Source: an optimization exercise on an open RTL-to-GDS flow (aim: small area and a short achievable clock period). Production flows keep margins and buffers that such runs may drop. At most, simulation tests tie the RTL to the original design; equivalence was not proved. Not every run is shown, and edits may drop behaviour that the tests do not exercise. No functional check of the RTL was part of runs 2 to 8 and 10.

**flow/run.sh**
```bash
#!/bin/bash
# synth_recipe.tcl (not shown) runs the flow's synth.tcl, then flattens the netlist and writes it again
# the make line also repeats each setting of config.mk as NAME=value (left out here)
make -C /OpenROAD-flow-scripts/flow DESIGN_CONFIG=/design/flow/config.mk WORK_HOME=/design/flow/orfs CLKGATE_MAP_FILE= SYNTH_SCRIPT=/design/flow/synth_recipe.tcl finish
```
**flow/config.mk**
```make
export PLATFORM = sky130hd
export DESIGN_NAME = PCPU
export DESIGN_NICKNAME = PCPU
export VERILOG_FILES = /design/flow/design.v
export SDC_FILE = /design/flow/constraint.sdc
export NUM_CORES = 4
export LEC_CHECK = 0
export CAP_MARGIN = 20
export CORE_MARGIN = 2
export CORE_UTILIZATION = 40
export SLEW_MARGIN = 20
```
**flow/constraint.sdc**
```tcl
create_clock -name core_clock -period 6.0 [get_ports {clock}]
set_input_delay 1.2000 -clock core_clock [delete_from_list [all_inputs] [get_ports {clock}]]
set_output_delay 1.2000 -clock core_clock [all_outputs]
set_load 0.01 [all_outputs]
```
**flow/design.v**
```verilog
module ALU (
	input wire [15:0] ex_ir,
	input wire [15:0] reg_A,
	input wire [15:0] reg_B,
	input wire cfin,
	input wire [15:0] ALUi,
	output reg cfout,
	output reg [15:0] ALUo
    );
always @ (*)      
    case(ex_ir[15:11])
        5'b00010   : {cfout, ALUo} <= reg_A + reg_B;
        5'b00011  : {cfout, ALUo} <= reg_A + reg_B;
        5'b01000    : {cfout, ALUo} <= reg_A + reg_B;
        5'b01001   : {cfout, ALUo} <= reg_A + reg_B;
        5'b00100   : {cfout, ALUo} <= {cfin, reg_B};
        5'b10001   : {cfout, ALUo} <= reg_A + reg_B + cfin;
        5'b10010    : {cfout, ALUo} <= reg_A - reg_B;
        5'b10011   : {cfout, ALUo} <= reg_A - reg_B;
        5'b10100   : {cfout, ALUo} <= reg_A - reg_B - cfin;
        5'b01100    : {cfout, ALUo} <= reg_A - reg_B;
        5'b01101    : {cfout, ALUo} <= reg_A & reg_B;
        5'b01110     : {cfout, ALUo} <= reg_A | reg_B;
        5'b01111    : {cfout, ALUo} <= reg_A ^ reg_B;
        5'b00100    : {cfout, ALUo} <= reg_A << reg_B[3:0];
        5'b00101    : {cfout, ALUo} <= reg_A >> reg_B[3:0];
        5'b00110    : {cfout, ALUo} <= $signed(reg_A) <<< reg_B[3:0];
        5'b00111    : {cfout, ALUo} <= $signed(reg_A) >>> reg_B[3:0];
        5'b11010     : {cfout, ALUo} <= reg_A + reg_B;
        5'b11011    : {cfout, ALUo} <= reg_A + reg_B;
        5'b11100     : {cfout, ALUo} <= reg_A + reg_B;
        5'b11101    : {cfout, ALUo} <= reg_A + reg_B;
        5'b11110     : {cfout, ALUo} <= reg_A + reg_B;
        5'b11111    : {cfout, ALUo} <= reg_A + reg_B;
        default : {cfout, ALUo} <= {cfin, ALUi};
     endcase
endmodule
module JP (
	input wire [15:0] mem_ir,
	input wire zf,
	input wire sf,
	input wire cf,
	output wire jump
    );
assign jump = (
				   ((mem_ir[15:11] == 5'b11010 ) && (zf == 1'b1))
				|| ((mem_ir[15:11] == 5'b11011) && (zf == 1'b0))
				|| ((mem_ir[15:11] == 5'b11100 ) && (sf == 1'b1))
				|| ((mem_ir[15:11] == 5'b11101) && (sf == 1'b0))
				|| ((mem_ir[15:11] == 5'b11110)  && (cf == 1'b1))
				|| ((mem_ir[15:11] == 5'b11111) && (cf == 1'b0))
			  );
endmodule
module CPU_Control (
	input wire clock,
	input wire reset,
	input wire [15:0] wb_ir,
	output reg state
	);
reg next_state;
always @ (posedge clock or negedge reset) begin
	if (!reset)
		state <= 1'b1;
	else
		state <= next_state;
end
always @ (*) begin
	if((wb_ir[15:11] == 5'b00001))
		next_state<=1'b0;
	else
		next_state<=state;
end
endmodule
module IF (
	input wire clock,
	input wire reset,
	input wire state,
	input wire [15:0] reg_C,
	input wire jump,
	input wire [15:0] mem_ir,
	input wire [15:0] i_datain,
	output reg [15:0] id_ir,
	output wire [7:0] i_addr
    );
reg [7:0] pc;
assign i_addr = pc;
always @ (posedge clock or negedge reset) begin
	if (!reset) begin
		id_ir <= 16'b0000_0000_0000_0000;
		pc <= 8'b0000_0000;
	end
	else if (state == 1'b1) begin
		if (jump) begin
			id_ir <= 16'b0000_0000_0000_0000;
			pc <= reg_C[7:0];
		end
		else if (id_ir[15:11] == 5'b11000) begin
			id_ir <= 16'b0000_0000_0000_0000;
			pc <= id_ir[7:0];
		end
		else if (  
			     (id_ir[15:11] == 5'b00010) &&
			     	(   (( (i_datain[15:11] == 5'b00100) || (i_datain[15:11] == 5'b00111) 
			     		|| (i_datain[15:11] == 5'b00101) || (i_datain[15:11] == 5'b00110)
	            		) && (id_ir[10:8] == i_datain[6:4]))
			     	|| 
	                    ((
	                    	(i_datain[15:11] == 5'b01000) || (i_datain[15:11] == 5'b10001)
	                    ||	(i_datain[15:11] == 5'b10010) || (i_datain[15:11] == 5'b10100)
	                    ||	(i_datain[15:11] == 5'b01100) || (i_datain[15:11] == 5'b01101)
	                    ||	(i_datain[15:11] == 5'b01110)  || (i_datain[15:11] == 5'b01111)
	                    ) && ((id_ir[10:8] == i_datain[6:4]) || (id_ir[10:8] == i_datain[2:0])))
	                ||
	                	((i_datain[15:11] == 5'b01001) || (i_datain[15:11] == 5'b10011)
						|| i_datain[15:11] == 5'b00100 || (i_datain[15:11] == 5'b00100)) 
	                	&& (id_ir[10:8] == i_datain[10:8])
	                ) 
			    ) begin
			id_ir <= 16'b0000_0000_0000_0000;
			pc <= pc;
		end
		else begin 
			pc <= pc + 1'b1;
			id_ir <= i_datain;
		end 
	end
end
endmodule
module ID (
    input wire clock,
    input wire reset,
    input wire state,
    input wire [15:0] id_ir,
    input wire [15:0] mem_ir,
    input wire [15:0] wb_ir,
    input wire [15:0] ALUo,
    input wire [15:0] reg_C,
    input wire [15:0] reg_C1,
    input wire [15:0] d_datain,
    input wire [15:0] gr0,
    input wire [15:0] gr1,
    input wire [15:0] gr2,
    input wire [15:0] gr3,
    input wire [15:0] gr4,
    input wire [15:0] gr5,
    input wire [15:0] gr6,
    input wire [15:0] gr7,
    input wire jump,
    output reg [15:0] ex_ir,
    output reg [15:0] reg_A,
    output reg [15:0] reg_B,
    output reg [15:0] smdr
    );
wire [15:0] gr [7:0];
assign gr[0] = gr0;
assign gr[1] = gr1;
assign gr[2] = gr2;
assign gr[3] = gr3;
assign gr[4] = gr4;
assign gr[5] = gr5;
assign gr[6] = gr6;
assign gr[7] = gr7;
always @ (posedge clock or negedge reset) begin
    if(!reset) begin
        ex_ir <= 16'b0000_0000_0000_0000;
        reg_A <= 16'b0000_0000_0000_0000;
        reg_B <= 16'b0000_0000_0000_0000;
        smdr  <= 16'b0000_0000_0000_0000;
    end
    else if (state == 1'b1) begin
        if (id_ir[15:11] == 5'b11000 || jump) 
            ex_ir <= 16'b0000_0000_0000_0000;
        else begin
            ex_ir <= id_ir;
            if (  
                   (id_ir[15:11] == 5'b11010) || (id_ir[15:11] == 5'b11011)
                || (id_ir[15:11] == 5'b11100) || (id_ir[15:11] == 5'b11101)
                || (id_ir[15:11] == 5'b11110) || (id_ir[15:11] == 5'b11111)
                || (id_ir[15:11] == 5'b01001)|| (id_ir[15:11] == 5'b10011)
                ||  (id_ir[15:11] == 5'b00100)
               ) begin
                    if ( 
                        (
                             (ex_ir[15:11] == 5'b00111) || (ex_ir[15:11] == 5'b00100)
                        ||  (ex_ir[15:11] == 5'b01000)  || (ex_ir[15:11] == 5'b01001)
                        ||  (ex_ir[15:11] == 5'b10001) || (ex_ir[15:11] == 5'b10010)
                        ||  (ex_ir[15:11] == 5'b10011) || (ex_ir[15:11] == 5'b10100)
                        ||  (ex_ir[15:11] == 5'b01101)  || (ex_ir[15:11] == 5'b01110)
                        ||  (ex_ir[15:11] == 5'b01111)  || (ex_ir[15:11] == 5'b00100)
                        ||  (ex_ir[15:11] == 5'b00101)  || (ex_ir[15:11] == 5'b00110)
                        ) && (id_ir[10:8] == ex_ir[10:8])
                       )
                        reg_A <= ALUo;
                    else if (
                        (
                            (mem_ir[15:11] == 5'b00111)  || (mem_ir[15:11] == 5'b00100)
                        ||  (mem_ir[15:11] == 5'b01000)  || (mem_ir[15:11] == 5'b01001)
                        ||  (mem_ir[15:11] == 5'b10001) || (mem_ir[15:11] == 5'b10010)
                        ||  (mem_ir[15:11] == 5'b10011) || (mem_ir[15:11] == 5'b10100)
                        ||  (mem_ir[15:11] == 5'b01101)  || (mem_ir[15:11] == 5'b01110)
                        ||  (mem_ir[15:11] == 5'b01111)  || (mem_ir[15:11] == 5'b00100)
                        ||  (mem_ir[15:11] == 5'b00101)  || (mem_ir[15:11] == 5'b00110) 
                        ) && (id_ir[10:8] == mem_ir[10:8])
                       )
                        reg_A <= reg_C;
                    else if ((mem_ir[15:11] == 5'b00010) && (id_ir[10:8] == mem_ir[10:8]))  
                        reg_A <= d_datain;
                    else if (
                        (
                            (wb_ir[15:11] == 5'b00111)  || (wb_ir[15:11] == 5'b00100)
                        ||  (wb_ir[15:11] == 5'b01000)  || (wb_ir[15:11] == 5'b01001)
                        ||  (wb_ir[15:11] == 5'b10001) || (wb_ir[15:11] == 5'b10010)
                        ||  (wb_ir[15:11] == 5'b10011) || (wb_ir[15:11] == 5'b10100)
                        ||  (wb_ir[15:11] == 5'b01101)  || (wb_ir[15:11] == 5'b01110)
                        ||  (wb_ir[15:11] == 5'b01111)  || (wb_ir[15:11] == 5'b00100)
                        ||  (wb_ir[15:11] == 5'b00101)  || (wb_ir[15:11] == 5'b00110)
                        ||  (wb_ir[15:11] == 5'b00010)
                        ) && (id_ir[10:8] == wb_ir[10:8])
                       )
                        reg_A <= reg_C1;
                    else
                        reg_A <= gr[id_ir[10:8]];
                end
            else if (
                        (id_ir[15:11] == 5'b00010)|| (id_ir[15:11] == 5'b00011)
                     || (id_ir[15:11] == 5'b01000) || (id_ir[15:11] == 5'b10001)
                     || (id_ir[15:11] == 5'b10010) || (id_ir[15:11] == 5'b10100)
                     || (id_ir[15:11] == 5'b01100) || (id_ir[15:11] == 5'b01101)
                     || (id_ir[15:11] == 5'b01110)  || (id_ir[15:11] == 5'b01111)
                     || (id_ir[15:11] == 5'b00100) || (id_ir[15:11] == 5'b00101)
                     || (id_ir[15:11] == 5'b00110) || (id_ir[15:11] == 5'b00111)
                    ) begin
                    if ( 
                        (
                            (ex_ir[15:11] == 5'b00111)  || (ex_ir[15:11] == 5'b00100)
                        ||  (ex_ir[15:11] == 5'b01000)  || (ex_ir[15:11] == 5'b01001)
                        ||  (ex_ir[15:11] == 5'b10001) || (ex_ir[15:11] == 5'b10010)
                        ||  (ex_ir[15:11] == 5'b10011) || (ex_ir[15:11] == 5'b10100)
                        ||  (ex_ir[15:11] == 5'b01101)  || (ex_ir[15:11] == 5'b01110)
                        ||  (ex_ir[15:11] == 5'b01111)  || (ex_ir[15:11] == 5'b00100)
                        ||  (ex_ir[15:11] == 5'b00101)  || (ex_ir[15:11] == 5'b00110)
                        ) && (id_ir[6:4] == ex_ir[10:8])
                       )
                        reg_A <= ALUo;
                    else if (
                        (
                            (mem_ir[15:11] == 5'b00111)  || (mem_ir[15:11] == 5'b00100)
                        ||  (mem_ir[15:11] == 5'b01000)  || (mem_ir[15:11] == 5'b01001)
                        ||  (mem_ir[15:11] == 5'b10001) || (mem_ir[15:11] == 5'b10010)
                        ||  (mem_ir[15:11] == 5'b10011) || (mem_ir[15:11] == 5'b10100)
                        ||  (mem_ir[15:11] == 5'b01101)  || (mem_ir[15:11] == 5'b01110)
                        ||  (mem_ir[15:11] == 5'b01111)  || (mem_ir[15:11] == 5'b00100)
                        ||  (mem_ir[15:11] == 5'b00101)  || (mem_ir[15:11] == 5'b00110)
                        ) && (id_ir[6:4] == mem_ir[10:8])
                       )
                        reg_A <= reg_C;
                    else if ((mem_ir[15:11] == 5'b00010) && (id_ir[6:4] == mem_ir[10:8]))  
                        reg_A <= d_datain;
                    else if (
                        (
                            (wb_ir[15:11] == 5'b00111)  || (wb_ir[15:11] == 5'b00100)
                        ||  (wb_ir[15:11] == 5'b01000)  || (wb_ir[15:11] == 5'b01001)
                        ||  (wb_ir[15:11] == 5'b10001) || (wb_ir[15:11] == 5'b10010)
                        ||  (wb_ir[15:11] == 5'b10011) || (wb_ir[15:11] == 5'b10100)
                        ||  (wb_ir[15:11] == 5'b01101)  || (wb_ir[15:11] == 5'b01110)
                        ||  (wb_ir[15:11] == 5'b01111)  || (wb_ir[15:11] == 5'b00100)
                        ||  (wb_ir[15:11] == 5'b00101)  || (wb_ir[15:11] == 5'b00110)
                        ||  (wb_ir[15:11] == 5'b00010)
                        ) && (id_ir[6:4] == wb_ir[10:8])
                       )
                        reg_A <= reg_C1;
                    else
                        reg_A <= gr[id_ir[6:4]];
                    end
            if (  
                    (id_ir[15:11] == 5'b00010) || (id_ir[15:11] == 5'b00100)
                 || (id_ir[15:11] == 5'b00101)  || (id_ir[15:11] == 5'b00110)
                 || (id_ir[15:11] == 5'b00111)  || (id_ir[15:11] == 5'b00011)
               )
                reg_B <= {12'b0000_0000_0000, id_ir[3:0]};
            else if (
                       (id_ir[15:11] == 5'b11010) || (id_ir[15:11] == 5'b11011)
                    || (id_ir[15:11] == 5'b11100) || (id_ir[15:11] == 5'b11101)
                    || (id_ir[15:11] == 5'b11110) || (id_ir[15:11] == 5'b11111)
                    || (id_ir[15:11] == 5'b01001) || (id_ir[15:11] == 5'b10011)
                    || (id_ir[15:11] == 5'b00100)
                    )
                reg_B <= {8'b0000_0000, id_ir[7:0]};
            else if (
                        (id_ir[15:11] == 5'b01000) || (id_ir[15:11] == 5'b10001)
                     || (id_ir[15:11] == 5'b10010) || (id_ir[15:11] == 5'b10100)
                     || (id_ir[15:11] == 5'b01100) || (id_ir[15:11] == 5'b01101)
                     || (id_ir[15:11] == 5'b01110)  || (id_ir[15:11] == 5'b01111)
                    ) begin
                        if (
                            (
                                (ex_ir[15:11] == 5'b00111)  || (ex_ir[15:11] == 5'b00100)
                            ||  (ex_ir[15:11] == 5'b01000)  || (ex_ir[15:11] == 5'b01001)
                            ||  (ex_ir[15:11] == 5'b10001) || (ex_ir[15:11] == 5'b10010)
                            ||  (ex_ir[15:11] == 5'b10011) || (ex_ir[15:11] == 5'b10100)
                            ||  (ex_ir[15:11] == 5'b01101)  || (ex_ir[15:11] == 5'b01110)
                            ||  (ex_ir[15:11] == 5'b01111)  || (ex_ir[15:11] == 5'b00100)
                            ||  (ex_ir[15:11] == 5'b00101)  || (ex_ir[15:11] == 5'b00110)
                            ) && (id_ir[2:0] == ex_ir[10:8])
                           )
                            reg_B <= ALUo;
                        else if (
                            (
                                (mem_ir[15:11] == 5'b00111)  || (mem_ir[15:11] == 5'b00100)
                            ||  (mem_ir[15:11] == 5'b01000)  || (mem_ir[15:11] == 5'b01001)
                            ||  (mem_ir[15:11] == 5'b10001) || (mem_ir[15:11] == 5'b10010)
                            ||  (mem_ir[15:11] == 5'b10011) || (mem_ir[15:11] == 5'b10100)
                            ||  (mem_ir[15:11] == 5'b01101)  || (mem_ir[15:11] == 5'b01110)
                            ||  (mem_ir[15:11] == 5'b01111)  || (mem_ir[15:11] == 5'b00100)
                            ||  (mem_ir[15:11] == 5'b00101)  || (mem_ir[15:11] == 5'b00110)
                            ) && (id_ir[2:0] == mem_ir[10:8])
                           )
                            reg_B <= reg_C;
                        else if ((mem_ir[15:11] == 5'b00010) && (id_ir[2:0] == mem_ir[10:8]))  
                            reg_B <= d_datain;
                        else if (
                            (
                                (wb_ir[15:11] == 5'b00111)  || (wb_ir[15:11] == 5'b00100)
                            ||  (wb_ir[15:11] == 5'b01000)  || (wb_ir[15:11] == 5'b01001)
                            ||  (wb_ir[15:11] == 5'b10001) || (wb_ir[15:11] == 5'b10010)
                            ||  (wb_ir[15:11] == 5'b10011) || (wb_ir[15:11] == 5'b10100)
                            ||  (wb_ir[15:11] == 5'b01101)  || (wb_ir[15:11] == 5'b01110)
                            ||  (wb_ir[15:11] == 5'b01111)  || (wb_ir[15:11] == 5'b00100)
                            ||  (wb_ir[15:11] == 5'b00101)  || (wb_ir[15:11] == 5'b00110)
                            ||  (wb_ir[15:11] == 5'b00010)
                            ) && (id_ir[2:0] == wb_ir[10:8])
                           )
                            reg_B <= reg_C1;
                        else 
                            reg_B <= gr[id_ir[2:0]];
                    end
            if (id_ir[15:11] == 5'b00011) begin
                if (
                    (
                        (ex_ir[15:11] == 5'b00111)  || (ex_ir[15:11] == 5'b00100)
                    ||  (ex_ir[15:11] == 5'b01000)  || (ex_ir[15:11] == 5'b01001)
                    ||  (ex_ir[15:11] == 5'b10001) || (ex_ir[15:11] == 5'b10010)
                    ||  (ex_ir[15:11] == 5'b10011) || (ex_ir[15:11] == 5'b10100)
                    ||  (ex_ir[15:11] == 5'b01101)  || (ex_ir[15:11] == 5'b01110)
                    ||  (ex_ir[15:11] == 5'b01111)  || (ex_ir[15:11] == 5'b00100)
                    ||  (ex_ir[15:11] == 5'b00101)  || (ex_ir[15:11] == 5'b00110)
                    ) && (id_ir[10:8] == ex_ir[10:8])
                   )
                    smdr <= ALUo;
                else if (
                    (
                        (mem_ir[15:11] == 5'b00111)  ||(mem_ir[15:11] == 5'b00100)
                    ||  (mem_ir[15:11] == 5'b01000)  || (mem_ir[15:11] == 5'b01001)
                    ||  (mem_ir[15:11] == 5'b10001) || (mem_ir[15:11] == 5'b10010)
                    ||  (mem_ir[15:11] == 5'b10011) || (mem_ir[15:11] == 5'b10100)
                    ||  (mem_ir[15:11] == 5'b01101)  || (mem_ir[15:11] == 5'b01110)
                    ||  (mem_ir[15:11] == 5'b01111)  || (mem_ir[15:11] == 5'b00100)
                    ||  (mem_ir[15:11] == 5'b00101)  || (mem_ir[15:11] == 5'b00110)
                    ) && (id_ir[10:8] == mem_ir[10:8])
                   )
                    smdr <= reg_C;
                else if ((mem_ir[15:11] == 5'b00010) && (id_ir[10:8] == mem_ir[10:8]))  
                    smdr <= d_datain;
                else if (
                    (
                        (wb_ir[15:11] == 5'b00111)  || (wb_ir[15:11] == 5'b00100)
                    ||  (wb_ir[15:11] == 5'b01000)  || (wb_ir[15:11] == 5'b01001)
                    ||  (wb_ir[15:11] == 5'b10001) || (wb_ir[15:11] == 5'b10010)
                    ||  (wb_ir[15:11] == 5'b10011) || (wb_ir[15:11] == 5'b10100)
                    ||  (wb_ir[15:11] == 5'b01101)  || (wb_ir[15:11] == 5'b01110)
                    ||  (wb_ir[15:11] == 5'b01111)  || (wb_ir[15:11] == 5'b00100)
                    ||  (wb_ir[15:11] == 5'b00101)  || (wb_ir[15:11] == 5'b00110)
                    ||  (wb_ir[15:11] == 5'b00010)
                    ) && (id_ir[10:8] == wb_ir[10:8])
                   )
                    smdr <= reg_C1;
                else
                    smdr <= gr[id_ir[10:8]];
            end
        end
    end
end
endmodule
module EX (
	input wire clock,
	input wire reset,
	input wire state,
	input wire [15:0] ex_ir,
	input wire [15:0] reg_B,
	input wire [15:0] reg_A,
	input wire [15:0] smdr,
	input wire jump,
	output wire [15:0] ALUo,
	output reg [15:0] mem_ir,
	output reg zf,
	output reg sf,
	output reg cf,
	output reg [15:0] reg_C,
	output reg dw,
	output reg [15:0] smdr1
	);
wire [15:0] ALUi;
wire cfin, cfout;
ALU ALU (
	.ex_ir(ex_ir), .reg_A(reg_A), .reg_B(reg_B),
	.cfin(cfin), .cfout(cfout),
	.ALUo(ALUo), .ALUi(ALUi)
		);
assign cfin = cf;
assign ALUi = reg_C;
always @ (posedge clock or negedge reset) begin
	if(!reset) begin
		mem_ir <= 16'b0000_0000_0000_0000;
		smdr1  <= 16'b0000_0000_0000_0000;
		reg_C  <= 16'b0000_0000_0000_0000;
		dw     <= 1'b0;
		zf     <= 1'b0;
		sf     <= 1'b0;
		cf     <= 1'b0;
	end
	else if (state == 1'b1) begin
		if (jump)
			mem_ir <= 16'b0000_0000_0000_0000;
		else begin
			mem_ir <= ex_ir;
			reg_C <= ALUo;
			if (
				(ex_ir[15:11] == 5'b01000)  
			 || (ex_ir[15:11] == 5'b01001) || (ex_ir[15:11] == 5'b10001)
			 || (ex_ir[15:11] == 5'b10010)  || (ex_ir[15:11] == 5'b10011)
			 || (ex_ir[15:11] == 5'b10100) || (ex_ir[15:11] == 5'b01100)
			   ) begin
				if (ALUo == 16'b0000_0000_0000_0000)
					zf <= 1'b1;
				else
					zf <= 1'b0;
				if (ALUo[15] == 1'b1)
					sf <= 1'b1;
				else
					sf <= 1'b0;
				cf <= cfout;
			end
			if (ex_ir[15:11] == 5'b00011) begin
				dw    <= 1'b1;
				smdr1 <= smdr;
			end
			else begin
				dw <= 1'b0;
				smdr1 <= 16'b0000_0000_0000_0000;
			end
		end
	end	
end
endmodule
module MEM (
    input wire clock,
    input wire reset,
    input wire state,
    input wire [15:0] mem_ir,
    input wire [15:0] reg_C,
    input wire dw,
    input wire hit,
    input wire [15:0] d_datain,
    input wire [15:0] smdr1,
    output reg [15:0] wb_ir,
    output reg [15:0] reg_C1,
    output wire [15:0] d_dataout,
    output wire [15:0] d_addr,
    output wire d_we
    );
assign d_addr = reg_C;
assign d_dataout = smdr1;
assign d_we = dw;
always @ (posedge clock or negedge reset) begin
    if(!reset) begin
        wb_ir     <= 16'b0000_0000_0000_0000;
        reg_C1    <= 16'b0000_0000_0000_0000;
    end
    else if (state == 1'b1) begin
        wb_ir <= mem_ir;
        if (mem_ir[15:11] == 5'b00010) begin
            reg_C1 <= d_datain;
        end else
            reg_C1 <= reg_C;
    end
end
endmodule
module WB (
	input wire clock,
	input wire reset,
	input wire state,
	input wire [15:0] wb_ir,
	input wire [15:0] reg_C1,
	output reg [15:0] gr0,
	output reg [15:0] gr1,
	output reg [15:0] gr2,
	output reg [15:0] gr3,
	output reg [15:0] gr4,
	output reg [15:0] gr5,
	output reg [15:0] gr6,
	output reg [15:0] gr7
    );
always @ (posedge clock or negedge reset) begin 
	if(!reset) begin
		gr7 <= 16'b0000_0000_0000_0000;
		gr6 <= 16'b0000_0000_0000_0000;
		gr5 <= 16'b0000_0000_0000_0000;
		gr4 <= 16'b0000_0000_0000_0000;
		gr3 <= 16'b0000_0000_0000_0000;
		gr2 <= 16'b0000_0000_0000_0000;
		gr1 <= 16'b0000_0000_0000_0000;
		gr0 <= 16'b0000_0000_0000_0000;
	end
	else if (state == 1'b1) begin
		if (
			(wb_ir[15:11] == 5'b00010) || (wb_ir[15:11] == 5'b00100)
		 || (wb_ir[15:11] == 5'b01000)  || (wb_ir[15:11] == 5'b01001)
		 || (wb_ir[15:11] == 5'b10001) || (wb_ir[15:11] == 5'b10010)
		 || (wb_ir[15:11] == 5'b10011) || (wb_ir[15:11] == 5'b10100)
		 || (wb_ir[15:11] == 5'b01101)  || (wb_ir[15:11] == 5'b01110)
		 || (wb_ir[15:11] == 5'b01111)  || (wb_ir[15:11] == 5'b00100)
		 || (wb_ir[15:11] == 5'b00101)  || (wb_ir[15:11] == 5'b00110)
		 || (wb_ir[15:11] == 5'b00111)
		   )
			case(wb_ir[10:8])
				3'b000 : gr0 <= reg_C1;
				3'b001 : gr1 <= reg_C1;
				3'b010 : gr2 <= reg_C1;
				3'b011 : gr3 <= reg_C1;
				3'b100 : gr4 <= reg_C1;
				3'b101 : gr5 <= reg_C1;
				3'b110 : gr6 <= reg_C1;
				3'b111 : gr7 <= reg_C1;
			endcase
	end
end
endmodule
module PCPU (
	input wire clock,
	input wire [15:0] d_datain,
	input wire enable,
	input wire [15:0] i_datain,
	input wire reset,
	input wire start,
	output wire [15:0] d_addr,
	output wire [15:0] d_dataout,
	output wire d_we,
	output wire [7:0] i_addr,
	output wire [15:0] regi0,
	output wire [15:0] regi1,
	output wire [15:0] regi2,
	output wire [15:0] regi3,
	output wire [15:0] regi4,
	output wire [15:0] regi5,
	output wire [15:0] regi6,
	output wire [15:0] regi7,
	output wire [2:0] wb_addr
);
wire state;
wire [15:0] reg_A;
wire [15:0] reg_B;
wire [15:0] reg_C;
wire [15:0] reg_C1;
wire [15:0] smdr;
wire [15:0] smdr1;
wire dw;
wire zf, sf, cf;
wire jump;
wire [15:0] ex_ir;
wire [15:0] mem_ir;
wire [15:0] wb_ir;
wire [15:0] id_ir;
wire [15:0] ALUo;
assign wb_addr=wb_ir[10:8];
reg [15:0] gr [7:0];
wire [15:0] gr0;
wire [15:0] gr1;
wire [15:0] gr2;
wire [15:0] gr3;
wire [15:0] gr4;
wire [15:0] gr5;
wire [15:0] gr6;
wire [15:0] gr7;
always @ (*) begin
	gr[0] <= gr0;
	gr[1] <= gr1;
	gr[2] <= gr2;
	gr[3] <= gr3;
	gr[4] <= gr4;
	gr[5] <= gr5;
	gr[6] <= gr6;
	gr[7] <= gr7;
end
assign regi0 = gr[0];
assign regi1 = gr[1];
assign regi2 = gr[2];
assign regi3 = gr[3];
assign regi4 = gr[4];
assign regi5 = gr[5];
assign regi6 = gr[6];
assign regi7 = gr[7];
CPU_Control co (
	.clock(clock), .reset(reset), .state(state),
	.wb_ir(wb_ir)
	);
IF IF (
	.clock(clock), .reset(reset), .state(state),
	.reg_C(reg_C), .jump(jump),
	.mem_ir(mem_ir), .i_addr(i_addr), .i_datain(i_datain),
	.id_ir(id_ir)
	  );
ID ID (
	.clock(clock), .reset(reset), .state(state),
	.id_ir(id_ir), .ex_ir(ex_ir), .mem_ir(mem_ir), .wb_ir(wb_ir),
	.ALUo(ALUo), .reg_C(reg_C), .reg_C1(reg_C1), .d_datain(d_datain),
	.reg_A(reg_A), .reg_B(reg_B), .smdr(smdr), .jump(jump),
	.gr0(gr[0]), .gr1(gr[1]), .gr2(gr[2]), .gr3(gr[3]),
	.gr4(gr[4]), .gr5(gr[5]), .gr6(gr[6]), .gr7(gr[7])
	  );
EX EX (
	.clock(clock), .reset(reset), .state(state),
	.ex_ir(ex_ir), .mem_ir(mem_ir), .jump(jump),
	.ALUo(ALUo),
	.reg_A(reg_A), .reg_B(reg_B),
	.smdr(smdr), .smdr1(smdr1),
	.zf(zf), .sf(sf), .cf(cf),
	.reg_C(reg_C), .dw(dw)
	  );
MEM MEM (
	.clock(clock), .reset(reset), .state(state),
	.d_dataout(d_dataout), .d_addr(d_addr), .d_we(d_we),
	.reg_C(reg_C), .dw(dw), .smdr1(smdr1), .mem_ir(mem_ir),
	.wb_ir(wb_ir), .reg_C1(reg_C1),
	.d_datain(d_datain)
	    );
WB WB (
	.clock(clock), .reset(reset), .state(state),
	.wb_ir(wb_ir), .reg_C1(reg_C1),
	.gr0(gr0), .gr1(gr1), .gr2(gr2), .gr3(gr3),
	.gr4(gr4), .gr5(gr5), .gr6(gr6), .gr7(gr7)
	  );
JP JP (
	.mem_ir(mem_ir), .zf(zf), .sf(sf), .cf(cf),
	.jump(jump)
	  );
endmodule
```
run_1/m1.png
Supply wires on this layer in gray.
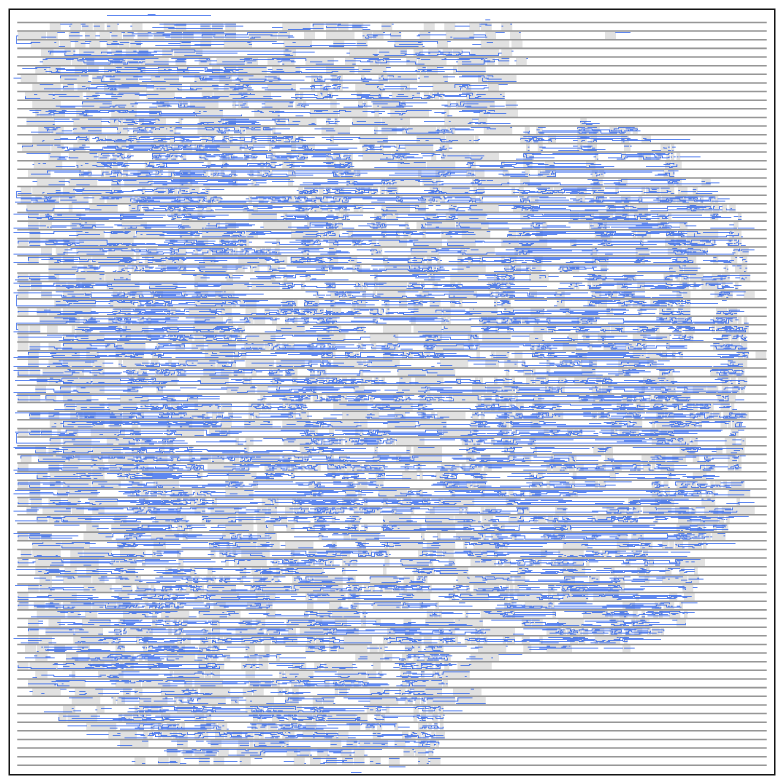
nets with wire on the layer	2577
wire length on this layer	38.4 mm
share of all routed wire	41%

run_1/m2.png
Bar = 50 um.
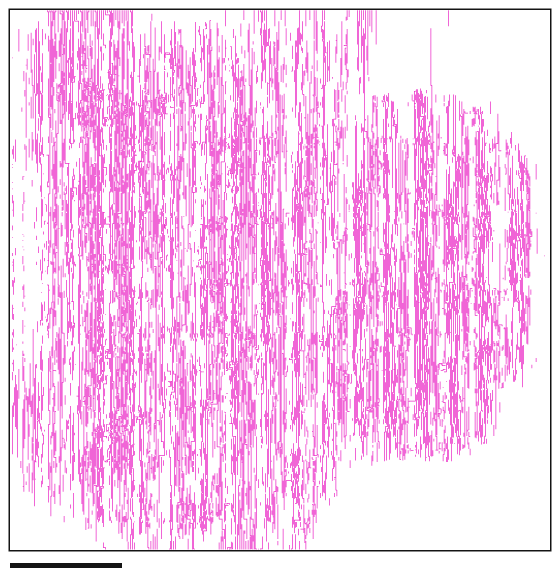
nets with wire on the layer	2246
longest straight run	120 um
share of all routed wire	45%

run_1/m3.png
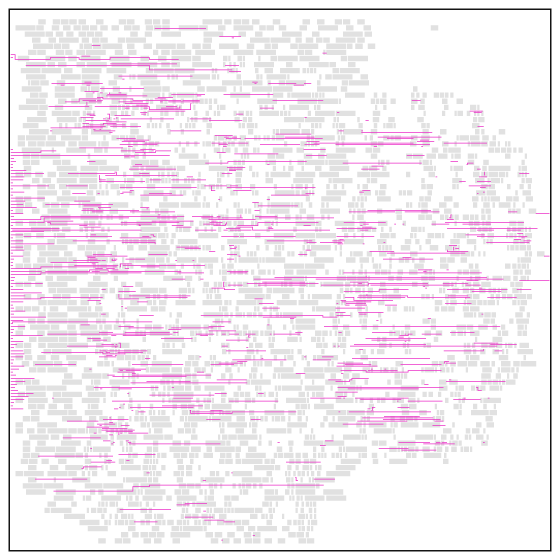
main direction	horizontal
wire length on this layer	7460 um
nets with wire on the layer	422

run 1: logic make-up after synthesis:
kind of cell,count (synthesis)
adder cells (fa/ha/maj),56
XOR/XNOR,87
AND/OR/NAND/NOR,816
flip-flops,277
multiplexers,272
AO/OA/AOI/OAI,814
buffers and inverters,318
run 1: how the worst min path moves through the flow:
stage                            from                     end  slack (ns)
2_1_floorplan       EX.sf$_DFFE_PN0P_       EX.sf$_DFFE_PN0P_        0.45
3_3_place_gp        EX.dw$_DFFE_PN0P_       EX.dw$_DFFE_PN0P_        0.46
3_5_place_dp        EX.dw$_DFFE_PN0P_       EX.dw$_DFFE_PN0P_        0.47
4_1_cts        ID.smdr[2]$_DFFE_PN0P_  ID.smdr[2]$_DFFE_PN0P_        0.49
5_1_grt             EX.dw$_DFFE_PN0P_       EX.dw$_DFFE_PN0P_        0.50
6_report            EX.dw$_DFFE_PN0P_       EX.dw$_DFFE_PN0P_        0.48
==> results.rst, run 1 <==
.. list-table::
   :header-rows: 1

   * - Metric
     - Value
   * - Run status
     - no timing/DRC/antenna violations
   * - Hold bufs inserted after CTS
     - 0
   * - Layout filler cell count
     - 5322
   * - GRT Max-Usage Layer
     - met2
   * - Clock latency of the later-clocked register in the worst-skew pair
     - 0.59 ns
   * - Most common cell after layout, fill and taps aside
     - sky130_fd_sc_hd__nand2_1
   * - Tap cell instance count
     - 748
   * - Reg area
     - 0.006940 mm2
   * - Number of distinct library cells after synthesis
     - 93
   * - Inserted Clock Buffers
     - 28
   * - Number of storage elements in the synthesis netlist
     - 277
   * - Critical path launch point type
     - register
   * - Placement-stage worst setup slack
     - 1.307 ns
   * - Core area
     - 0.05520 mm2
   * - Via count
     - 22200
   * - Met2 WL post-DR
     - 41950 um
   * - Clk tree area frac
     - 3.542%
   * - First-pass GRT wire length
     - 139600 um
   * - Source of the critical timing path
     - ID.reg_A[4]$_DFFE_PN0P_
   * - Layout multi-input combinational cell count
     - 2045
   * - Worst Hold Margin
     - 0.4827 ns
   * - Worst relative slew slack
     - 26.05%
   * - Crit path setup slack, layout
     - 1.184 ns
   * - Endpoint kind of the worst setup timing path
     - register
   * - Delay of the slowest cell on the worst path
     - 0.75 ns
   * - Proportion of register bits with asynchronous set or reset after synthesis
     - 100.0%
   * - End of the worst register-to-register path
     - ID.reg_A[15]$_DFFE_PN0P_
   * - Overall overflow remaining after global route
     - 0
   * - Initial Utilization
     - 40.55%
   * - Area used by multi-input combinational logic
     - 0.01424 mm2
   * - Number of global-route vias before repair
     - 21480
   * - Dominant kind of cell by area
     - multi-input gates
   * - Final #Nets
     - 2817
   * - Maximum achievable frequency
     - 207.6 MHz
   * - Combinational family with the most area after synthesis
     - compound AO/OA/AOI/OAI gates
   * - Buffer and inverter count on the worst path
     - 1
   * - Worst Setup EP
     - ID.reg_A[15]$_DFFE_PN0P_
   * - Final non-clock buffer share
     - 10.01%
   * - Utilization after layout
     - 47.11%
   * - Antenna diode instance count
     - 0
   * - Top Ports
     - 208
   * - Input/output buffers
     - 205
   * - Most used cells in the layout excluding fill and tap cells
     - 313 x sky130_fd_sc_hd__nand2_1, 270 x sky130_fd_sc_hd__dfrtp_1, 231 x sky130_fd_sc_hd__nor2_1
   * - Yosys synthesis warning count
     - 10
   * - Total number of sequential cells
     - 277
==> run 2: a larger rewrite; changed files in full <==
==> flow/design.v <==
module PCPU (
	input wire clock,
	input wire [15:0] d_datain,
	input wire enable,
	input wire [15:0] i_datain,
	input wire reset,
	input wire start,
	output wire [15:0] d_addr,
	output wire [15:0] d_dataout,
	output wire d_we,
	output wire [7:0] i_addr,
	output wire [15:0] regi0,
	output wire [15:0] regi1,
	output wire [15:0] regi2,
	output wire [15:0] regi3,
	output wire [15:0] regi4,
	output wire [15:0] regi5,
	output wire [15:0] regi6,
	output wire [15:0] regi7,
	output wire [2:0] wb_addr
);
localparam [4:0] OP_LOAD = 5'b00010, OP_STORE = 5'b00011, OP_MOVI = 5'b00100,
                 OP_SHR  = 5'b00101, OP_CAL   = 5'b00110, OP_CAR  = 5'b00111,
                 OP_ADD  = 5'b01000, OP_ADDI  = 5'b01001, OP_ADDC = 5'b10001,
                 OP_SUB  = 5'b10010, OP_SUBI  = 5'b10011, OP_SUBC = 5'b10100,
                 OP_CMP  = 5'b01100, OP_AND   = 5'b01101, OP_OR   = 5'b01110,
                 OP_XOR  = 5'b01111, OP_JUMP  = 5'b11000, OP_HALT = 5'b00001;
reg        run;                  
reg [7:0]  pc;
reg [4:0]  id_op;
reg [2:0]  id_rd;
reg [7:0]  id_lo;                
reg [4:0]  ex_op;
reg [2:0]  ex_rd;
reg        ex_sub;               
reg        ex_usec;              
reg        ex_i4;                
reg [3:0]  ex_imm4;
reg [15:0] reg_A, reg_B;
reg        mem_wr, mem_load, mem_fs, mem_halt;
reg [2:0]  mem_rd;
reg        dw, jump;
reg [15:0] reg_C, smdr1;
reg        zf, sf, cf;
reg        wb_wr, wb_halt;
reg [2:0]  wb_rd;
reg [15:0] reg_C1;
reg [15:0] gr [0:7];
assign i_addr    = pc;
assign d_addr    = reg_C;
assign d_dataout = smdr1;
assign d_we      = dw;
assign wb_addr   = wb_rd;
assign regi0 = gr[0];
assign regi1 = gr[1];
assign regi2 = gr[2];
assign regi3 = gr[3];
assign regi4 = gr[4];
assign regi5 = gr[5];
assign regi6 = gr[6];
assign regi7 = gr[7];
wire wb_we = run & wb_wr;
wire [15:0] grn [0:7];           
genvar gi;
generate
	for (gi = 0; gi < 8; gi = gi + 1) begin : g_rf
		assign grn[gi] = (wb_we && wb_rd == gi) ? reg_C1 : gr[gi];
		always @(posedge clock or negedge reset)
			if (!reset) gr[gi] <= 16'd0;
			else        gr[gi] <= grn[gi];
	end
endgenerate
wire [15:0] c1n = mem_load ? d_datain : reg_C;
wire ex_wr = (ex_op == OP_MOVI) || (ex_op == OP_SHR) || (ex_op == OP_CAL) ||
             (ex_op == OP_CAR)  || (ex_op == OP_ADD) || (ex_op == OP_ADDI) ||
             (ex_op == OP_ADDC) || (ex_op == OP_SUB) || (ex_op == OP_SUBI) ||
             (ex_op == OP_SUBC) || (ex_op == OP_AND) || (ex_op == OP_OR) ||
             (ex_op == OP_XOR);
wire ex_fs = (ex_op == OP_ADD)  || (ex_op == OP_ADDI) || (ex_op == OP_ADDC) ||
             (ex_op == OP_SUB)  || (ex_op == OP_SUBI) || (ex_op == OP_SUBC) ||
             (ex_op == OP_CMP);
wire ex_load  = ex_op == OP_LOAD;
wire ex_store = ex_op == OP_STORE;
wire ex_halt  = ex_op == OP_HALT;
wire ex_br    = (ex_op[4:3] == 2'b11) && (ex_op[2:1] != 2'b00);
wire        cin = ex_sub ^ (ex_usec & cf);
wire [15:0] bop = ex_i4 ? {12'd0, ex_imm4} : reg_B;
wire [15:0] bx  = bop ^ {16{ex_sub}};
wire [17:0] sum18 = {1'b0, reg_A, 1'b1} + {1'b0, bx, cin};
wire [15:0] sum = sum18[16:1];
wire        cout = sum18[17];
wire        is_cal = ex_op == OP_CAL;
wire [15:0] a_rev;
genvar bi;
generate
	for (bi = 0; bi < 16; bi = bi + 1) begin : g_rev
		assign a_rev[bi] = reg_A[15 - bi];
	end
endgenerate
wire [15:0] sh_in = is_cal ? a_rev : reg_A;
wire        fill  = (ex_op == OP_CAR) & reg_A[15];
wire [3:0]  n = ex_imm4;
wire [15:0] s1 = n[0] ? {fill, sh_in[15:1]} : sh_in;
wire [15:0] s2 = n[1] ? {{2{fill}}, s1[15:2]} : s1;
wire [15:0] s3 = n[2] ? {{4{fill}}, s2[15:4]} : s2;
wire [15:0] s4 = n[3] ? {{8{fill}}, s3[15:8]} : s3;
wire [15:0] s4_rev;
generate
	for (bi = 0; bi < 16; bi = bi + 1) begin : g_rev2
		assign s4_rev[bi] = s4[15 - bi];
	end
endgenerate
reg [15:0] alu;
always @(*) begin
	case (ex_op)
		OP_MOVI: alu = {12'd0, ex_imm4};
		OP_AND:  alu = reg_A & reg_B;
		OP_OR:   alu = reg_A | reg_B;
		OP_XOR:  alu = reg_A ^ reg_B;
		OP_SHR:  alu = s4;
		OP_CAR:  alu = s4;
		OP_CAL:  alu = s4_rev;
		default: alu = sum;
	endcase
end
wire id_rdA = (id_op[4:3] == 2'b11 && id_op[2:1] != 2'b00) ||
              (id_op == OP_ADDI) || (id_op == OP_SUBI) || (id_op == OP_MOVI);
wire id_store = id_op == OP_STORE;
wire id_imm4 = (id_op == OP_LOAD) || (id_op == OP_STORE) || (id_op == OP_MOVI) ||
               (id_op == OP_SHR)  || (id_op == OP_CAL)   || (id_op == OP_CAR);
wire id_imm8 = (id_op[4:3] == 2'b11 && id_op[2:1] != 2'b00) ||
               (id_op == OP_ADDI) || (id_op == OP_SUBI);
wire id_jump = id_op == OP_JUMP;
wire [2:0] aA = id_rdA ? id_rd : id_lo[6:4];
wire [2:0] aB = id_store ? id_rd : id_lo[2:0];
wire fA_ex  = ex_wr  && ex_rd  == aA;
wire fA_mem = mem_wr && mem_rd == aA;
wire fB_ex  = ex_wr  && ex_rd  == aB;
wire fB_mem = mem_wr && mem_rd == aB;
wire [15:0] rA = fA_ex ? alu : fA_mem ? c1n : grn[aA];
wire [15:0] rB = fB_ex ? alu : fB_mem ? c1n : grn[aB];
wire id_sub  = (id_op == OP_SUB) || (id_op == OP_SUBI) || (id_op == OP_SUBC) || (id_op == OP_CMP);
wire id_usec = (id_op == OP_ADDC) || (id_op == OP_SUBC);
wire [4:0] i_op = i_datain[15:11];
wire id_load = id_op == OP_LOAD;
wire stall = id_load && (
	((i_op[4:2] == 3'b001) && (id_rd == i_datain[6:4])) ||
	(((i_op == OP_ADD) || (i_op == OP_ADDC) || (i_op == OP_SUB) || (i_op == OP_SUBC) ||
	  (i_op == OP_CMP) || (i_op == OP_AND)  || (i_op == OP_OR)  || (i_op == OP_XOR)) &&
	 ((id_rd == i_datain[6:4]) || (id_rd == i_datain[2:0]))) ||
	(((i_op == OP_ADDI) || (i_op == OP_SUBI) || (i_op == OP_MOVI)) && (id_rd == i_datain[10:8])));
wire zf_now = mem_fs ? (reg_C == 16'd0) : zf;
reg  cond;
always @(*) begin
	case (ex_op[2:1])
		2'b01:   cond = zf_now;
		2'b10:   cond = sf;
		default: cond = cf;
	endcase
end
always @(posedge clock or negedge reset) begin
	if (!reset) begin
		run <= 1'b1;
		pc <= 8'd0;
		id_op <= 5'd0; id_rd <= 3'd0;
		ex_op <= 5'd0; ex_rd <= 3'd0; ex_sub <= 1'b0; ex_usec <= 1'b0; ex_i4 <= 1'b0;
		mem_wr <= 1'b0; mem_load <= 1'b0; mem_fs <= 1'b0; mem_halt <= 1'b0;
		mem_rd <= 3'd0; dw <= 1'b0; jump <= 1'b0;
		zf <= 1'b0; sf <= 1'b0; cf <= 1'b0;
		wb_wr <= 1'b0; wb_halt <= 1'b0; wb_rd <= 3'd0;
	end else begin
		run <= run & ~wb_halt;
		if (run) begin
			if (jump)         pc <= reg_C[7:0];
			else if (id_jump) pc <= id_lo;
			else if (!stall)  pc <= pc + 8'd1;
		end
		if (jump || id_jump || stall) begin
			id_op <= 5'd0; id_rd <= 3'd0;
		end else begin
			id_op <= i_datain[15:11]; id_rd <= i_datain[10:8];
		end
		if (jump || id_jump) begin
			ex_op <= 5'd0; ex_rd <= 3'd0; ex_sub <= 1'b0; ex_usec <= 1'b0; ex_i4 <= 1'b0;
		end else begin
			ex_op <= id_op; ex_rd <= id_rd; ex_sub <= id_sub; ex_usec <= id_usec; ex_i4 <= id_imm4;
		end
		if (jump) begin
			mem_wr <= 1'b0; mem_load <= 1'b0; mem_fs <= 1'b0; mem_halt <= 1'b0;
			mem_rd <= 3'd0;
		end else begin
			mem_wr <= ex_wr | ex_load; mem_load <= ex_load; mem_fs <= ex_fs;
			mem_halt <= ex_halt; mem_rd <= ex_rd;
		end
		if (run) dw <= ex_store & ~jump;
		jump <= ~jump & ex_br & (cond ^ ex_op[0]);
		zf <= zf_now;
		if (ex_fs && !jump) begin
			sf <= alu[15];
			cf <= cout ^ ex_sub;
		end
		wb_wr <= mem_wr; wb_halt <= mem_halt;
		if (run) wb_rd <= mem_rd;
	end
end
always @(posedge clock) begin
	id_lo <= i_datain[7:0];
	reg_A <= rA;
	reg_B <= id_imm8 ? {8'd0, id_lo} : rB;
	ex_imm4 <= id_lo[3:0];
	if (run) begin
		reg_C <= alu;
		smdr1 <= reg_B;
	end
	reg_C1 <= c1n;
end
endmodule
==> flow/config.mk <==
export PLATFORM = sky130hd
export DESIGN_NAME = PCPU
export DESIGN_NICKNAME = PCPU
export VERILOG_FILES = /design/flow/design.v
export SDC_FILE = /design/flow/constraint.sdc
export NUM_CORES = 4
export LEC_CHECK = 0
export CAP_MARGIN = 20
export CORE_MARGIN = 2
export CORE_UTILIZATION = 60
export CTS_BUF_LIST = sky130_fd_sc_hd__clkbuf_4
export CTS_CLUSTER_SIZE = 30
export SLEW_MARGIN = 20
==> results.rst, run 2 <==
.. list-table::
   :header-rows: 1

   * - Metric
     - Value
   * - Inserted Clock Buffers
     - 70 (+150%)
   * - Worst Hold Margin
     - 0.3631 ns (-0.1196 ns)
   * - Crit path setup slack, layout
     - 1.570 ns (+0.3862 ns)
   * - Worst hold endpoint
     - wb_halt$_DFF_PN0_
   * - Startpoint of the tightest hold check path
     - mem_halt$_DFF_PN0_
   * - Most common cell after layout, fill and taps aside
     - sky130_fd_sc_hd__clkdlybuf4s50_1
   * - First-pass GRT wire length
     - 96400 um (-31%)
   * - Clock latency of the later-clocked register in the worst-skew pair
     - 0.74 ns (+0.15 ns)
   * - Top Ports
     - 208 (unchanged)
   * - Core area
     - 0.02703 mm2 (-51%)
   * - Number of storage elements in the synthesis netlist
     - 265 (-4.3%)
   * - Input/output buffers
     - 205 (unchanged)
   * - Final non-clock buffer share
     - 11.88% (+1.9 points)
   * - Proportion of register bits with asynchronous set or reset after synthesis
     - 65.28% (-35 points)
   * - Antenna diode instance count
     - 1 (+1)
   * - Most used cells in the layout excluding fill and tap cells
     - 204 x sky130_fd_sc_hd__clkdlybuf4s50_1, 172 x sky130_fd_sc_hd__dfrtp_1, 128 x sky130_fd_sc_hd__inv_1
   * - Dominant kind of cell by area
     - multi-input gates
   * - Hold bufs inserted after CTS
     - 0 (unchanged)
   * - Placement-stage worst setup slack
     - 1.778 ns (+0.4712 ns)
   * - End of the worst register-to-register path
     - reg_A[10]$_DFF_P_
   * - Total number of sequential cells
     - 265 (-4.3%)
   * - Number of distinct library cells after synthesis
     - 101 (+8.6%)
   * - Worst relative slew slack
     - 24.60% (-1.5 points)
   * - Utilization after layout
     - 73.53% (+26 points)
   * - Maximum achievable frequency
     - 225.7 MHz (+8.7%)
   * - Worst Setup EP
     - reg_A[10]$_DFF_P_
   * - Area used by multi-input combinational logic
     - 0.009115 mm2 (-36%)
   * - Run status
     - no timing/DRC/antenna violations
   * - Initial Utilization
     - 61.16% (+21 points)
   * - Layout multi-input combinational cell count
     - 1234 (-40%)
   * - Endpoint kind of the worst setup timing path
     - register
## run 2: cell count changes after synthesis, sizes merged, moves of 41 or more
| cell | change |
|---|---|
| a21oi | -76 |
| clkbuf | -88 |
| dfrtp | -104 |
| dfxtp | +60 |
| mux2 | -47 |
| mux4 | -41 |
| nand2 | -209 |
| nor2 | -118 |
| o21ai | -137 |
## run 2: logic make-up (layout without fill, tap and decap cells)
logic type | after synthesis | count (layout) | synth area share, %
simple gates | 441 | 441 | 13.75
buf+inv | 239 | 506 | 5.731
xor+xnor | 53 | 53 | 2.809
other cells | 0 | 1 | 0
compound gates | 500 | 500 | 21.37
fa+ha+maj | 53 | 53 | 4.058
mux | 187 | 187 | 13.01
flops | 265 | 265 | 39.28
## run 2: layer usage
layer | global-route usage (%) | routed length (um) | vias to the layer above
met4 | 22.15 | 3724 | 0
met2 | 66.44 | 27800 | 1492
met1 | 59.30 | 23820 | 7973
li1 | - | - | 6926
met3 | 11.81 | 9046 | 350
met5 | 0 | 0 | -
run_2/m2.png
Bar = 50 um.
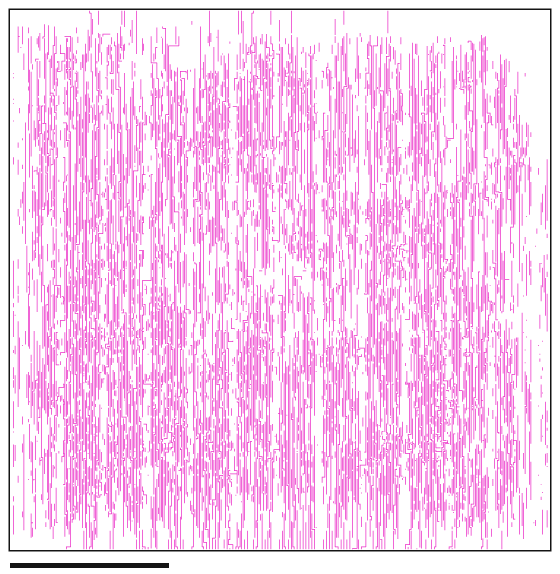
wire length on this layer	27.8 mm
longest straight run	74.3 um
nets with wire on the layer	1760
main direction	vertical

run_2/m4.png
Supply wires on this layer in gray.
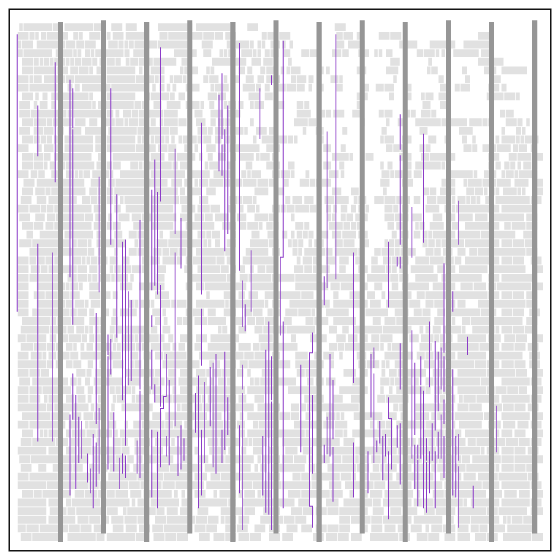
nets with wire on the layer	113
wire length on this layer	3720 um

run_2/routed.png
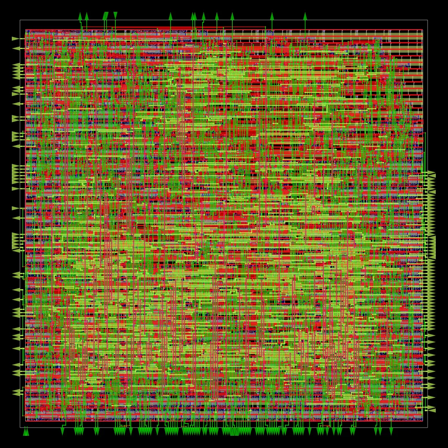
met2 WL post-DR: 27800 um
overall global routing resource usage: 44.24%
via count: 16740

--- run 3 (diff from run 2) ---
--- a/flow/config.mk
+++ b/flow/config.mk
@@ -8,6 +8,5 @@
 export CAP_MARGIN = 20
 export CORE_MARGIN = 2
 export CORE_UTILIZATION = 60
-export CTS_BUF_LIST = sky130_fd_sc_hd__clkbuf_4
-export CTS_CLUSTER_SIZE = 30
+export SETUP_SLACK_MARGIN = 2.5
 export SLEW_MARGIN = 20
==> results.rst, run 3 <==
.. list-table::
   :header-rows: 1

   * - Metric
     - Value
   * - Run status
     - no timing/DRC/antenna violations
   * - Worst relative slew slack
     - 25.92% (+1.3 points)
   * - Endpoint kind of the worst setup timing path
     - register
   * - Input/output buffers
     - 205 (unchanged)
   * - Crit path setup slack, layout
     - 2.523 ns (+0.9529 ns)
   * - Met2 global-route usage
     - 64.95% (-1.5 points)
   * - Antenna diode instance count
     - 0 (-1)
   * - Vertical die dimension
     - 170.0 um
   * - Arithmetic-cell share of the synthesized area counting full adders, half adders and majority gates
     - 4.058% (unchanged)
   * - Maximum achievable frequency
     - 287.6 MHz (+27%)
   * - End of the worst register-to-register path
     - reg_B[14]$_SDFF_PN0_
   * - Routed length on met1
     - 23800 um (about the same)
   * - Top Ports
     - 208 (unchanged)
   * - Dominant kind of cell by area
     - multi-input gates
   * - Area used by multi-input combinational logic
     - 0.009301 mm2 (+2.0%)
   * - Overall global routing resource usage
     - 43.82% (-0.42 points)
   * - Placement-stage worst setup slack
     - 1.938 ns (+0.1597 ns)
   * - Number of cells in the design after placement
     - 2218
   * - Total number of sequential cells
     - 265 (unchanged)
   * - Most used cells in the layout excluding fill and tap cells
     - 204 x sky130_fd_sc_hd__clkdlybuf4s50_1, 169 x sky130_fd_sc_hd__dfrtp_1, 128 x sky130_fd_sc_hd__inv_1
   * - Fraction of the mapped netlist area in simple logic gates
     - 13.75% (unchanged)
   * - Initial antenna violation count
     - 1
   * - Proportion of register bits with asynchronous set or reset after synthesis
     - 65.28% (unchanged)
   * - Final non-clock buffer share
     - 13.06% (+1.2 points)
   * - GR met3 Demand/Resource
     - 11.35% (-0.47 points)
   * - Number of distinct library cells after synthesis
     - 101 (unchanged)
   * - Layout multi-input combinational cell count
     - 1234 (unchanged)
   * - First-pass GRT wire length
     - 95250 um (-1.2%)
   * - GRT Max-Usage Layer
     - met2
   * - Worst hold endpoint
     - wb_halt$_DFF_PN0_
   * - Compound-Gate Fraction of Synth Area
     - 21.37% (unchanged)
   * - Worst Hold Margin
     - 0.3487 ns (-0.01435 ns)
   * - Area share of xor/xnor cells in the synthesized design
     - 2.808% (unchanged)
   * - Inserted Clock Buffers
     - 28 (-60%)
   * - Most common cell after layout, fill and taps aside
     - sky130_fd_sc_hd__clkdlybuf4s50_1
   * - Initial Utilization
     - 61.16% (unchanged)
   * - Met3 Routed Length
     - 9039 um (about the same)
[run 3: cell counts after synthesis]
No cell type changed its count.
[run 3: worst max-delay path, stage by stage (launching register included)]
cell and delay, ns:
sky130_fd_sc_hd__dfxtp_1 0.35, sky130_fd_sc_hd__buf_12 0.18, sky130_fd_sc_hd__mux2i_1 0.12, sky130_fd_sc_hd__xnor2_1 0.26, sky130_fd_sc_hd__ha_1 0.29, sky130_fd_sc_hd__and4b_1 0.19
sky130_fd_sc_hd__a2111o_1 0.49, sky130_fd_sc_hd__a211oi_4 0.36, sky130_fd_sc_hd__nor4_2 0.12, sky130_fd_sc_hd__or4_1 0.49, sky130_fd_sc_hd__a31o_2 0.25, sky130_fd_sc_hd__o21ai_2 0.10
sky130_fd_sc_hd__o22ai_1 0.13
[run 3: cell families after synthesis]
logic type / after synthesis
adder cells (fa/ha/maj): 53
AND/OR/NAND/NOR: 441
AO/OA/AOI/OAI: 500
XOR/XNOR: 53
multiplexers: 187
flip-flops: 265
buffers and inverters: 239
run_3/routed.png
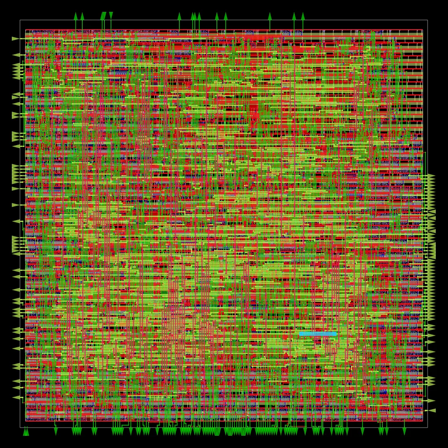
met2 WL post-DR: 27370 um
uppermost metal layer occupied by signal nets: met5

run_3/m4.png
Supply wires on this layer in gray.
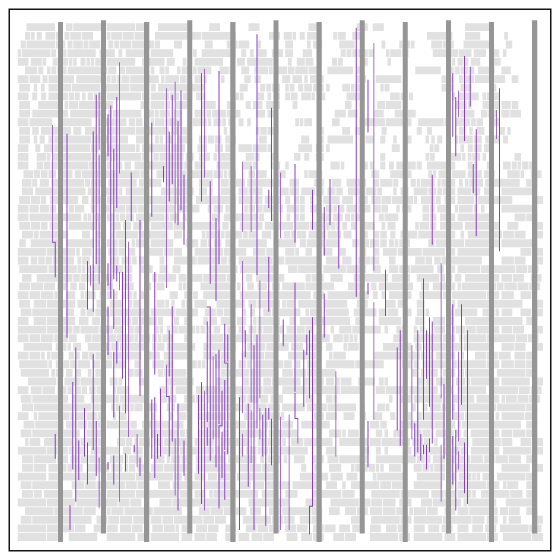
main direction	vertical
share of all routed wire	6.4%
wire length on this layer	4150 um

run_3/m1.png
Supply wires on this layer in gray.
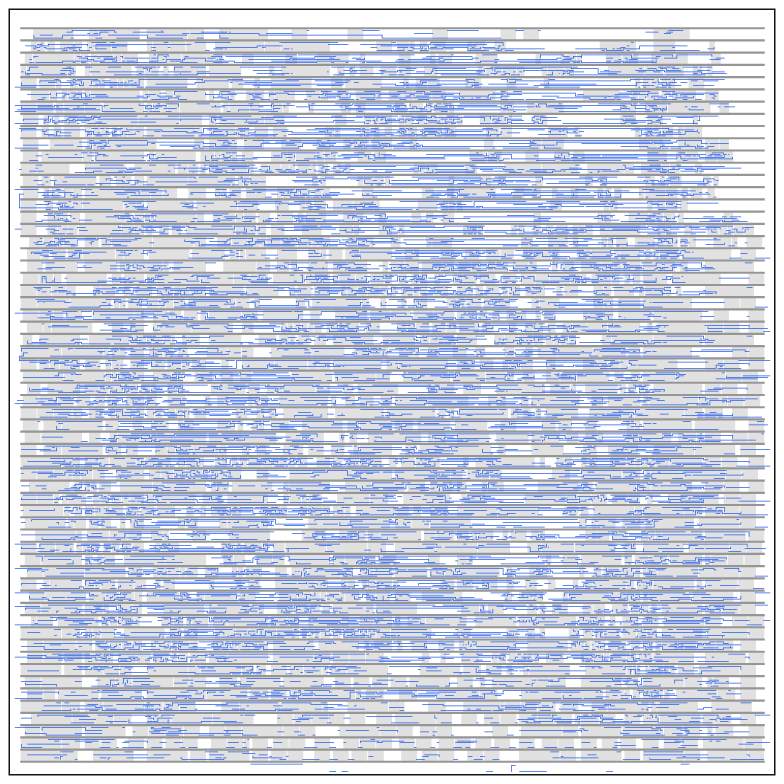
main direction	horizontal
nets with wire on the layer	1847
via count: 16620
wire length reported by the detailed router: 64370 um
met1 track demand over resource: 59.99%

--- run 4 (diff from run 3) ---
--- a/flow/design.v
+++ b/flow/design.v
@@ -110,19 +110,25 @@
 		assign s4_rev[bi] = s4[15 - bi];
 	end
 endgenerate
-reg [15:0] alu;
+reg [3:0] lut;
 always @(*) begin
 	case (ex_op)
-		OP_MOVI: alu = {12'd0, ex_imm4};
-		OP_AND:  alu = reg_A & reg_B;
-		OP_OR:   alu = reg_A | reg_B;
-		OP_XOR:  alu = reg_A ^ reg_B;
-		OP_SHR:  alu = s4;
-		OP_CAR:  alu = s4;
-		OP_CAL:  alu = s4_rev;
-		default: alu = sum;
+		OP_AND:  lut = 4'b1000;
+		OP_OR:   lut = 4'b1110;
+		OP_XOR:  lut = 4'b0110;
+		default: lut = 4'b1010;         
 	endcase
 end
+wire ex_shift = (ex_op == OP_SHR) || (ex_op == OP_CAL) || (ex_op == OP_CAR);
+wire ex_logic = (ex_op == OP_AND) || (ex_op == OP_OR) || (ex_op == OP_XOR) || (ex_op == OP_MOVI);
+wire [15:0] lg;
+generate
+	for (bi = 0; bi < 16; bi = bi + 1) begin : g_lut
+		assign lg[bi] = lut[{reg_A[bi], bop[bi]}];
+	end
+endgenerate
+wire [15:0] sh  = is_cal ? s4_rev : s4;
+wire [15:0] alu = ex_logic ? lg : ex_shift ? sh : sum;
 wire id_rdA = (id_op[4:3] == 2'b11 && id_op[2:1] != 2'b00) ||
               (id_op == OP_ADDI) || (id_op == OP_SUBI) || (id_op == OP_MOVI);
 wire id_store = id_op == OP_STORE;
@@ -137,6 +143,17 @@
 wire fA_mem = mem_wr && mem_rd == aA;
 wire fB_ex  = ex_wr  && ex_rd  == aB;
 wire fB_mem = mem_wr && mem_rd == aB;
+wire [7:0] selA = 8'd1 << aA;
+wire [7:0] selB = 8'd1 << aB;
+reg [15:0] rfA, rfB;
+integer ri;
+always @(*) begin
+	rfA = 16'd0; rfB = 16'd0;
+	for (ri = 0; ri < 8; ri = ri + 1) begin
+		rfA = rfA | ({16{selA[ri]}} & grn[ri]);
+		rfB = rfB | ({16{selB[ri]}} & grn[ri]);
+	end
+end
 wire [15:0] rA = fA_ex ? alu : fA_mem ? c1n : grn[aA];
 wire [15:0] rB = fB_ex ? alu : fB_mem ? c1n : grn[aB];
 wire id_sub  = (id_op == OP_SUB) || (id_op == OP_SUBI) || (id_op == OP_SUBC) || (id_op == OP_CMP);
--- a/flow/config.mk
+++ b/flow/config.mk
@@ -8,5 +8,5 @@
 export CAP_MARGIN = 20
 export CORE_MARGIN = 2
 export CORE_UTILIZATION = 60
-export SETUP_SLACK_MARGIN = 2.5
+export SETUP_SLACK_MARGIN = 3.5
 export SLEW_MARGIN = 20
==> results.rst, run 4 <==
.. list-table::
   :header-rows: 1

   * - Metric
     - Value
   * - Run status
     - no timing/DRC/antenna violations
   * - Inserted Clock Buffers
     - 29 (+3.6%)
   * - Fraction of the mapped netlist area in simple logic gates
     - 12.28% (-1.5 points)
   * - Initial Utilization
     - 61.17% (about the same)
   * - Cell with the largest stage delay on the worst path
     - sky130_fd_sc_hd__o21ai_0
   * - Area share of xor/xnor cells in the synthesized design
     - 3.685% (+0.88 points)
   * - Endpoint kind of the worst setup timing path
     - register
   * - First-pass GRT wire length
     - 94650 um (-0.63%)
   * - Most common cell after layout, fill and taps aside
     - sky130_fd_sc_hd__dfrtp_1
   * - Overall global routing resource usage
     - 46.74% (+2.9 points)
   * - Most used cells in the layout excluding fill and tap cells
     - 159 x sky130_fd_sc_hd__dfrtp_1, 154 x sky130_fd_sc_hd__dlygate4sd2_1, 152 x sky130_fd_sc_hd__buf_4
   * - Proportion of register bits with asynchronous set or reset after synthesis
     - 65.28% (unchanged)
   * - Input/output buffers
     - 205 (unchanged)
   * - Met1 track demand over resource
     - 59.04% (-0.95 points)
   * - Delay of the slowest cell on the worst path
     - 0.73 ns (+0.24 ns)
   * - GRT Max-Usage Layer
     - met2
   * - Worst hold endpoint
     - wb_halt$_DFF_PN0_
   * - Critical path's top delay family
     - compound AO/OA/AOI/OAI gates
   * - Uppermost metal layer occupied by signal nets
     - met4
   * - Crit path setup slack, layout
     - 2.621 ns (+0.09805 ns)
## run 4: cell count changes in the layout (fill, tap and decap cells not counted), sizes merged, moves of 16 or more
| cell | change |
|---|---|
| o22ai | -26 |
| clkdlybuf4s50 | -183 |
| ha | -32 |
| buf | +131 |
| nor2 | -32 |
| a22oi | +31 |
| nor3 | -17 |
| nand4 | +16 |
| dlygate4sd2 | +154 |
| inv | -54 |
## run 4: repair_timing
item                                    in CTS  in global routing
setup buffers                              133                 31
pin swaps                                   78                 65
gates resized for setup                    368                 92
endpoints found under the hold margin        0                  0
gates cloned                                 3                  1
endpoints found under the setup margin     290                 86
## run 4: kinds of logic after synthesis
kind of cell,Yosys count
compound gates,471
xor+xnor,65
fa+ha+maj,21
buf+inv,182
flops,265
mux,187
simple gates,370
## run 4: cell type report
type                    count  area [um2]  share of cell area, %
multi-input cells        1116        9413                  44.28
inverters                  79       300.3                  1.413
clock buffers              44       914.6                  4.303
clock inverters             9       95.09                 0.4474
repair buffers            399        3595                  16.91
well taps                 330       412.9                  1.943
flip-flops and latches    265        6525                  30.70
run_4/routed.png
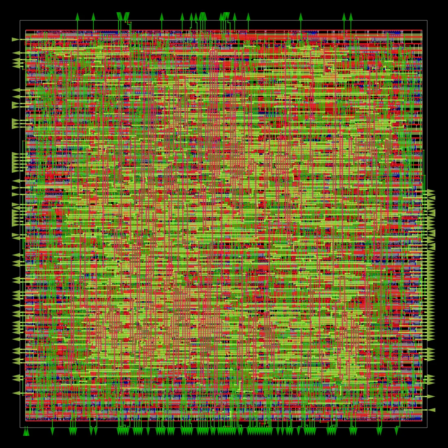
Met3 Routed Length: 10760 um
wire length reported by the detailed router: 66790 um
routed length on met1: 22120 um

run_4/m2.png
Bar = 50 um.
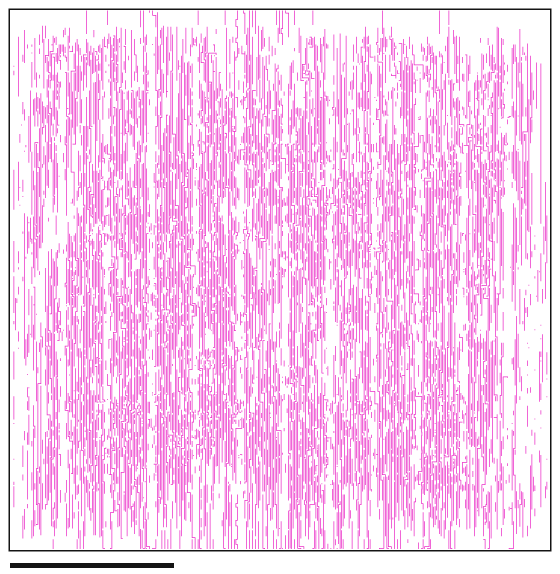
nets with wire on the layer	1807
wire length on this layer	28.3 mm
share of all routed wire	42%
via count: 16620
met2 global-route usage: 71.34%

run_4/m3.png
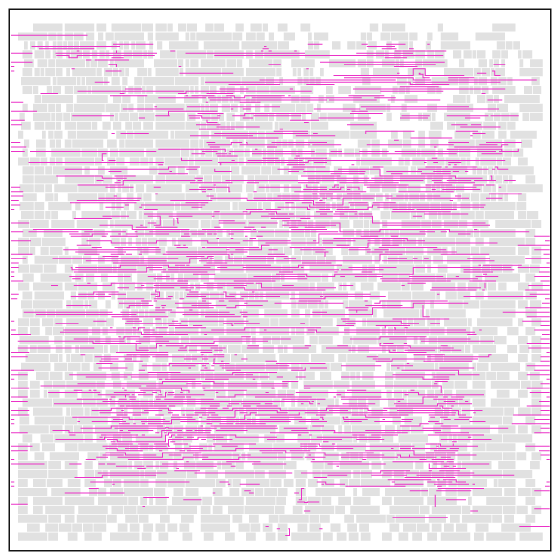
nets with wire on the layer	560
wire length on this layer	10800 um
longest straight run	69.5 um
share of all routed wire	16%
main direction	horizontal
GR met3 Demand/Resource: 14.87%

--- run 5 (diff from run 4) ---
--- a/flow/config.mk
+++ b/flow/config.mk
@@ -8,5 +8,5 @@
 export CAP_MARGIN = 20
 export CORE_MARGIN = 2
 export CORE_UTILIZATION = 60
-export SETUP_SLACK_MARGIN = 3.5
+export SETUP_SLACK_MARGIN = 3.0
 export SLEW_MARGIN = 20
==> results.rst, run 5 <==
.. list-table::
   :header-rows: 1

   * - Metric
     - Value
   * - Most common cell after layout, fill and taps aside
     - sky130_fd_sc_hd__clkdlybuf4s50_1
   * - Avg Inst Size Synth
     - 9.897 um2
   * - Delay of the slowest cell on the worst path
     - 0.53 ns (-0.20 ns)
   * - Met2 global-route usage
     - 64.83% (-6.5 points)
   * - Final #Nets
     - 1856
   * - Proportion of register bits with asynchronous set or reset after synthesis
     - 65.28% (unchanged)
   * - Worst relative slew slack
     - 30.79%
   * - Most used cells in the layout excluding fill and tap cells
     - 203 x sky130_fd_sc_hd__clkdlybuf4s50_1, 163 x sky130_fd_sc_hd__dfrtp_1, 110 x sky130_fd_sc_hd__mux2_2
   * - Buffers inserted during post-CTS setup optimization
     - 54 (-59%)
   * - Mean number of vias per cell
     - 7.093
   * - Critical path's top delay family
     - compound AO/OA/AOI/OAI gates
   * - Met1 track demand over resource
     - 57.63% (-1.4 points)
   * - Final clock period utilization by the worst path
     - 55.39%
   * - Endpoint kind of the worst setup timing path
     - register
   * - Number of storage elements in the synthesis netlist
     - 265
   * - Core area
     - 0.02525 mm2
   * - Hold bufs inserted after CTS
     - 0
   * - Resized cells post-CTS
     - 126 (-66%)
   * - Maximum achievable frequency
     - 300.9 MHz
   * - Pin count of the biggest net entering global routing
     - 71
   * - Initial Utilization
     - 61.17% (unchanged)
   * - Worst Hold Margin
     - 0.3640 ns
   * - Run status
     - no timing/DRC/antenna violations
   * - GRT Max-Usage Layer
     - met2
   * - Library cell with the largest summed area after synthesis
     - sky130_fd_sc_hd__dfrtp_1
   * - First-pass GRT wire length
     - 87570 um (-7.5%)
   * - Final Hold Violating Endpoints
     - 0
   * - Input/output buffers
     - 205 (unchanged)
[run 5: cell counts after synthesis]
Identical to the previous run, type by type.
[run 5: area by class of cell]
class	instances	area (um2)
diodes	1	2.502
well taps	330	412.9
clock buffers	33	750.7
multi-input cells	1115	9029
flip-flops and latches	265	6514
clock inverters	19	171.4
fillers	1652	5050
repair buffers	310	3024
inverters	79	300.3
[run 5: how the worst min path moves through the flow]
stage	startpoint	end	slack [ns]	cells past startpoint
after floorplan	mem_halt$_DFF_PN0_	wb_halt$_DFF_PN0_	0.33	0
after global placement	mem_halt$_DFF_PN0_	wb_halt$_DFF_PN0_	0.33	0
after detailed placement	mem_halt$_DFF_PN0_	wb_halt$_DFF_PN0_	0.35	0
after CTS	mem_halt$_DFF_PN0_	wb_halt$_DFF_PN0_	0.37	0
after global routing	mem_halt$_DFF_PN0_	wb_halt$_DFF_PN0_	0.37	0
final	mem_halt$_DFF_PN0_	wb_halt$_DFF_PN0_	0.36	0
[run 5: cell families after synthesis]
logic type | share of synthesized area, %
buffers and inverters | 4.649
AND/OR/NAND/NOR | 12.28
multiplexers | 14.34
AO/OA/AOI/OAI | 21.27
adder cells (fa/ha/maj) | 1.749
XOR/XNOR | 3.685
flip-flops | 42.03
run_5/m3.png
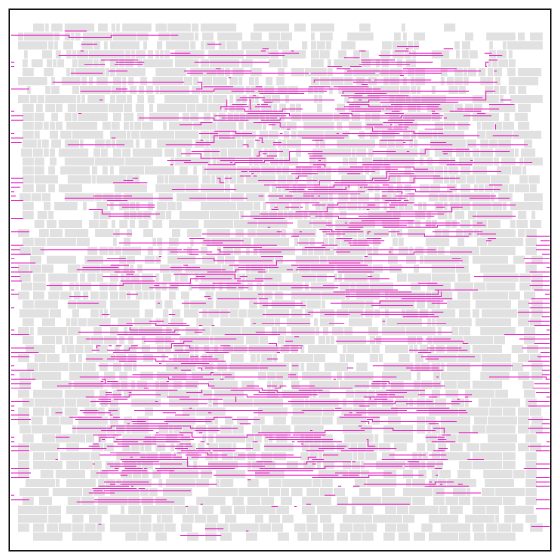
longest straight run	79.6 um
nets with wire on the layer	435
share of all routed wire	14%
main direction	horizontal
via count: 15270
GR met3 Demand/Resource: 12.66%
wire length reported by the detailed router: 59180 um

run_5/routed.png
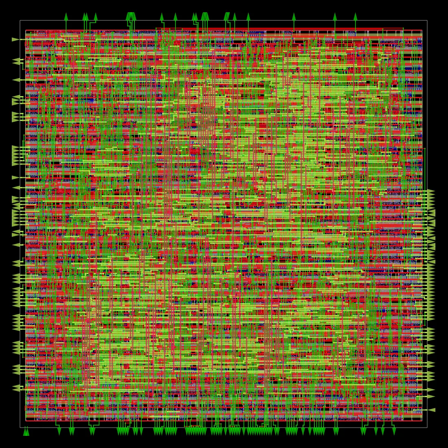
Met3 Routed Length: 8479 um
met2 WL post-DR: 25650 um
uppermost metal layer occupied by signal nets: met4
routed length on met1: 21680 um
overall global routing resource usage: 42.94%

run_5/m4.png
Supply wires on this layer in gray.
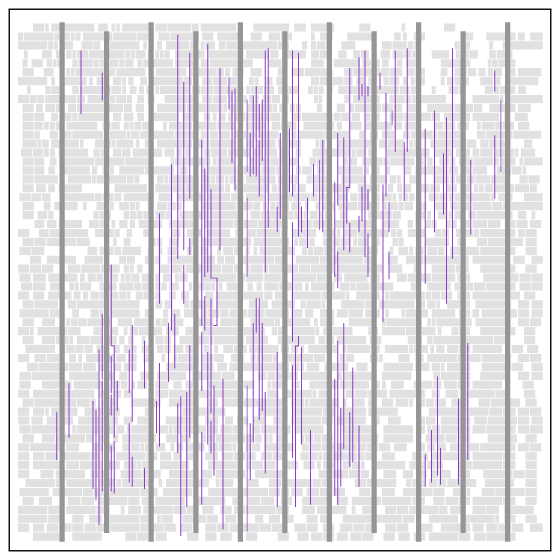
wire length on this layer	3370 um
nets with wire on the layer	109
share of all routed wire	5.7%
main direction	vertical

--- run 6 (diff from run 5) ---
==> flow/flow/run.sh (new file) <==
#!/bin/bash
# Standard layout, with the port buffers made from the smallest buffer cell and
# the clock tree built without dummy loads.
set -euo pipefail
export BUFFER_PORTS_ARGS="-buffer_cell sky130_fd_sc_hd__buf_1"
export CTS_ARGS="-sink_clustering_enable -repair_clock_nets -dont_use_dummy_load"
bash standard.sh > standard.log 2>&1
==> flow/standard.sh (new file) <==
#!/bin/bash
# synth_recipe.tcl (not shown) runs the flow's synth.tcl, then flattens the netlist and writes it again
# the make line also repeats each setting of config.mk as NAME=value (left out here)
make -C /OpenROAD-flow-scripts/flow DESIGN_CONFIG=/design/flow/config.mk WORK_HOME=/design/flow/orfs CLKGATE_MAP_FILE= SYNTH_SCRIPT=/design/flow/synth_recipe.tcl "${@:-finish}"
removed: flow/run.sh
==> results.rst, run 6 <==
.. list-table::
   :header-rows: 1

   * - Metric
     - Value
   * - Run status
     - no timing/DRC/antenna violations
   * - Library cell with the largest summed area after synthesis
     - sky130_fd_sc_hd__dfrtp_1
   * - Non-clock inverter count
     - 79 (unchanged)
   * - Final-layout clock buffer total
     - 29 (-12%)
   * - Final #Nets
     - 1872 (+0.86%)
   * - Combinational family with the most area after synthesis
     - compound AO/OA/AOI/OAI gates
   * - Input/output buffers
     - 205 (unchanged)
   * - Overall global routing resource usage
     - 40.87% (-2.1 points)
   * - Layout multi-input combinational cell count
     - 1116 (+0.090%)
   * - Initial Utilization
     - 61.17% (unchanged)
   * - Pin count of the biggest net entering global routing
     - 147 (+110%)
   * - Final clock period utilization by the worst path
     - 55.10% (-0.29 points)
   * - Total number of sequential cells
     - 265 (unchanged)
   * - Most common cell after layout, fill and taps aside
     - sky130_fd_sc_hd__buf_1
   * - Layout filler cell count
     - 1809 (+9.5%)
   * - Tap cell instance count
     - 330 (unchanged)
   * - Delay of the slowest cell on the worst path
     - 0.54 ns (about the same)
   * - Avg Inst Size Synth
     - 9.897 um2 (unchanged)
   * - Area share of xor/xnor cells in the synthesized design
     - 3.685% (unchanged)
   * - Most used cells in the layout excluding fill and tap cells
     - 204 x sky130_fd_sc_hd__buf_1, 162 x sky130_fd_sc_hd__dfrtp_1, 110 x sky130_fd_sc_hd__mux2_2
   * - Arithmetic-cell share of the synthesized area counting full adders, half adders and majority gates
     - 1.749% (unchanged)
   * - Via count
     - 15040 (-1.5%)
   * - Critical path's top delay family
     - multiplexers
   * - Number of storage elements in the synthesis netlist
     - 265 (unchanged)
   * - Worst relative slew slack
     - 34.79% (+4.0 points)
   * - Hold path cells
     - 0 (unchanged)
   * - Endpoint kind of the worst setup timing path
     - register
   * - Non-clock buffer count
     - 324 (+4.5%)
   * - Maximum achievable frequency
     - 302.5 MHz (+0.53%)
   * - Fraction of area in multi-input gates
     - 48.04% (+3.3 points)
   * - Core area
     - 0.02525 mm2 (unchanged)
   * - Reg area
     - 0.006516 mm2 (about the same)
   * - Multiplexer area fraction after synthesis
     - 14.34% (unchanged)
   * - Fraction of the mapped netlist area in simple logic gates
     - 12.28% (unchanged)
   * - Final Hold Violating Endpoints
     - 0 (unchanged)
   * - Antenna diode instance count
     - 1 (unchanged)
   * - Final non-clock buffer share
     - 10.03% (-4.9 points)
   * - Worst hold endpoint
     - wb_halt$_DFF_PN0_
   * - Dominant kind of cell by area
     - multi-input gates
   * - Buffers inserted during post-CTS setup optimization
     - 44 (-19%)
[run 6: kinds of logic (layout without fill, tap and decap cells)]
group           Yosys count  count (layout)
compound gates          471             471
simple gates            370             372
flops                   265             265
mux                     187             187
buf+inv                 182             432
xor+xnor                 65              65
fa+ha+maj                21              21
other cells               0               1
[run 6: through the flow]
step,hold slack (ns),setup WS [ns],cells,instance area (um2)
after detailed placement,0.3386,1.998,2028,16570
after CTS,0.3502,2.746,2104,18350
after floorplan,0.3312,2.873,1561,15520
final,0.3522,2.694,2144,18980
after global placement,0.3336,1.980,2028,16570
after global routing,0.3513,2.655,2143,18970
[run 6: layer usage]
metal / wire [um] / up-vias / GRT usage (%)
met3: 7654 / 221 / 10.57
met4: 2794 / 0 / 15.53
met1: 21950 / 7295 / 57.28
li1: - / 6380 / -
met2: 24860 / 1146 / 61.14
met5: 0 / - / 0
run_6/m3.png
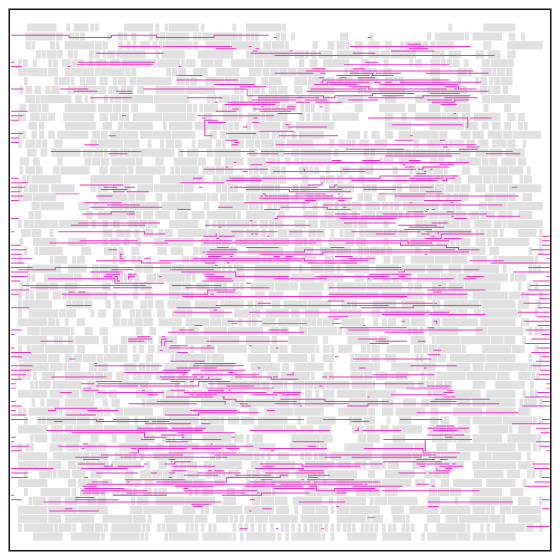
main direction	horizontal
longest straight run	105 um

run_6/m4.png
Supply wires on this layer in gray.
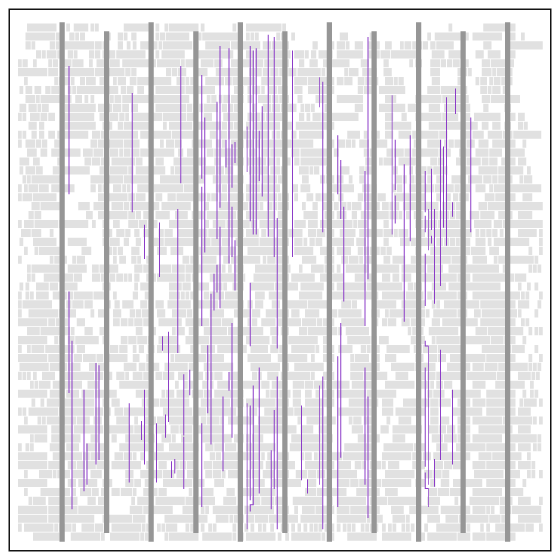
longest straight run	73.4 um
share of all routed wire	4.9%
wire length on this layer	2790 um
main direction	vertical

run_6/m2.png
Bar = 50 um.
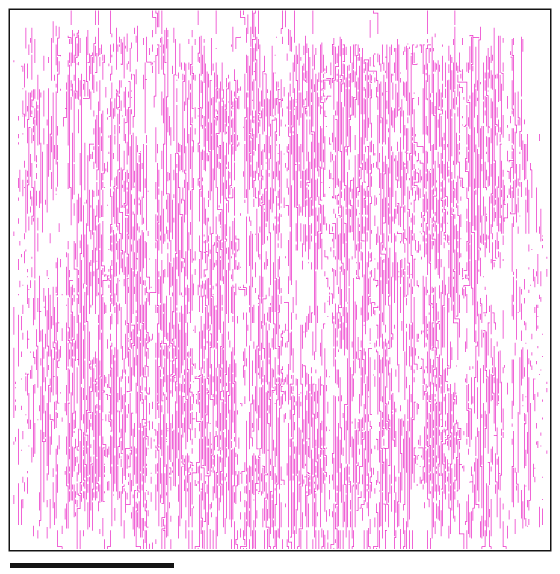
main direction	vertical
nets with wire on the layer	1664
wire length reported by the detailed router: 57260 um
met2 global-route usage: 61.14%

--- run 7 (diff from run 6) ---
--- a/flow/design.v
+++ b/flow/design.v
@@ -34,9 +34,7 @@
 reg [2:0]  ex_rd;
 reg        ex_sub;               
 reg        ex_usec;              
-reg        ex_i4;                
-reg [3:0]  ex_imm4;
-reg [15:0] reg_A, reg_B;
+reg [15:0] reg_A, reg_B, smdr;
 reg        mem_wr, mem_load, mem_fs, mem_halt;
 reg [2:0]  mem_rd;
 reg        dw, jump;
@@ -84,7 +82,7 @@
 wire ex_halt  = ex_op == OP_HALT;
 wire ex_br    = (ex_op[4:3] == 2'b11) && (ex_op[2:1] != 2'b00);
 wire        cin = ex_sub ^ (ex_usec & cf);
-wire [15:0] bop = ex_i4 ? {12'd0, ex_imm4} : reg_B;
+wire [15:0] bop = reg_B;
 wire [15:0] bx  = bop ^ {16{ex_sub}};
 wire [17:0] sum18 = {1'b0, reg_A, 1'b1} + {1'b0, bx, cin};
 wire [15:0] sum = sum18[16:1];
@@ -99,7 +97,7 @@
 endgenerate
 wire [15:0] sh_in = is_cal ? a_rev : reg_A;
 wire        fill  = (ex_op == OP_CAR) & reg_A[15];
-wire [3:0]  n = ex_imm4;
+wire [3:0]  n = reg_B[3:0];
 wire [15:0] s1 = n[0] ? {fill, sh_in[15:1]} : sh_in;
 wire [15:0] s2 = n[1] ? {{2{fill}}, s1[15:2]} : s1;
 wire [15:0] s3 = n[2] ? {{4{fill}}, s2[15:4]} : s2;
@@ -180,7 +178,7 @@
 		run <= 1'b1;
 		pc <= 8'd0;
 		id_op <= 5'd0; id_rd <= 3'd0;
-		ex_op <= 5'd0; ex_rd <= 3'd0; ex_sub <= 1'b0; ex_usec <= 1'b0; ex_i4 <= 1'b0;
+		ex_op <= 5'd0; ex_rd <= 3'd0;
 		mem_wr <= 1'b0; mem_load <= 1'b0; mem_fs <= 1'b0; mem_halt <= 1'b0;
 		mem_rd <= 3'd0; dw <= 1'b0; jump <= 1'b0;
 		zf <= 1'b0; sf <= 1'b0; cf <= 1'b0;
@@ -198,9 +196,9 @@
 			id_op <= i_datain[15:11]; id_rd <= i_datain[10:8];
 		end
 		if (jump || id_jump) begin
-			ex_op <= 5'd0; ex_rd <= 3'd0; ex_sub <= 1'b0; ex_usec <= 1'b0; ex_i4 <= 1'b0;
+			ex_op <= 5'd0; ex_rd <= 3'd0;
 		end else begin
-			ex_op <= id_op; ex_rd <= id_rd; ex_sub <= id_sub; ex_usec <= id_usec; ex_i4 <= id_imm4;
+			ex_op <= id_op; ex_rd <= id_rd;
 		end
 		if (jump) begin
 			mem_wr <= 1'b0; mem_load <= 1'b0; mem_fs <= 1'b0; mem_halt <= 1'b0;
@@ -223,11 +221,13 @@
 always @(posedge clock) begin
 	id_lo <= i_datain[7:0];
 	reg_A <= rA;
-	reg_B <= id_imm8 ? {8'd0, id_lo} : rB;
-	ex_imm4 <= id_lo[3:0];
+	reg_B <= id_imm4 ? {12'd0, id_lo[3:0]} : id_imm8 ? {8'd0, id_lo} : rB;
+	smdr  <= rB;
+	ex_sub  <= id_sub;
+	ex_usec <= id_usec;
 	if (run) begin
 		reg_C <= alu;
-		smdr1 <= reg_B;
+		smdr1 <= smdr;
 	end
 	reg_C1 <= c1n;
 end
--- a/flow/config.mk
+++ b/flow/config.mk
@@ -8,5 +8,5 @@
 export CAP_MARGIN = 20
 export CORE_MARGIN = 2
 export CORE_UTILIZATION = 60
-export SETUP_SLACK_MARGIN = 3.0
+export SETUP_SLACK_MARGIN = 2.7
 export SLEW_MARGIN = 20
==> results.rst, run 7 <==
.. list-table::
   :header-rows: 1

   * - Metric
     - Value
   * - Initial Utilization
     - 60.81% (-0.36 points)
   * - Most common cell after layout, fill and taps aside
     - sky130_fd_sc_hd__buf_1
   * - Core area
     - 0.02771 mm2 (+9.7%)
   * - Worst relative slew slack
     - 16.26% (-19 points)
   * - Maximum achievable frequency
     - 303.9 MHz (+0.45%)
   * - Layout filler cell count
     - 2233 (+23%)
   * - Final clock period utilization by the worst path
     - 54.85% (-0.25 points)
   * - Number of storage elements in the synthesis netlist
     - 276 (+4.2%)
   * - Endpoint kind of the worst setup timing path
     - register
   * - Met1 track demand over resource
     - 60.98% (+3.7 points)
   * - Reg area
     - 0.006713 mm2 (+3.0%)
   * - Uppermost metal layer occupied by signal nets
     - met4
   * - Final Hold Violating Endpoints
     - 0 (unchanged)
   * - GRT Max-Usage Layer
     - met2
   * - Delay of the slowest cell on the worst path
     - 0.97 ns (+0.43 ns)
   * - Final #Nets
     - 2064 (+10%)
   * - Worst hold endpoint
     - wb_halt$_DFF_PN0_
   * - Avg Inst Size Synth
     - 9.454 um2 (-4.5%)
   * - Clock skew after layout
     - 0.04562 ns
   * - Critical path's top delay family
     - multiplexers
   * - Hold path cells
     - 0 (unchanged)
   * - Run status
     - no timing/DRC/antenna violations
   * - Met3 Routed Length
     - 9779 um (+28%)
   * - Min-Delay Path Class
     - register to register
   * - Library cell with the largest summed area after synthesis
     - sky130_fd_sc_hd__dfrtp_1
   * - Most used cells in the layout excluding fill and tap cells
     - 204 x sky130_fd_sc_hd__buf_1, 162 x sky130_fd_sc_hd__dfrtp_1, 128 x sky130_fd_sc_hd__nand2_1
   * - Routed length on met1
     - 25080 um (+14%)
   * - Root buffer cell
     - sky130_fd_sc_hd__clkbuf_16
   * - Input/output buffers
     - 205 (unchanged)
   * - Pin count of the biggest net entering global routing
     - 171 (+16%)
## run 7: logic make-up after synthesis
kind of cell,Yosys count,synth area share [%]
AND/OR/NAND/NOR,479,14.68
adder cells (fa/ha/maj),21,1.604
buffers and inverters,191,4.701
XOR/XNOR,58,3.015
flip-flops,276,39.75
AO/OA/AOI/OAI,578,24.17
multiplexers,179,12.07
## run 7: stage by stage
stage                     hold slack, ns  area [um2]  worst slack, ns  std cells  utilization, %
after floorplan                   0.3312       16850            2.731       1782               -
after global placement            0.3367       17940            1.727       2294           64.74
after detailed placement          0.3379       17940            1.641       2294           64.74
after CTS                         0.3610       18960            2.564       2335           68.42
after global routing              0.3752       19530            2.642       2383           70.47
final                             0.3600       19530            2.709       2383           70.47
## run 7: cell type report
class / instances / share of cell area [%]
Clock buffer: 27 / 3.460
Inverter: 79 / 1.538
Multi-Input combinational cell: 1316 / 49.86
Sequential cell: 276 / 34.38
Tap cell: 378 / 2.422
Timing Repair Buffer: 307 / 8.337
## run 7: what timing repair did
item	in CTS	in global routing
endpoints found under the hold margin	0	0
endpoints found under the setup margin	63	48
hold buffers	0	0
gates resized for setup	63	47
pin swaps	7	19
cloned	1	0
setup buffers	13	48
run_7/m2.png
Bar = 50 um.
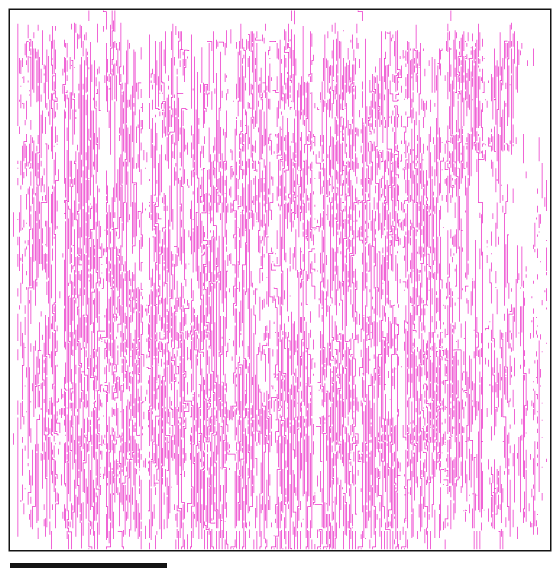
wire length on this layer	27.5 mm
main direction	vertical
nets with wire on the layer	1834
met2 global-route usage: 63.80%
via count: 17060
wire length reported by the detailed router: 66140 um

run_7/m3.png
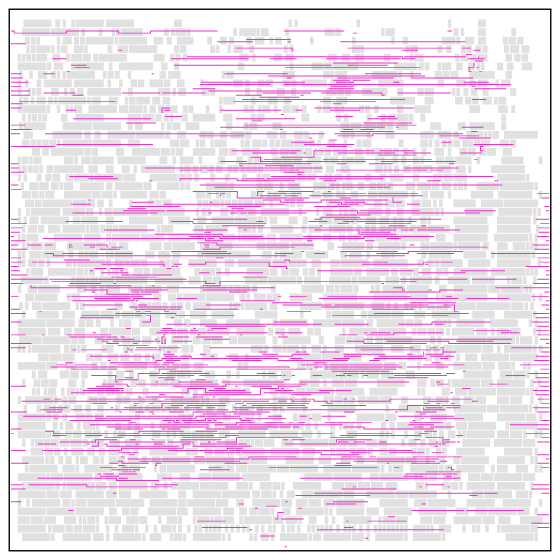
main direction	horizontal
wire length on this layer	9780 um
GR met3 Demand/Resource: 12.22%

run_7/routed.png
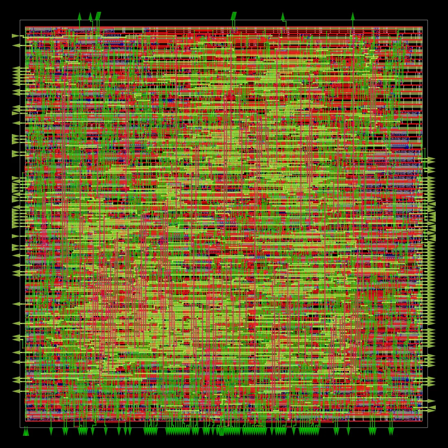
met2 WL post-DR: 27510 um
overall global routing resource usage: 43.74%

--- run 8 (diff from run 7) ---
==> flow/run.sh (new file) <==
#!/bin/bash
# synth_recipe.tcl (not shown) runs the flow's synth.tcl, then flattens the netlist and writes it again
# the make line also repeats each setting of config.mk as NAME=value (left out here)
make -C /OpenROAD-flow-scripts/flow DESIGN_CONFIG=/design/flow/config.mk WORK_HOME=/design/flow/orfs CLKGATE_MAP_FILE= SYNTH_SCRIPT=/design/flow/synth_recipe.tcl finish
--- a/flow/config.mk
+++ b/flow/config.mk
@@ -8,5 +8,5 @@
 export CAP_MARGIN = 20
 export CORE_MARGIN = 2
 export CORE_UTILIZATION = 60
-export SETUP_SLACK_MARGIN = 2.7
+export SETUP_SLACK_MARGIN = 3.0
 export SLEW_MARGIN = 20
removed: flow/flow/run.sh
removed: flow/standard.sh
==> results.rst, run 8 <==
.. list-table::
   :header-rows: 1

   * - Metric
     - Value
   * - Layout Cells excl Fill
     - 2506 (+5.2%)
   * - Crit path setup slack, layout
     - 2.664 ns (-0.04530 ns)
   * - Met1 track demand over resource
     - 63.31% (+2.3 points)
   * - Avg Inst Size Synth
     - 9.454 um2 (unchanged)
   * - Weighted congestion at the end of routability-driven global placement
     - 1.055
   * - Arithmetic-cell share of the synthesized area counting full adders, half adders and majority gates
     - 1.604% (unchanged)
   * - Pin count of the biggest net entering global routing
     - 140 (-18%)
   * - Compound-Gate Fraction of Synth Area
     - 24.17% (unchanged)
   * - GR met3 Demand/Resource
     - 20.02% (+7.8 points)
   * - Number of cells in the design after placement
     - 2295 (+0.044%)
   * - Final #Nets
     - 2162 (+4.7%)
   * - Most common cell after layout, fill and taps aside
     - sky130_fd_sc_hd__clkdlybuf4s50_1
   * - Reg area
     - 0.006723 mm2 (+0.15%)
   * - Core area
     - 0.02771 mm2 (unchanged)
   * - Wire length reported by the detailed router
     - 80970 um (+22%)
   * - Placement-stage worst setup slack
     - 1.703 ns (+0.06231 ns)
   * - Buffers inserted during post-CTS setup optimization
     - 78 (+65)
   * - Netlist area before placement
     - 0.01685 mm2
   * - Delay of the slowest cell on the worst path
     - 0.81 ns (-0.16 ns)
   * - GRT Max-Usage Layer
     - met2
   * - Worst hold endpoint
     - run$_DFF_PN1_
   * - Worst Hold Margin
     - 0.3728 ns (+0.01281 ns)
   * - Maximum achievable frequency
     - 299.7 MHz (-1.4%)
   * - Initial Utilization
     - 60.81% (unchanged)
   * - Required time worst endpoint
     - 6.48 ns
   * - Number of storage elements in the synthesis netlist
     - 276 (unchanged)
   * - Library cell with the largest summed area after synthesis
     - sky130_fd_sc_hd__dfrtp_1
   * - Fraction of the mapped netlist area in simple logic gates
     - 14.68% (unchanged)
   * - Clock skew after layout
     - 0.03722 ns (-0.008401 ns)
   * - Mean number of vias per cell
     - 7.706
   * - Input/output buffers
     - 205 (unchanged)
   * - Hold bufs inserted after CTS
     - 0 (unchanged)
   * - Number of max-cap violations
     - 0
   * - Combinational family with the most area after synthesis
     - compound AO/OA/AOI/OAI gates
   * - Number of distinct library cells after synthesis
     - 103
   * - Critical path's top delay family
     - compound AO/OA/AOI/OAI gates
   * - Most used cells in the layout excluding fill and tap cells
     - 203 x sky130_fd_sc_hd__clkdlybuf4s50_1, 160 x sky130_fd_sc_hd__dfrtp_1, 154 x sky130_fd_sc_hd__buf_4
   * - Run status
     - no timing/DRC/antenna violations
   * - Post-place instance area
     - 0.01925 mm2 (+7.3%)
   * - Source of the critical timing path
     - id_op[3]$_DFF_PN0_
   * - Utilization after layout
     - 82.39% (+12 points)
   * - Min-Delay Path Class
     - register to register
   * - Final Hold Violating Endpoints
     - 0 (unchanged)
   * - Overall global routing resource usage
     - 49.96% (+6.2 points)
   * - Summed area of non-filler cells in the final layout
     - 0.02283 mm2 (+17%)
   * - Layout filler cell count
     - 1515 (-32%)
   * - Via count
     - 19310 (+13%)
   * - Register-to-register setup slack
     - 2.66 ns
   * - Resized cells post-CTS
     - 160 (+150%)
   * - Worst relative slew slack
     - 25.18% (+8.9 points)
   * - Final clock period utilization by the worst path
     - 55.60% (+0.76 points)
   * - Multiplexer area fraction after synthesis
     - 12.07% (unchanged)
   * - Area share of xor/xnor cells in the synthesized design
     - 3.015% (unchanged)
   * - Inserted Clock Buffers
     - 29
   * - Endpoint kind of the worst setup timing path
     - register
   * - Hold path cells
     - 1 (+1)
==> run 8: cell counts after synthesis <==
Identical to the previous run, type by type.
==> run 8: final cells by class <==
| class | instances | share of cell area, % |
|---|---|---|
| Multi-Input combinational cell | 1317 | 45.70 |
| Tap cell | 378 | 2.072 |
| Sequential cell | 276 | 29.45 |
| Clock inverter | 12 | 0.6085 |
| Inverter | 79 | 1.321 |
| Clock buffer | 42 | 3.755 |
| Timing Repair Buffer | 402 | 17.09 |
==> run 8: cell families (layout without fill, tap and decap cells) <==
kind of cell	count (synthesis)	in the layout
muxes	179	179
AOI/OAI and AO/OA	578	579
xor gates and xnor gates	58	58
and+or+nand+nor	479	480
buffers and inverters	191	535
adders and majority gates	21	21
DFF	276	276
==> run 8: metal layers <==
| metal | vias up | share of wire [%] |
|---|---|---|
| met5 | - | 0 |
| met4 | 0 | 8.7 |
| met3 | 757 | 17 |
| met2 | 2176 | 40 |
| met1 | 9011 | 33 |
| li1 | 7366 | - |
run_8/m4.png
Supply wires on this layer in gray.
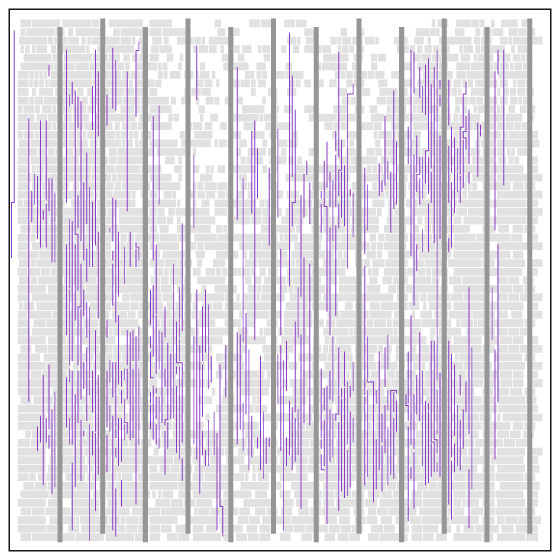
nets with wire on the layer	279
longest straight run	89.8 um
main direction	vertical
share of all routed wire	8.7%

run_8/m3.png
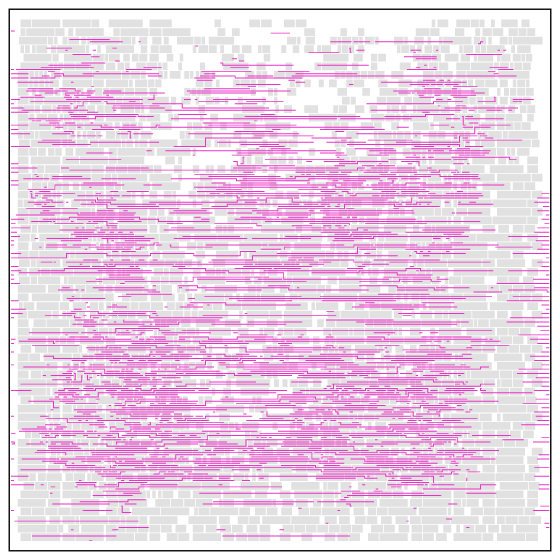
longest straight run	98.2 um
main direction	horizontal
nets with wire on the layer	726
wire length on this layer	14200 um

run_8/m2.png
Bar = 50 um.
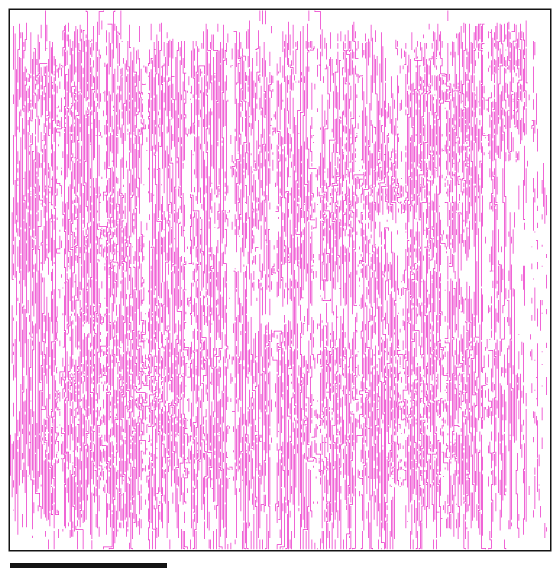
share of all routed wire	40%
longest straight run	72.1 um
nets with wire on the layer	1981
wire length on this layer	32.8 mm
main direction	vertical

--- run 9 (diff from run 8) ---
--- a/flow/design.v
+++ b/flow/design.v
@@ -82,8 +82,7 @@
 wire ex_halt  = ex_op == OP_HALT;
 wire ex_br    = (ex_op[4:3] == 2'b11) && (ex_op[2:1] != 2'b00);
 wire        cin = ex_sub ^ (ex_usec & cf);
-wire [15:0] bop = reg_B;
-wire [15:0] bx  = bop ^ {16{ex_sub}};
+wire [15:0] bx  = reg_B ^ {16{ex_sub}};
 wire [17:0] sum18 = {1'b0, reg_A, 1'b1} + {1'b0, bx, cin};
 wire [15:0] sum = sum18[16:1];
 wire        cout = sum18[17];
@@ -108,25 +107,19 @@
 		assign s4_rev[bi] = s4[15 - bi];
 	end
 endgenerate
-reg [3:0] lut;
+reg [15:0] alu;
 always @(*) begin
 	case (ex_op)
-		OP_AND:  lut = 4'b1000;
-		OP_OR:   lut = 4'b1110;
-		OP_XOR:  lut = 4'b0110;
-		default: lut = 4'b1010;         
+		OP_MOVI: alu = reg_B;
+		OP_AND:  alu = reg_A & reg_B;
+		OP_OR:   alu = reg_A | reg_B;
+		OP_XOR:  alu = reg_A ^ reg_B;
+		OP_SHR:  alu = s4;
+		OP_CAR:  alu = s4;
+		OP_CAL:  alu = s4_rev;
+		default: alu = sum;
 	endcase
 end
-wire ex_shift = (ex_op == OP_SHR) || (ex_op == OP_CAL) || (ex_op == OP_CAR);
-wire ex_logic = (ex_op == OP_AND) || (ex_op == OP_OR) || (ex_op == OP_XOR) || (ex_op == OP_MOVI);
-wire [15:0] lg;
-generate
-	for (bi = 0; bi < 16; bi = bi + 1) begin : g_lut
-		assign lg[bi] = lut[{reg_A[bi], bop[bi]}];
-	end
-endgenerate
-wire [15:0] sh  = is_cal ? s4_rev : s4;
-wire [15:0] alu = ex_logic ? lg : ex_shift ? sh : sum;
 wire id_rdA = (id_op[4:3] == 2'b11 && id_op[2:1] != 2'b00) ||
               (id_op == OP_ADDI) || (id_op == OP_SUBI) || (id_op == OP_MOVI);
 wire id_store = id_op == OP_STORE;
@@ -141,17 +134,6 @@
 wire fA_mem = mem_wr && mem_rd == aA;
 wire fB_ex  = ex_wr  && ex_rd  == aB;
 wire fB_mem = mem_wr && mem_rd == aB;
-wire [7:0] selA = 8'd1 << aA;
-wire [7:0] selB = 8'd1 << aB;
-reg [15:0] rfA, rfB;
-integer ri;
-always @(*) begin
-	rfA = 16'd0; rfB = 16'd0;
-	for (ri = 0; ri < 8; ri = ri + 1) begin
-		rfA = rfA | ({16{selA[ri]}} & grn[ri]);
-		rfB = rfB | ({16{selB[ri]}} & grn[ri]);
-	end
-end
 wire [15:0] rA = fA_ex ? alu : fA_mem ? c1n : grn[aA];
 wire [15:0] rB = fB_ex ? alu : fB_mem ? c1n : grn[aB];
 wire id_sub  = (id_op == OP_SUB) || (id_op == OP_SUBI) || (id_op == OP_SUBC) || (id_op == OP_CMP);
@@ -178,7 +160,7 @@
 		run <= 1'b1;
 		pc <= 8'd0;
 		id_op <= 5'd0; id_rd <= 3'd0;
-		ex_op <= 5'd0; ex_rd <= 3'd0;
+		ex_op <= 5'd0; ex_rd <= 3'd0; ex_sub <= 1'b0; ex_usec <= 1'b0;
 		mem_wr <= 1'b0; mem_load <= 1'b0; mem_fs <= 1'b0; mem_halt <= 1'b0;
 		mem_rd <= 3'd0; dw <= 1'b0; jump <= 1'b0;
 		zf <= 1'b0; sf <= 1'b0; cf <= 1'b0;
@@ -196,9 +178,9 @@
 			id_op <= i_datain[15:11]; id_rd <= i_datain[10:8];
 		end
 		if (jump || id_jump) begin
-			ex_op <= 5'd0; ex_rd <= 3'd0;
+			ex_op <= 5'd0; ex_rd <= 3'd0; ex_sub <= 1'b0; ex_usec <= 1'b0;
 		end else begin
-			ex_op <= id_op; ex_rd <= id_rd;
+			ex_op <= id_op; ex_rd <= id_rd; ex_sub <= id_sub; ex_usec <= id_usec;
 		end
 		if (jump) begin
 			mem_wr <= 1'b0; mem_load <= 1'b0; mem_fs <= 1'b0; mem_halt <= 1'b0;
@@ -223,8 +205,6 @@
 	reg_A <= rA;
 	reg_B <= id_imm4 ? {12'd0, id_lo[3:0]} : id_imm8 ? {8'd0, id_lo} : rB;
 	smdr  <= rB;
-	ex_sub  <= id_sub;
-	ex_usec <= id_usec;
 	if (run) begin
 		reg_C <= alu;
 		smdr1 <= smdr;
--- a/flow/config.mk
+++ b/flow/config.mk
@@ -7,6 +7,5 @@
 export LEC_CHECK = 0
 export CAP_MARGIN = 20
 export CORE_MARGIN = 2
-export CORE_UTILIZATION = 60
-export SETUP_SLACK_MARGIN = 3.0
+export CORE_UTILIZATION = 40
 export SLEW_MARGIN = 20
==> results.rst, run 9 <==
.. list-table::
   :header-rows: 1

   * - Metric
     - Value
   * - Run status
     - no timing/DRC/antenna violations
   * - Final #Nets
     - 1974 (-8.7%)
   * - Buffers inserted during post-CTS setup optimization
     - 0 (-100%)
   * - Most used cells in the layout excluding fill and tap cells
     - 204 x sky130_fd_sc_hd__clkdlybuf4s50_1, 171 x sky130_fd_sc_hd__dfrtp_1, 121 x sky130_fd_sc_hd__nand2_1
   * - Final clock period utilization by the worst path
     - 74.56% (+19 points)
   * - Pin count of the biggest net entering global routing
     - 76 (-46%)
   * - Final non-clock buffer share
     - 11.02% (-6.1 points)
   * - Post-place instance area
     - 0.01930 mm2 (+0.25%)
   * - Layout multi-input combinational cell count
     - 1242 (-5.7%)
   * - Endpoint kind of the worst setup timing path
     - register
   * - Input/output buffers
     - 205 (unchanged)
   * - Reg area
     - 0.006708 mm2 (-0.22%)
   * - Dominant kind of cell by area
     - multi-input gates
   * - Combinational family with the most area after synthesis
     - compound AO/OA/AOI/OAI gates
   * - Arithmetic-cell share of the synthesized area counting full adders, half adders and majority gates
     - 4.006% (+2.4 points)
   * - Source of the critical timing path
     - ex_sub$_DFF_PN0_
   * - Worst Hold Margin
     - 0.3665 ns (-0.006303 ns)
   * - Number of distinct library cells after synthesis
     - 101 (-1.9%)
   * - Weighted congestion at the end of routability-driven global placement
     - 0.9816 (-6.9%)
   * - Overall global routing resource usage
     - 30.90% (-19 points)
   * - Number of cells in the design after placement
     - 2385 (+3.9%)
   * - Clk tree area frac
     - 5.040% (+0.68 points)
   * - Total number of sequential cells
     - 276 (unchanged)
   * - Initial Utilization
     - 40.73% (-20 points)
   * - Most common cell after layout, fill and taps aside
     - sky130_fd_sc_hd__clkdlybuf4s50_1
   * - Layout filler cell count
     - 3838 (+150%)
   * - Worst hold endpoint
     - wb_halt$_DFF_PN0_
   * - Flip-flop and latch share of the layout cell area
     - 32.99% (+3.5 points)
   * - Number of storage elements in the synthesis netlist
     - 276 (unchanged)
   * - Fraction of area in multi-input gates
     - 45.74% (about the same)
   * - Non-clock inverter count
     - 105 (+33%)
   * - Hold path cells
     - 0 (-1)
   * - Area share of xor/xnor cells in the synthesized design
     - 2.563% (-0.45 points)
[run 9: cell types whose count changed after synthesis, moves of 10 or more]
| cell | previous run | this run |
|---|---|---|
| sky130_fd_sc_hd__o21ai_0 | 100 | 66 |
| sky130_fd_sc_hd__a21oi_1 | 118 | 86 |
| sky130_fd_sc_hd__ha_1 | 20 | 52 |
| sky130_fd_sc_hd__inv_1 | 74 | 103 |
| sky130_fd_sc_hd__nand3_1 | 61 | 41 |
| sky130_fd_sc_hd__a221oi_1 | 14 | 30 |
| sky130_fd_sc_hd__buf_2 | 30 | 15 |
| sky130_fd_sc_hd__o211ai_1 | 31 | 16 |
| sky130_fd_sc_hd__nor2_1 | 79 | 92 |
| sky130_fd_sc_hd__nand2_1 | 133 | 121 |
| sky130_fd_sc_hd__nor2b_1 | 21 | 10 |
| sky130_fd_sc_hd__a22oi_1 | 48 | 58 |
run_9/routed.png
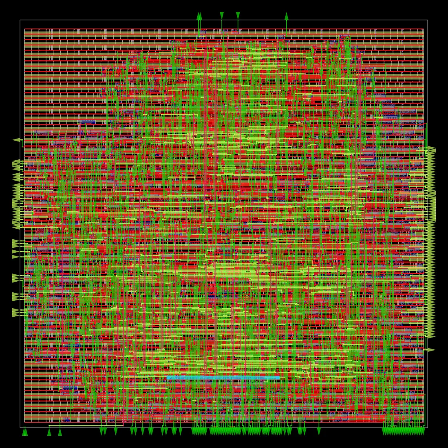
uppermost metal layer occupied by signal nets: met5
met2 WL post-DR: 29640 um

run_9/m3.png
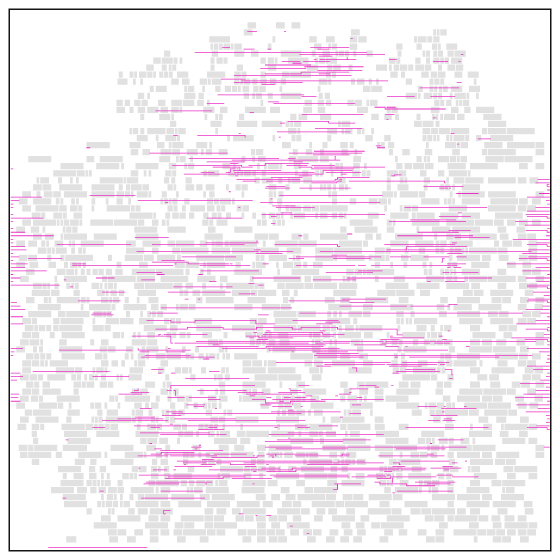
share of all routed wire	10%
main direction	horizontal
longest straight run	86.0 um
wire length on this layer	6930 um
nets with wire on the layer	374
wire length reported by the detailed router: 69210 um
GR met3 Demand/Resource: 6.402%
via count: 15780

run_9/m4.png
Supply wires on this layer in gray.
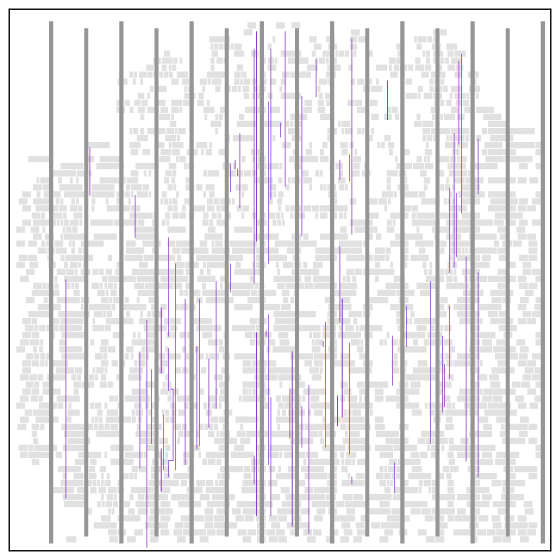
longest straight run	90.4 um
share of all routed wire	3.5%
nets with wire on the layer	50

==> run 10: too many edits to list; what changed since run 9 <==
flow/design.v: 214 -> 227 lines; modules unchanged: 0
  PCPU: edited, 214 -> 227 lines
==> flow/flow/run.sh (new file) <==
#!/bin/bash
# Standard layout (standard.sh) with two changes: the port buffers use
# the smallest buffer cell, and the clock tree is built with larger sink
# clusters and no dummy loads. Each tool's output is in standard.log and in
# orfs/logs/.
set -euo pipefail
export BUFFER_PORTS_ARGS="-buffer_cell sky130_fd_sc_hd__buf_1"
export CTS_ARGS="-sink_clustering_enable -repair_clock_nets -dont_use_dummy_load -sink_clustering_size 25 -sink_clustering_max_diameter 80"
bash standard.sh > standard.log 2>&1
==> flow/standard.sh (new file) <==
#!/bin/bash
# synth_recipe.tcl (not shown) runs the flow's synth.tcl, then flattens the netlist and writes it again
# the make line also repeats each setting of config.mk as NAME=value (left out here)
make -C /OpenROAD-flow-scripts/flow DESIGN_CONFIG=/design/flow/config.mk WORK_HOME=/design/flow/orfs CLKGATE_MAP_FILE= SYNTH_SCRIPT=/design/flow/synth_recipe.tcl "${@:-finish}"
--- a/flow/config.mk
+++ b/flow/config.mk
@@ -8,4 +8,5 @@
 export CAP_MARGIN = 20
 export CORE_MARGIN = 2
-export CORE_UTILIZATION = 40
+export CORE_UTILIZATION = 50
+export SETUP_SLACK_MARGIN = 3.0
 export SLEW_MARGIN = 20
removed: flow/run.sh
==> results.rst, run 10 <==
.. list-table::
   :header-rows: 1

   * - Metric
     - Value
   * - Run status
     - no timing/DRC/antenna violations
   * - Placement Rows
     - 66
   * - Overall global routing resource usage
     - 36.60% (+5.7 points)
   * - Number of max-cap violations
     - 0
   * - Post-synth top area share
     - 25.38%
   * - Most common cell after layout, fill and taps aside
     - sky130_fd_sc_hd__buf_1
   * - Top Ports
     - 208
   * - Final clock period utilization by the worst path
     - 53.78% (-21 points)
   * - Startpoint of the tightest hold check path
     - mem_halt$_DFF_PN0_
   * - Input/output buffers
     - 205 (unchanged)
   * - Library cell with the largest summed area after synthesis
     - sky130_fd_sc_hd__dfrtp_1
   * - Number of storage elements in the synthesis netlist
     - 276 (unchanged)
   * - GRT Max-Usage Layer
     - met2
   * - Pin count of the biggest net entering global routing
     - 171 (+130%)
   * - GR met3 Demand/Resource
     - 7.260% (+0.86 points)
   * - Top flip-flop cell by instance count after synthesis
     - sky130_fd_sc_hd__dfrtp_1
   * - Number of cells in the design after placement
     - 2241 (-6.0%)
   * - CTS H-tree depth
     - 1
   * - Hold path cells
     - 0 (unchanged)
   * - Uppermost metal layer occupied by signal nets
     - met5
   * - Post-place instance area
     - 0.01787 mm2 (-7.4%)
   * - Post-synth top cells
     - 169 x sky130_fd_sc_hd__dfrtp_1, 130 x sky130_fd_sc_hd__mux2_2, 122 x sky130_fd_sc_hd__nor2_1
   * - Weighted congestion at the end of routability-driven global placement
     - 0.9777 (-0.40%)
   * - Overall die area
     - 0.03480 mm2
   * - Initial antenna violation count
     - 1
   * - Clock slew at reported path FFs
     - 0.08 ns
   * - Met2 WL post-DR
     - 29020 um (-2.1%)
   * - Source of the critical timing path
     - ex_sub$_DFF_P_
   * - Final #Nets
     - 2022 (+2.4%)
   * - Number of flip-flops in the largest register
     - 128
   * - Utilization after layout
     - 63.12%
   * - Worst hold endpoint
     - wb_halt$_DFF_PN0_
   * - Initial Utilization
     - 50.95% (+10 points)
   * - Mean number of vias per cell
     - 6.642
   * - Setup TNS Final
     - 0 ns
   * - Worst Hold Margin
     - 0.3509 ns (-0.01563 ns)
   * - Number of distinct library cells after synthesis
     - 102 (+0.99%)
   * - Layout filler cell count
     - 2802 (-27%)
   * - Critical path's top delay family
     - compound AO/OA/AOI/OAI gates
   * - Drt wl/cell
     - 27.71 um
   * - Cell with the largest stage delay on the worst path
     - sky130_fd_sc_hd__or4_4
   * - Most used cells in the layout excluding fill and tap cells
     - 204 x sky130_fd_sc_hd__buf_1, 160 x sky130_fd_sc_hd__dfrtp_1, 134 x sky130_fd_sc_hd__buf_4
   * - Synth top area cells
     - sky130_fd_sc_hd__dfrtp_1 25%, sky130_fd_sc_hd__dfxtp_1 8.9%, sky130_fd_sc_hd__mux2_2 8.8%
   * - Crit. path cell count
     - 12
[run 10: kinds of logic (layout without fill, tap and decap cells)]
family	after synthesis	count (layout)	share of synthesized area (%)
AO/OA/AOI/OAI	474	474	20.38
AND/OR/NAND/NOR	426	430	13.24
flip-flops	276	276	40.20
multiplexers	230	230	16.37
buffers and inverters	191	471	5.009
XOR/XNOR	59	59	3.102
adder cells (fa/ha/maj)	22	22	1.697
[run 10: timing repair]
| action | 4_1_cts | 5_1_grt |
|---|---|---|
| cloned | 5 | 2 |
| setup endpoints to repair | 65 | 51 |
| pin swaps | 34 | 66 |
| buffers inserted | 75 | 64 |
| gates resized for setup | 108 | 99 |
[run 10: layout make-up]
cell class / count / area (um2) / share of cell area (%)
Multi-Input combinational cell: 1215 / 10210 / 49.49
Sequential cell: 276 / 6728 / 32.60
Timing Repair Buffer: 376 / 2425 / 11.75
Tap cell: 442 / 553.0 / 2.679
Clock buffer: 17 / 425.4 / 2.061
Inverter: 78 / 294.0 / 1.425
run_10/m2.png
Bar = 50 um.
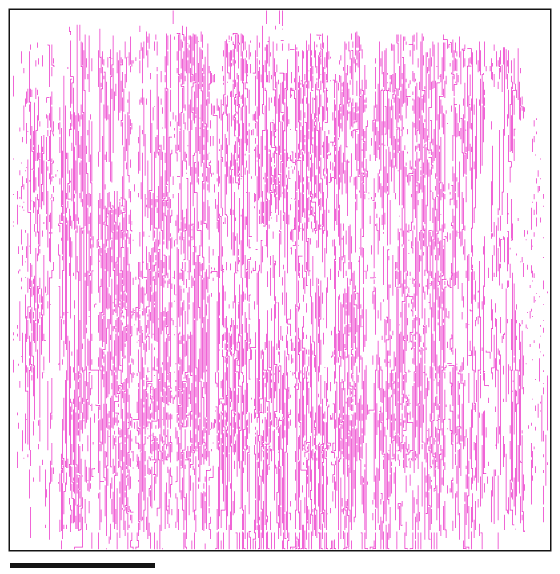
nets with wire on the layer	1777
longest straight run	82.3 um
main direction	vertical
via count: 15970
met2 global-route usage: 55.77%
wire length reported by the detailed router: 66620 um

run_10/m4.png
Supply wires on this layer in gray.
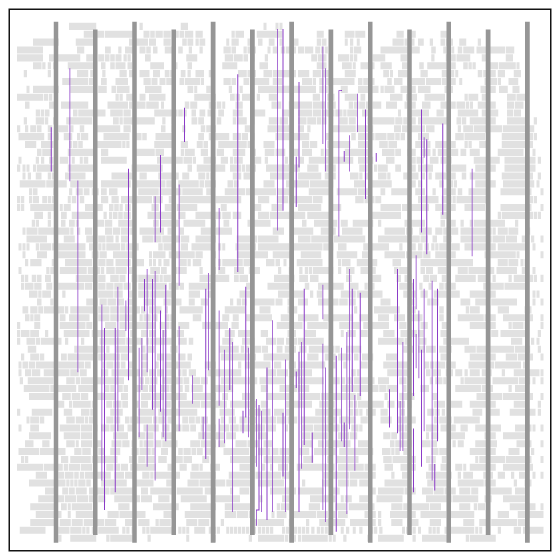
share of all routed wire	4.8%
nets with wire on the layer	77
longest straight run	72.8 um
main direction	vertical

run_10/m1.png
Supply wires on this layer in gray.
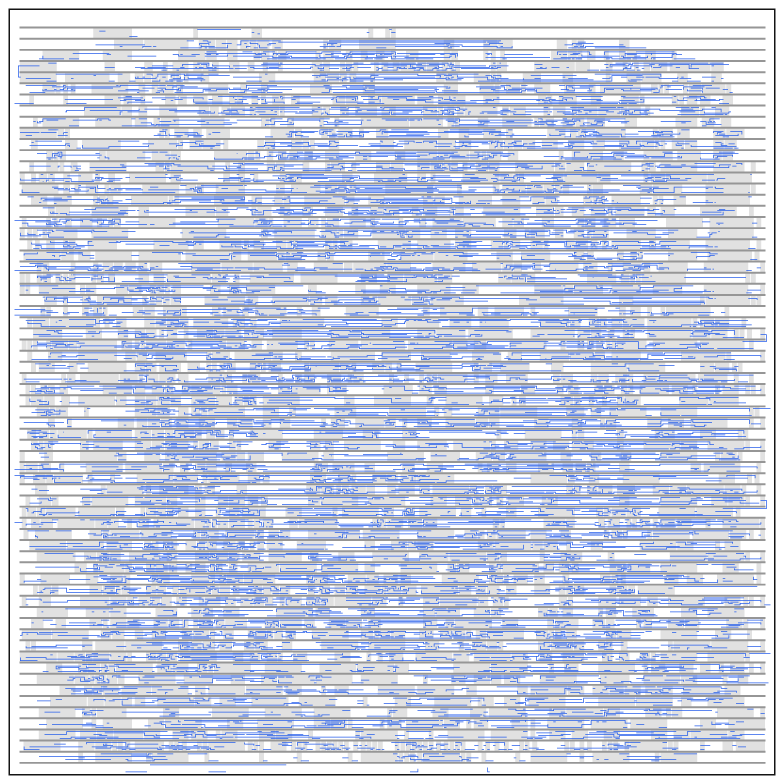
wire length on this layer	26.7 mm
share of all routed wire	40%
main direction	horizontal
longest straight run	67.6 um
nets with wire on the layer	1843
met1 track demand over resource: 51.77%


==> screenshots <==
Signal wires on met3.
picture 1
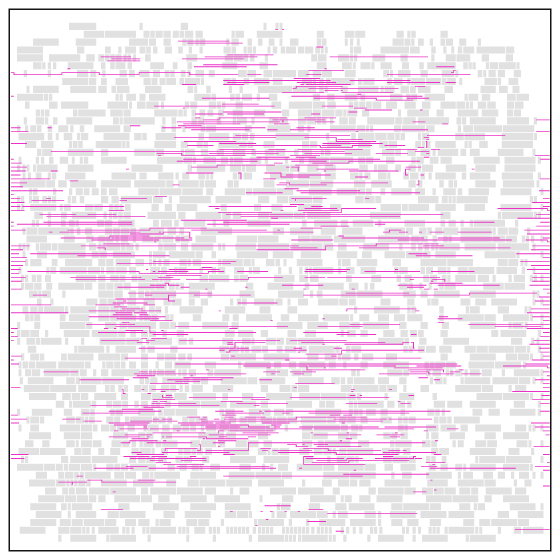
picture 2
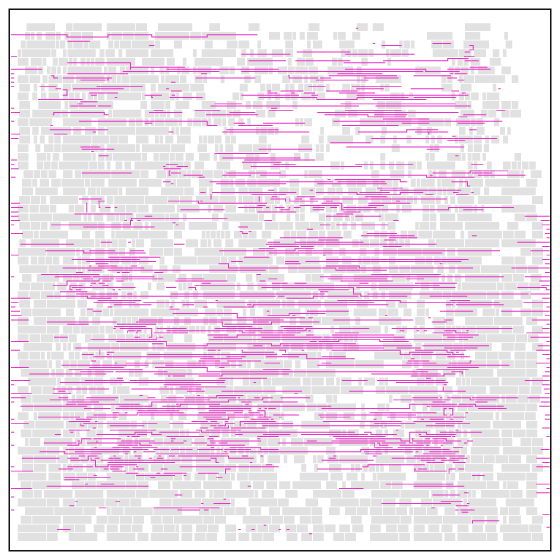
run 10: picture 1
run 3: picture 2

Key to picture 1:
wire length on this layer	7630 um
main direction	horizontal


==> gallery <==
The metal 1 layer.
Supply wires on this layer in gray.
panel A
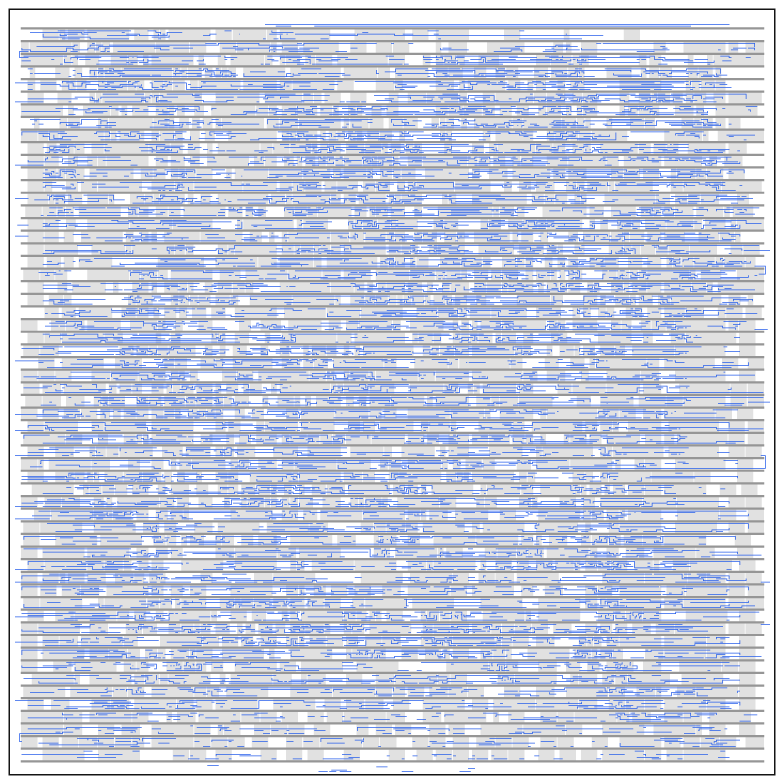
panel B
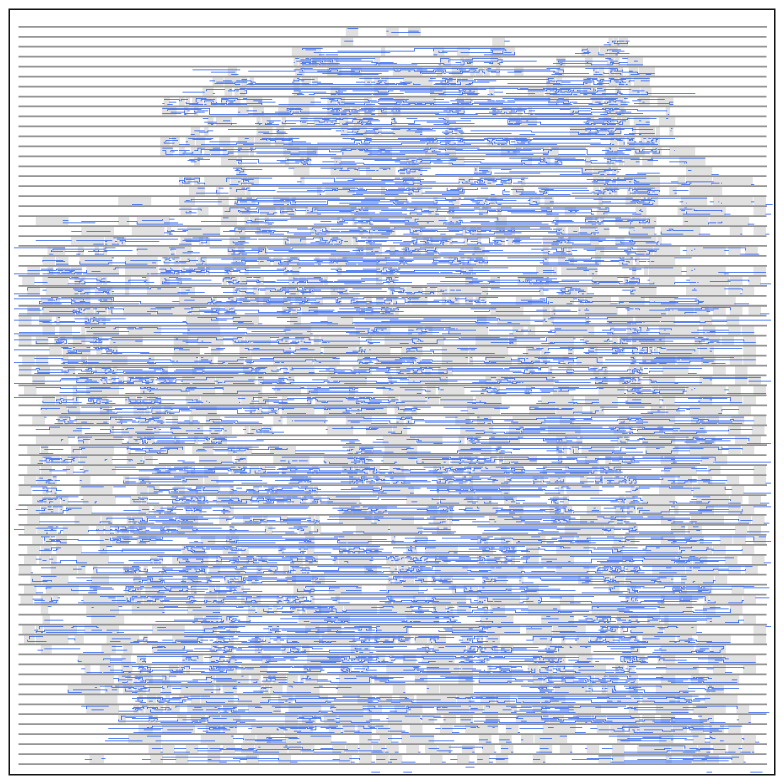
panel C
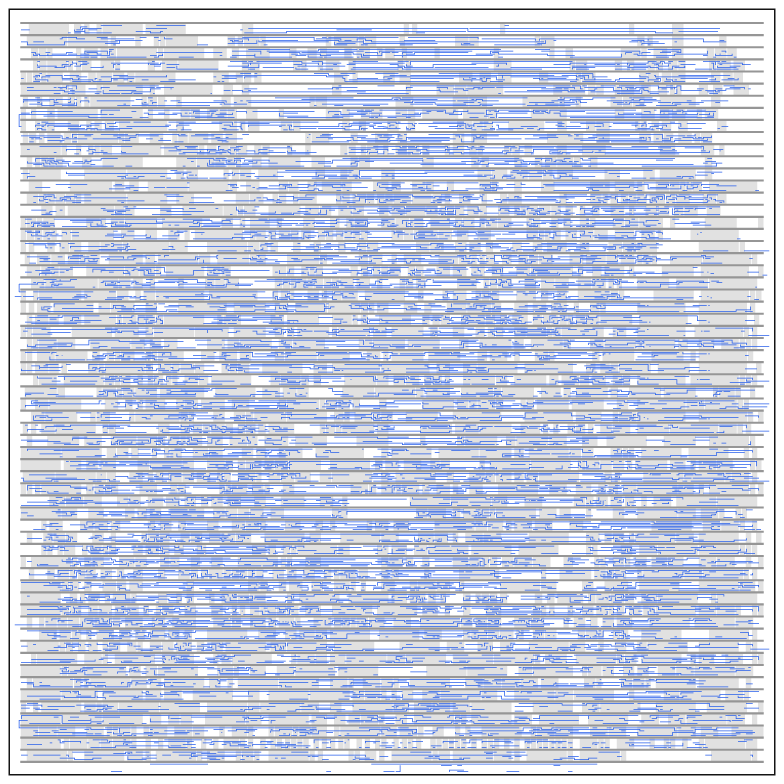
panel D
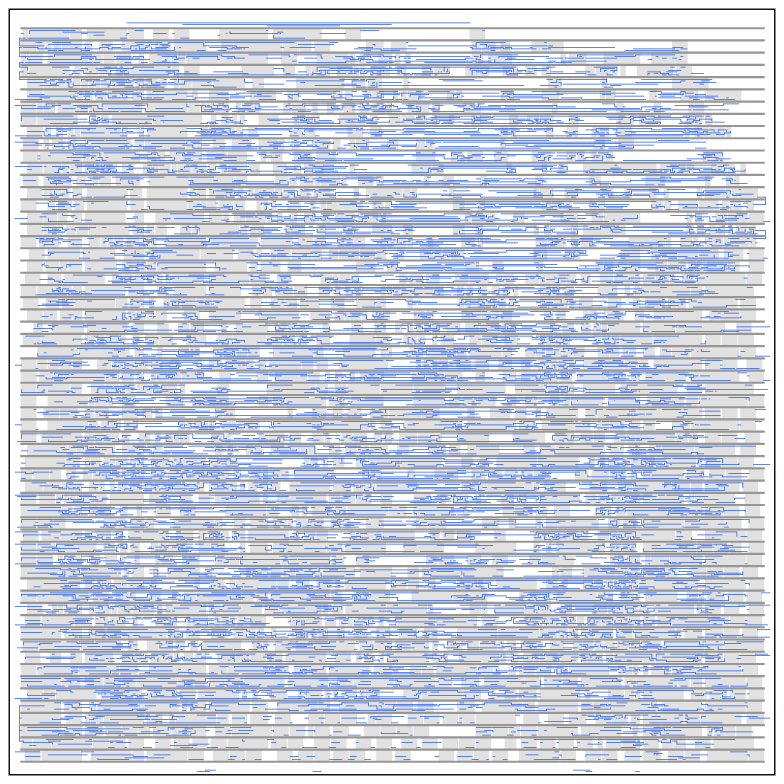
panel E
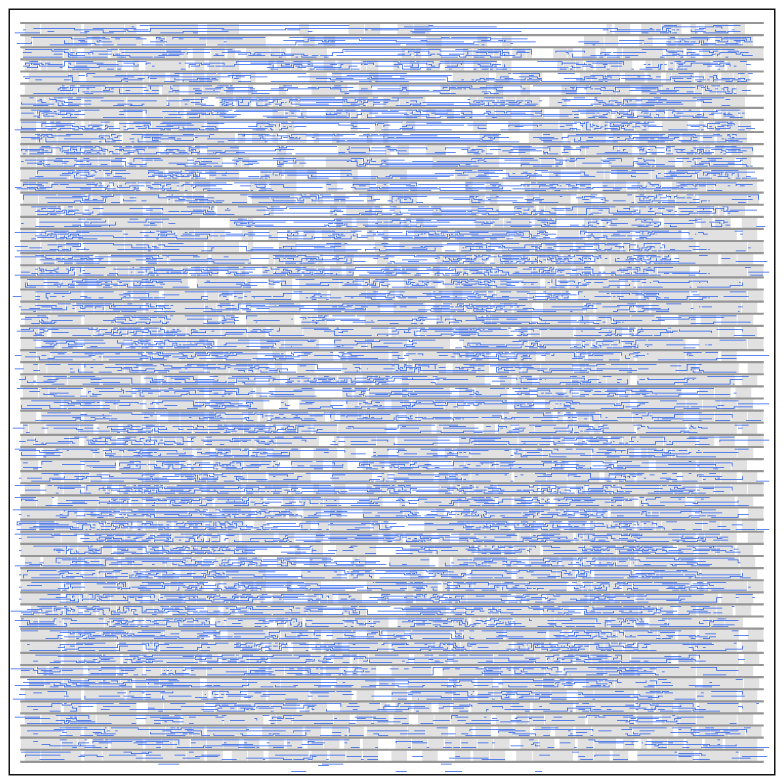
| picture | from |
|---|---|
| panel A | run 5 |
| panel D | run 2 |
| panel C | run 7 |
| panel E | run 8 |
| panel B | run 9 |

Key to panel D:
nets with wire on the layer	1878
wire length on this layer	23.8 mm
longest straight run	77.3 um

[static timing again, ports no longer ideal]
The flow's constraints put no driver on any port. The routed layouts listed below were extracted and timed again, unchanged, in two steps. Step 1 (the two cells are an assumption about what drives the block):
set clk [get_ports {clock}]
set_driving_cell -lib_cell sky130_fd_sc_hd__clkbuf_16 $clk
set_driving_cell -lib_cell sky130_fd_sc_hd__buf_2 [delete_from_list [all_inputs] $clk]
Step 2 also shifts input and output timing later by t, the mid clock arrival at the registers, as if the neighbouring blocks saw the same clock. Slacks: ideal / step 1 / step 2; pairs: ideal / step 1.
| run | t (ns) | slack for setup (ns) | hold slack, ns | clock arrival spread, ns | pins driven straight from the clock port |
|---|---|---|---|---|---|
| run 1 | 0.631 | 1.184 / 1.184 / 1.184 | 0.483 / 0.483 / 0.483 | 0.030 / 0.031 | 1 |
| run 2 | 0.731 | 1.570 / 1.570 / 1.570 | 0.363 / 0.363 / 0.363 | 0.108 / 0.108 | 1 |
| run 3 | 0.612 | 2.523 / 2.523 / 2.456 | 0.349 / 0.349 / 0.349 | 0.055 / 0.056 | 1 |
| run 4 | 0.632 | 2.621 / 2.621 / 2.621 | 0.356 / 0.356 / 0.356 | 0.020 / 0.020 | 1 |
| run 5 | 0.624 | 2.677 / 2.677 / 2.644 | 0.364 / 0.364 / 0.364 | 0.059 / 0.058 | 1 |
| run 6 | 0.589 | 2.694 / 2.694 / 2.694 | 0.352 / 0.352 / 0.352 | 0.059 / 0.060 | 1 |
| run 7 | 0.583 | 2.709 / 2.709 / 2.487 | 0.360 / 0.360 / 0.360 | 0.050 / 0.050 | 1 |
| run 8 | 0.632 | 2.664 / 2.664 / 2.285 | 0.373 / 0.373 / 0.373 | 0.038 / 0.038 | 1 |
| run 9 | 0.625 | 1.527 / 1.527 / 1.527 | 0.367 / 0.367 / 0.367 | 0.014 / 0.014 | 1 |
| run 10 | 0.546 | 2.773 / 2.773 / 2.773 | 0.351 / 0.351 / 0.351 | 0.054 / 0.054 | 1 |
After both steps every run listed still meets setup and hold. For run 8, which loses most, drivers alone change the setup slack by 0.000 ns; drivers and shift together by -0.379 ns.
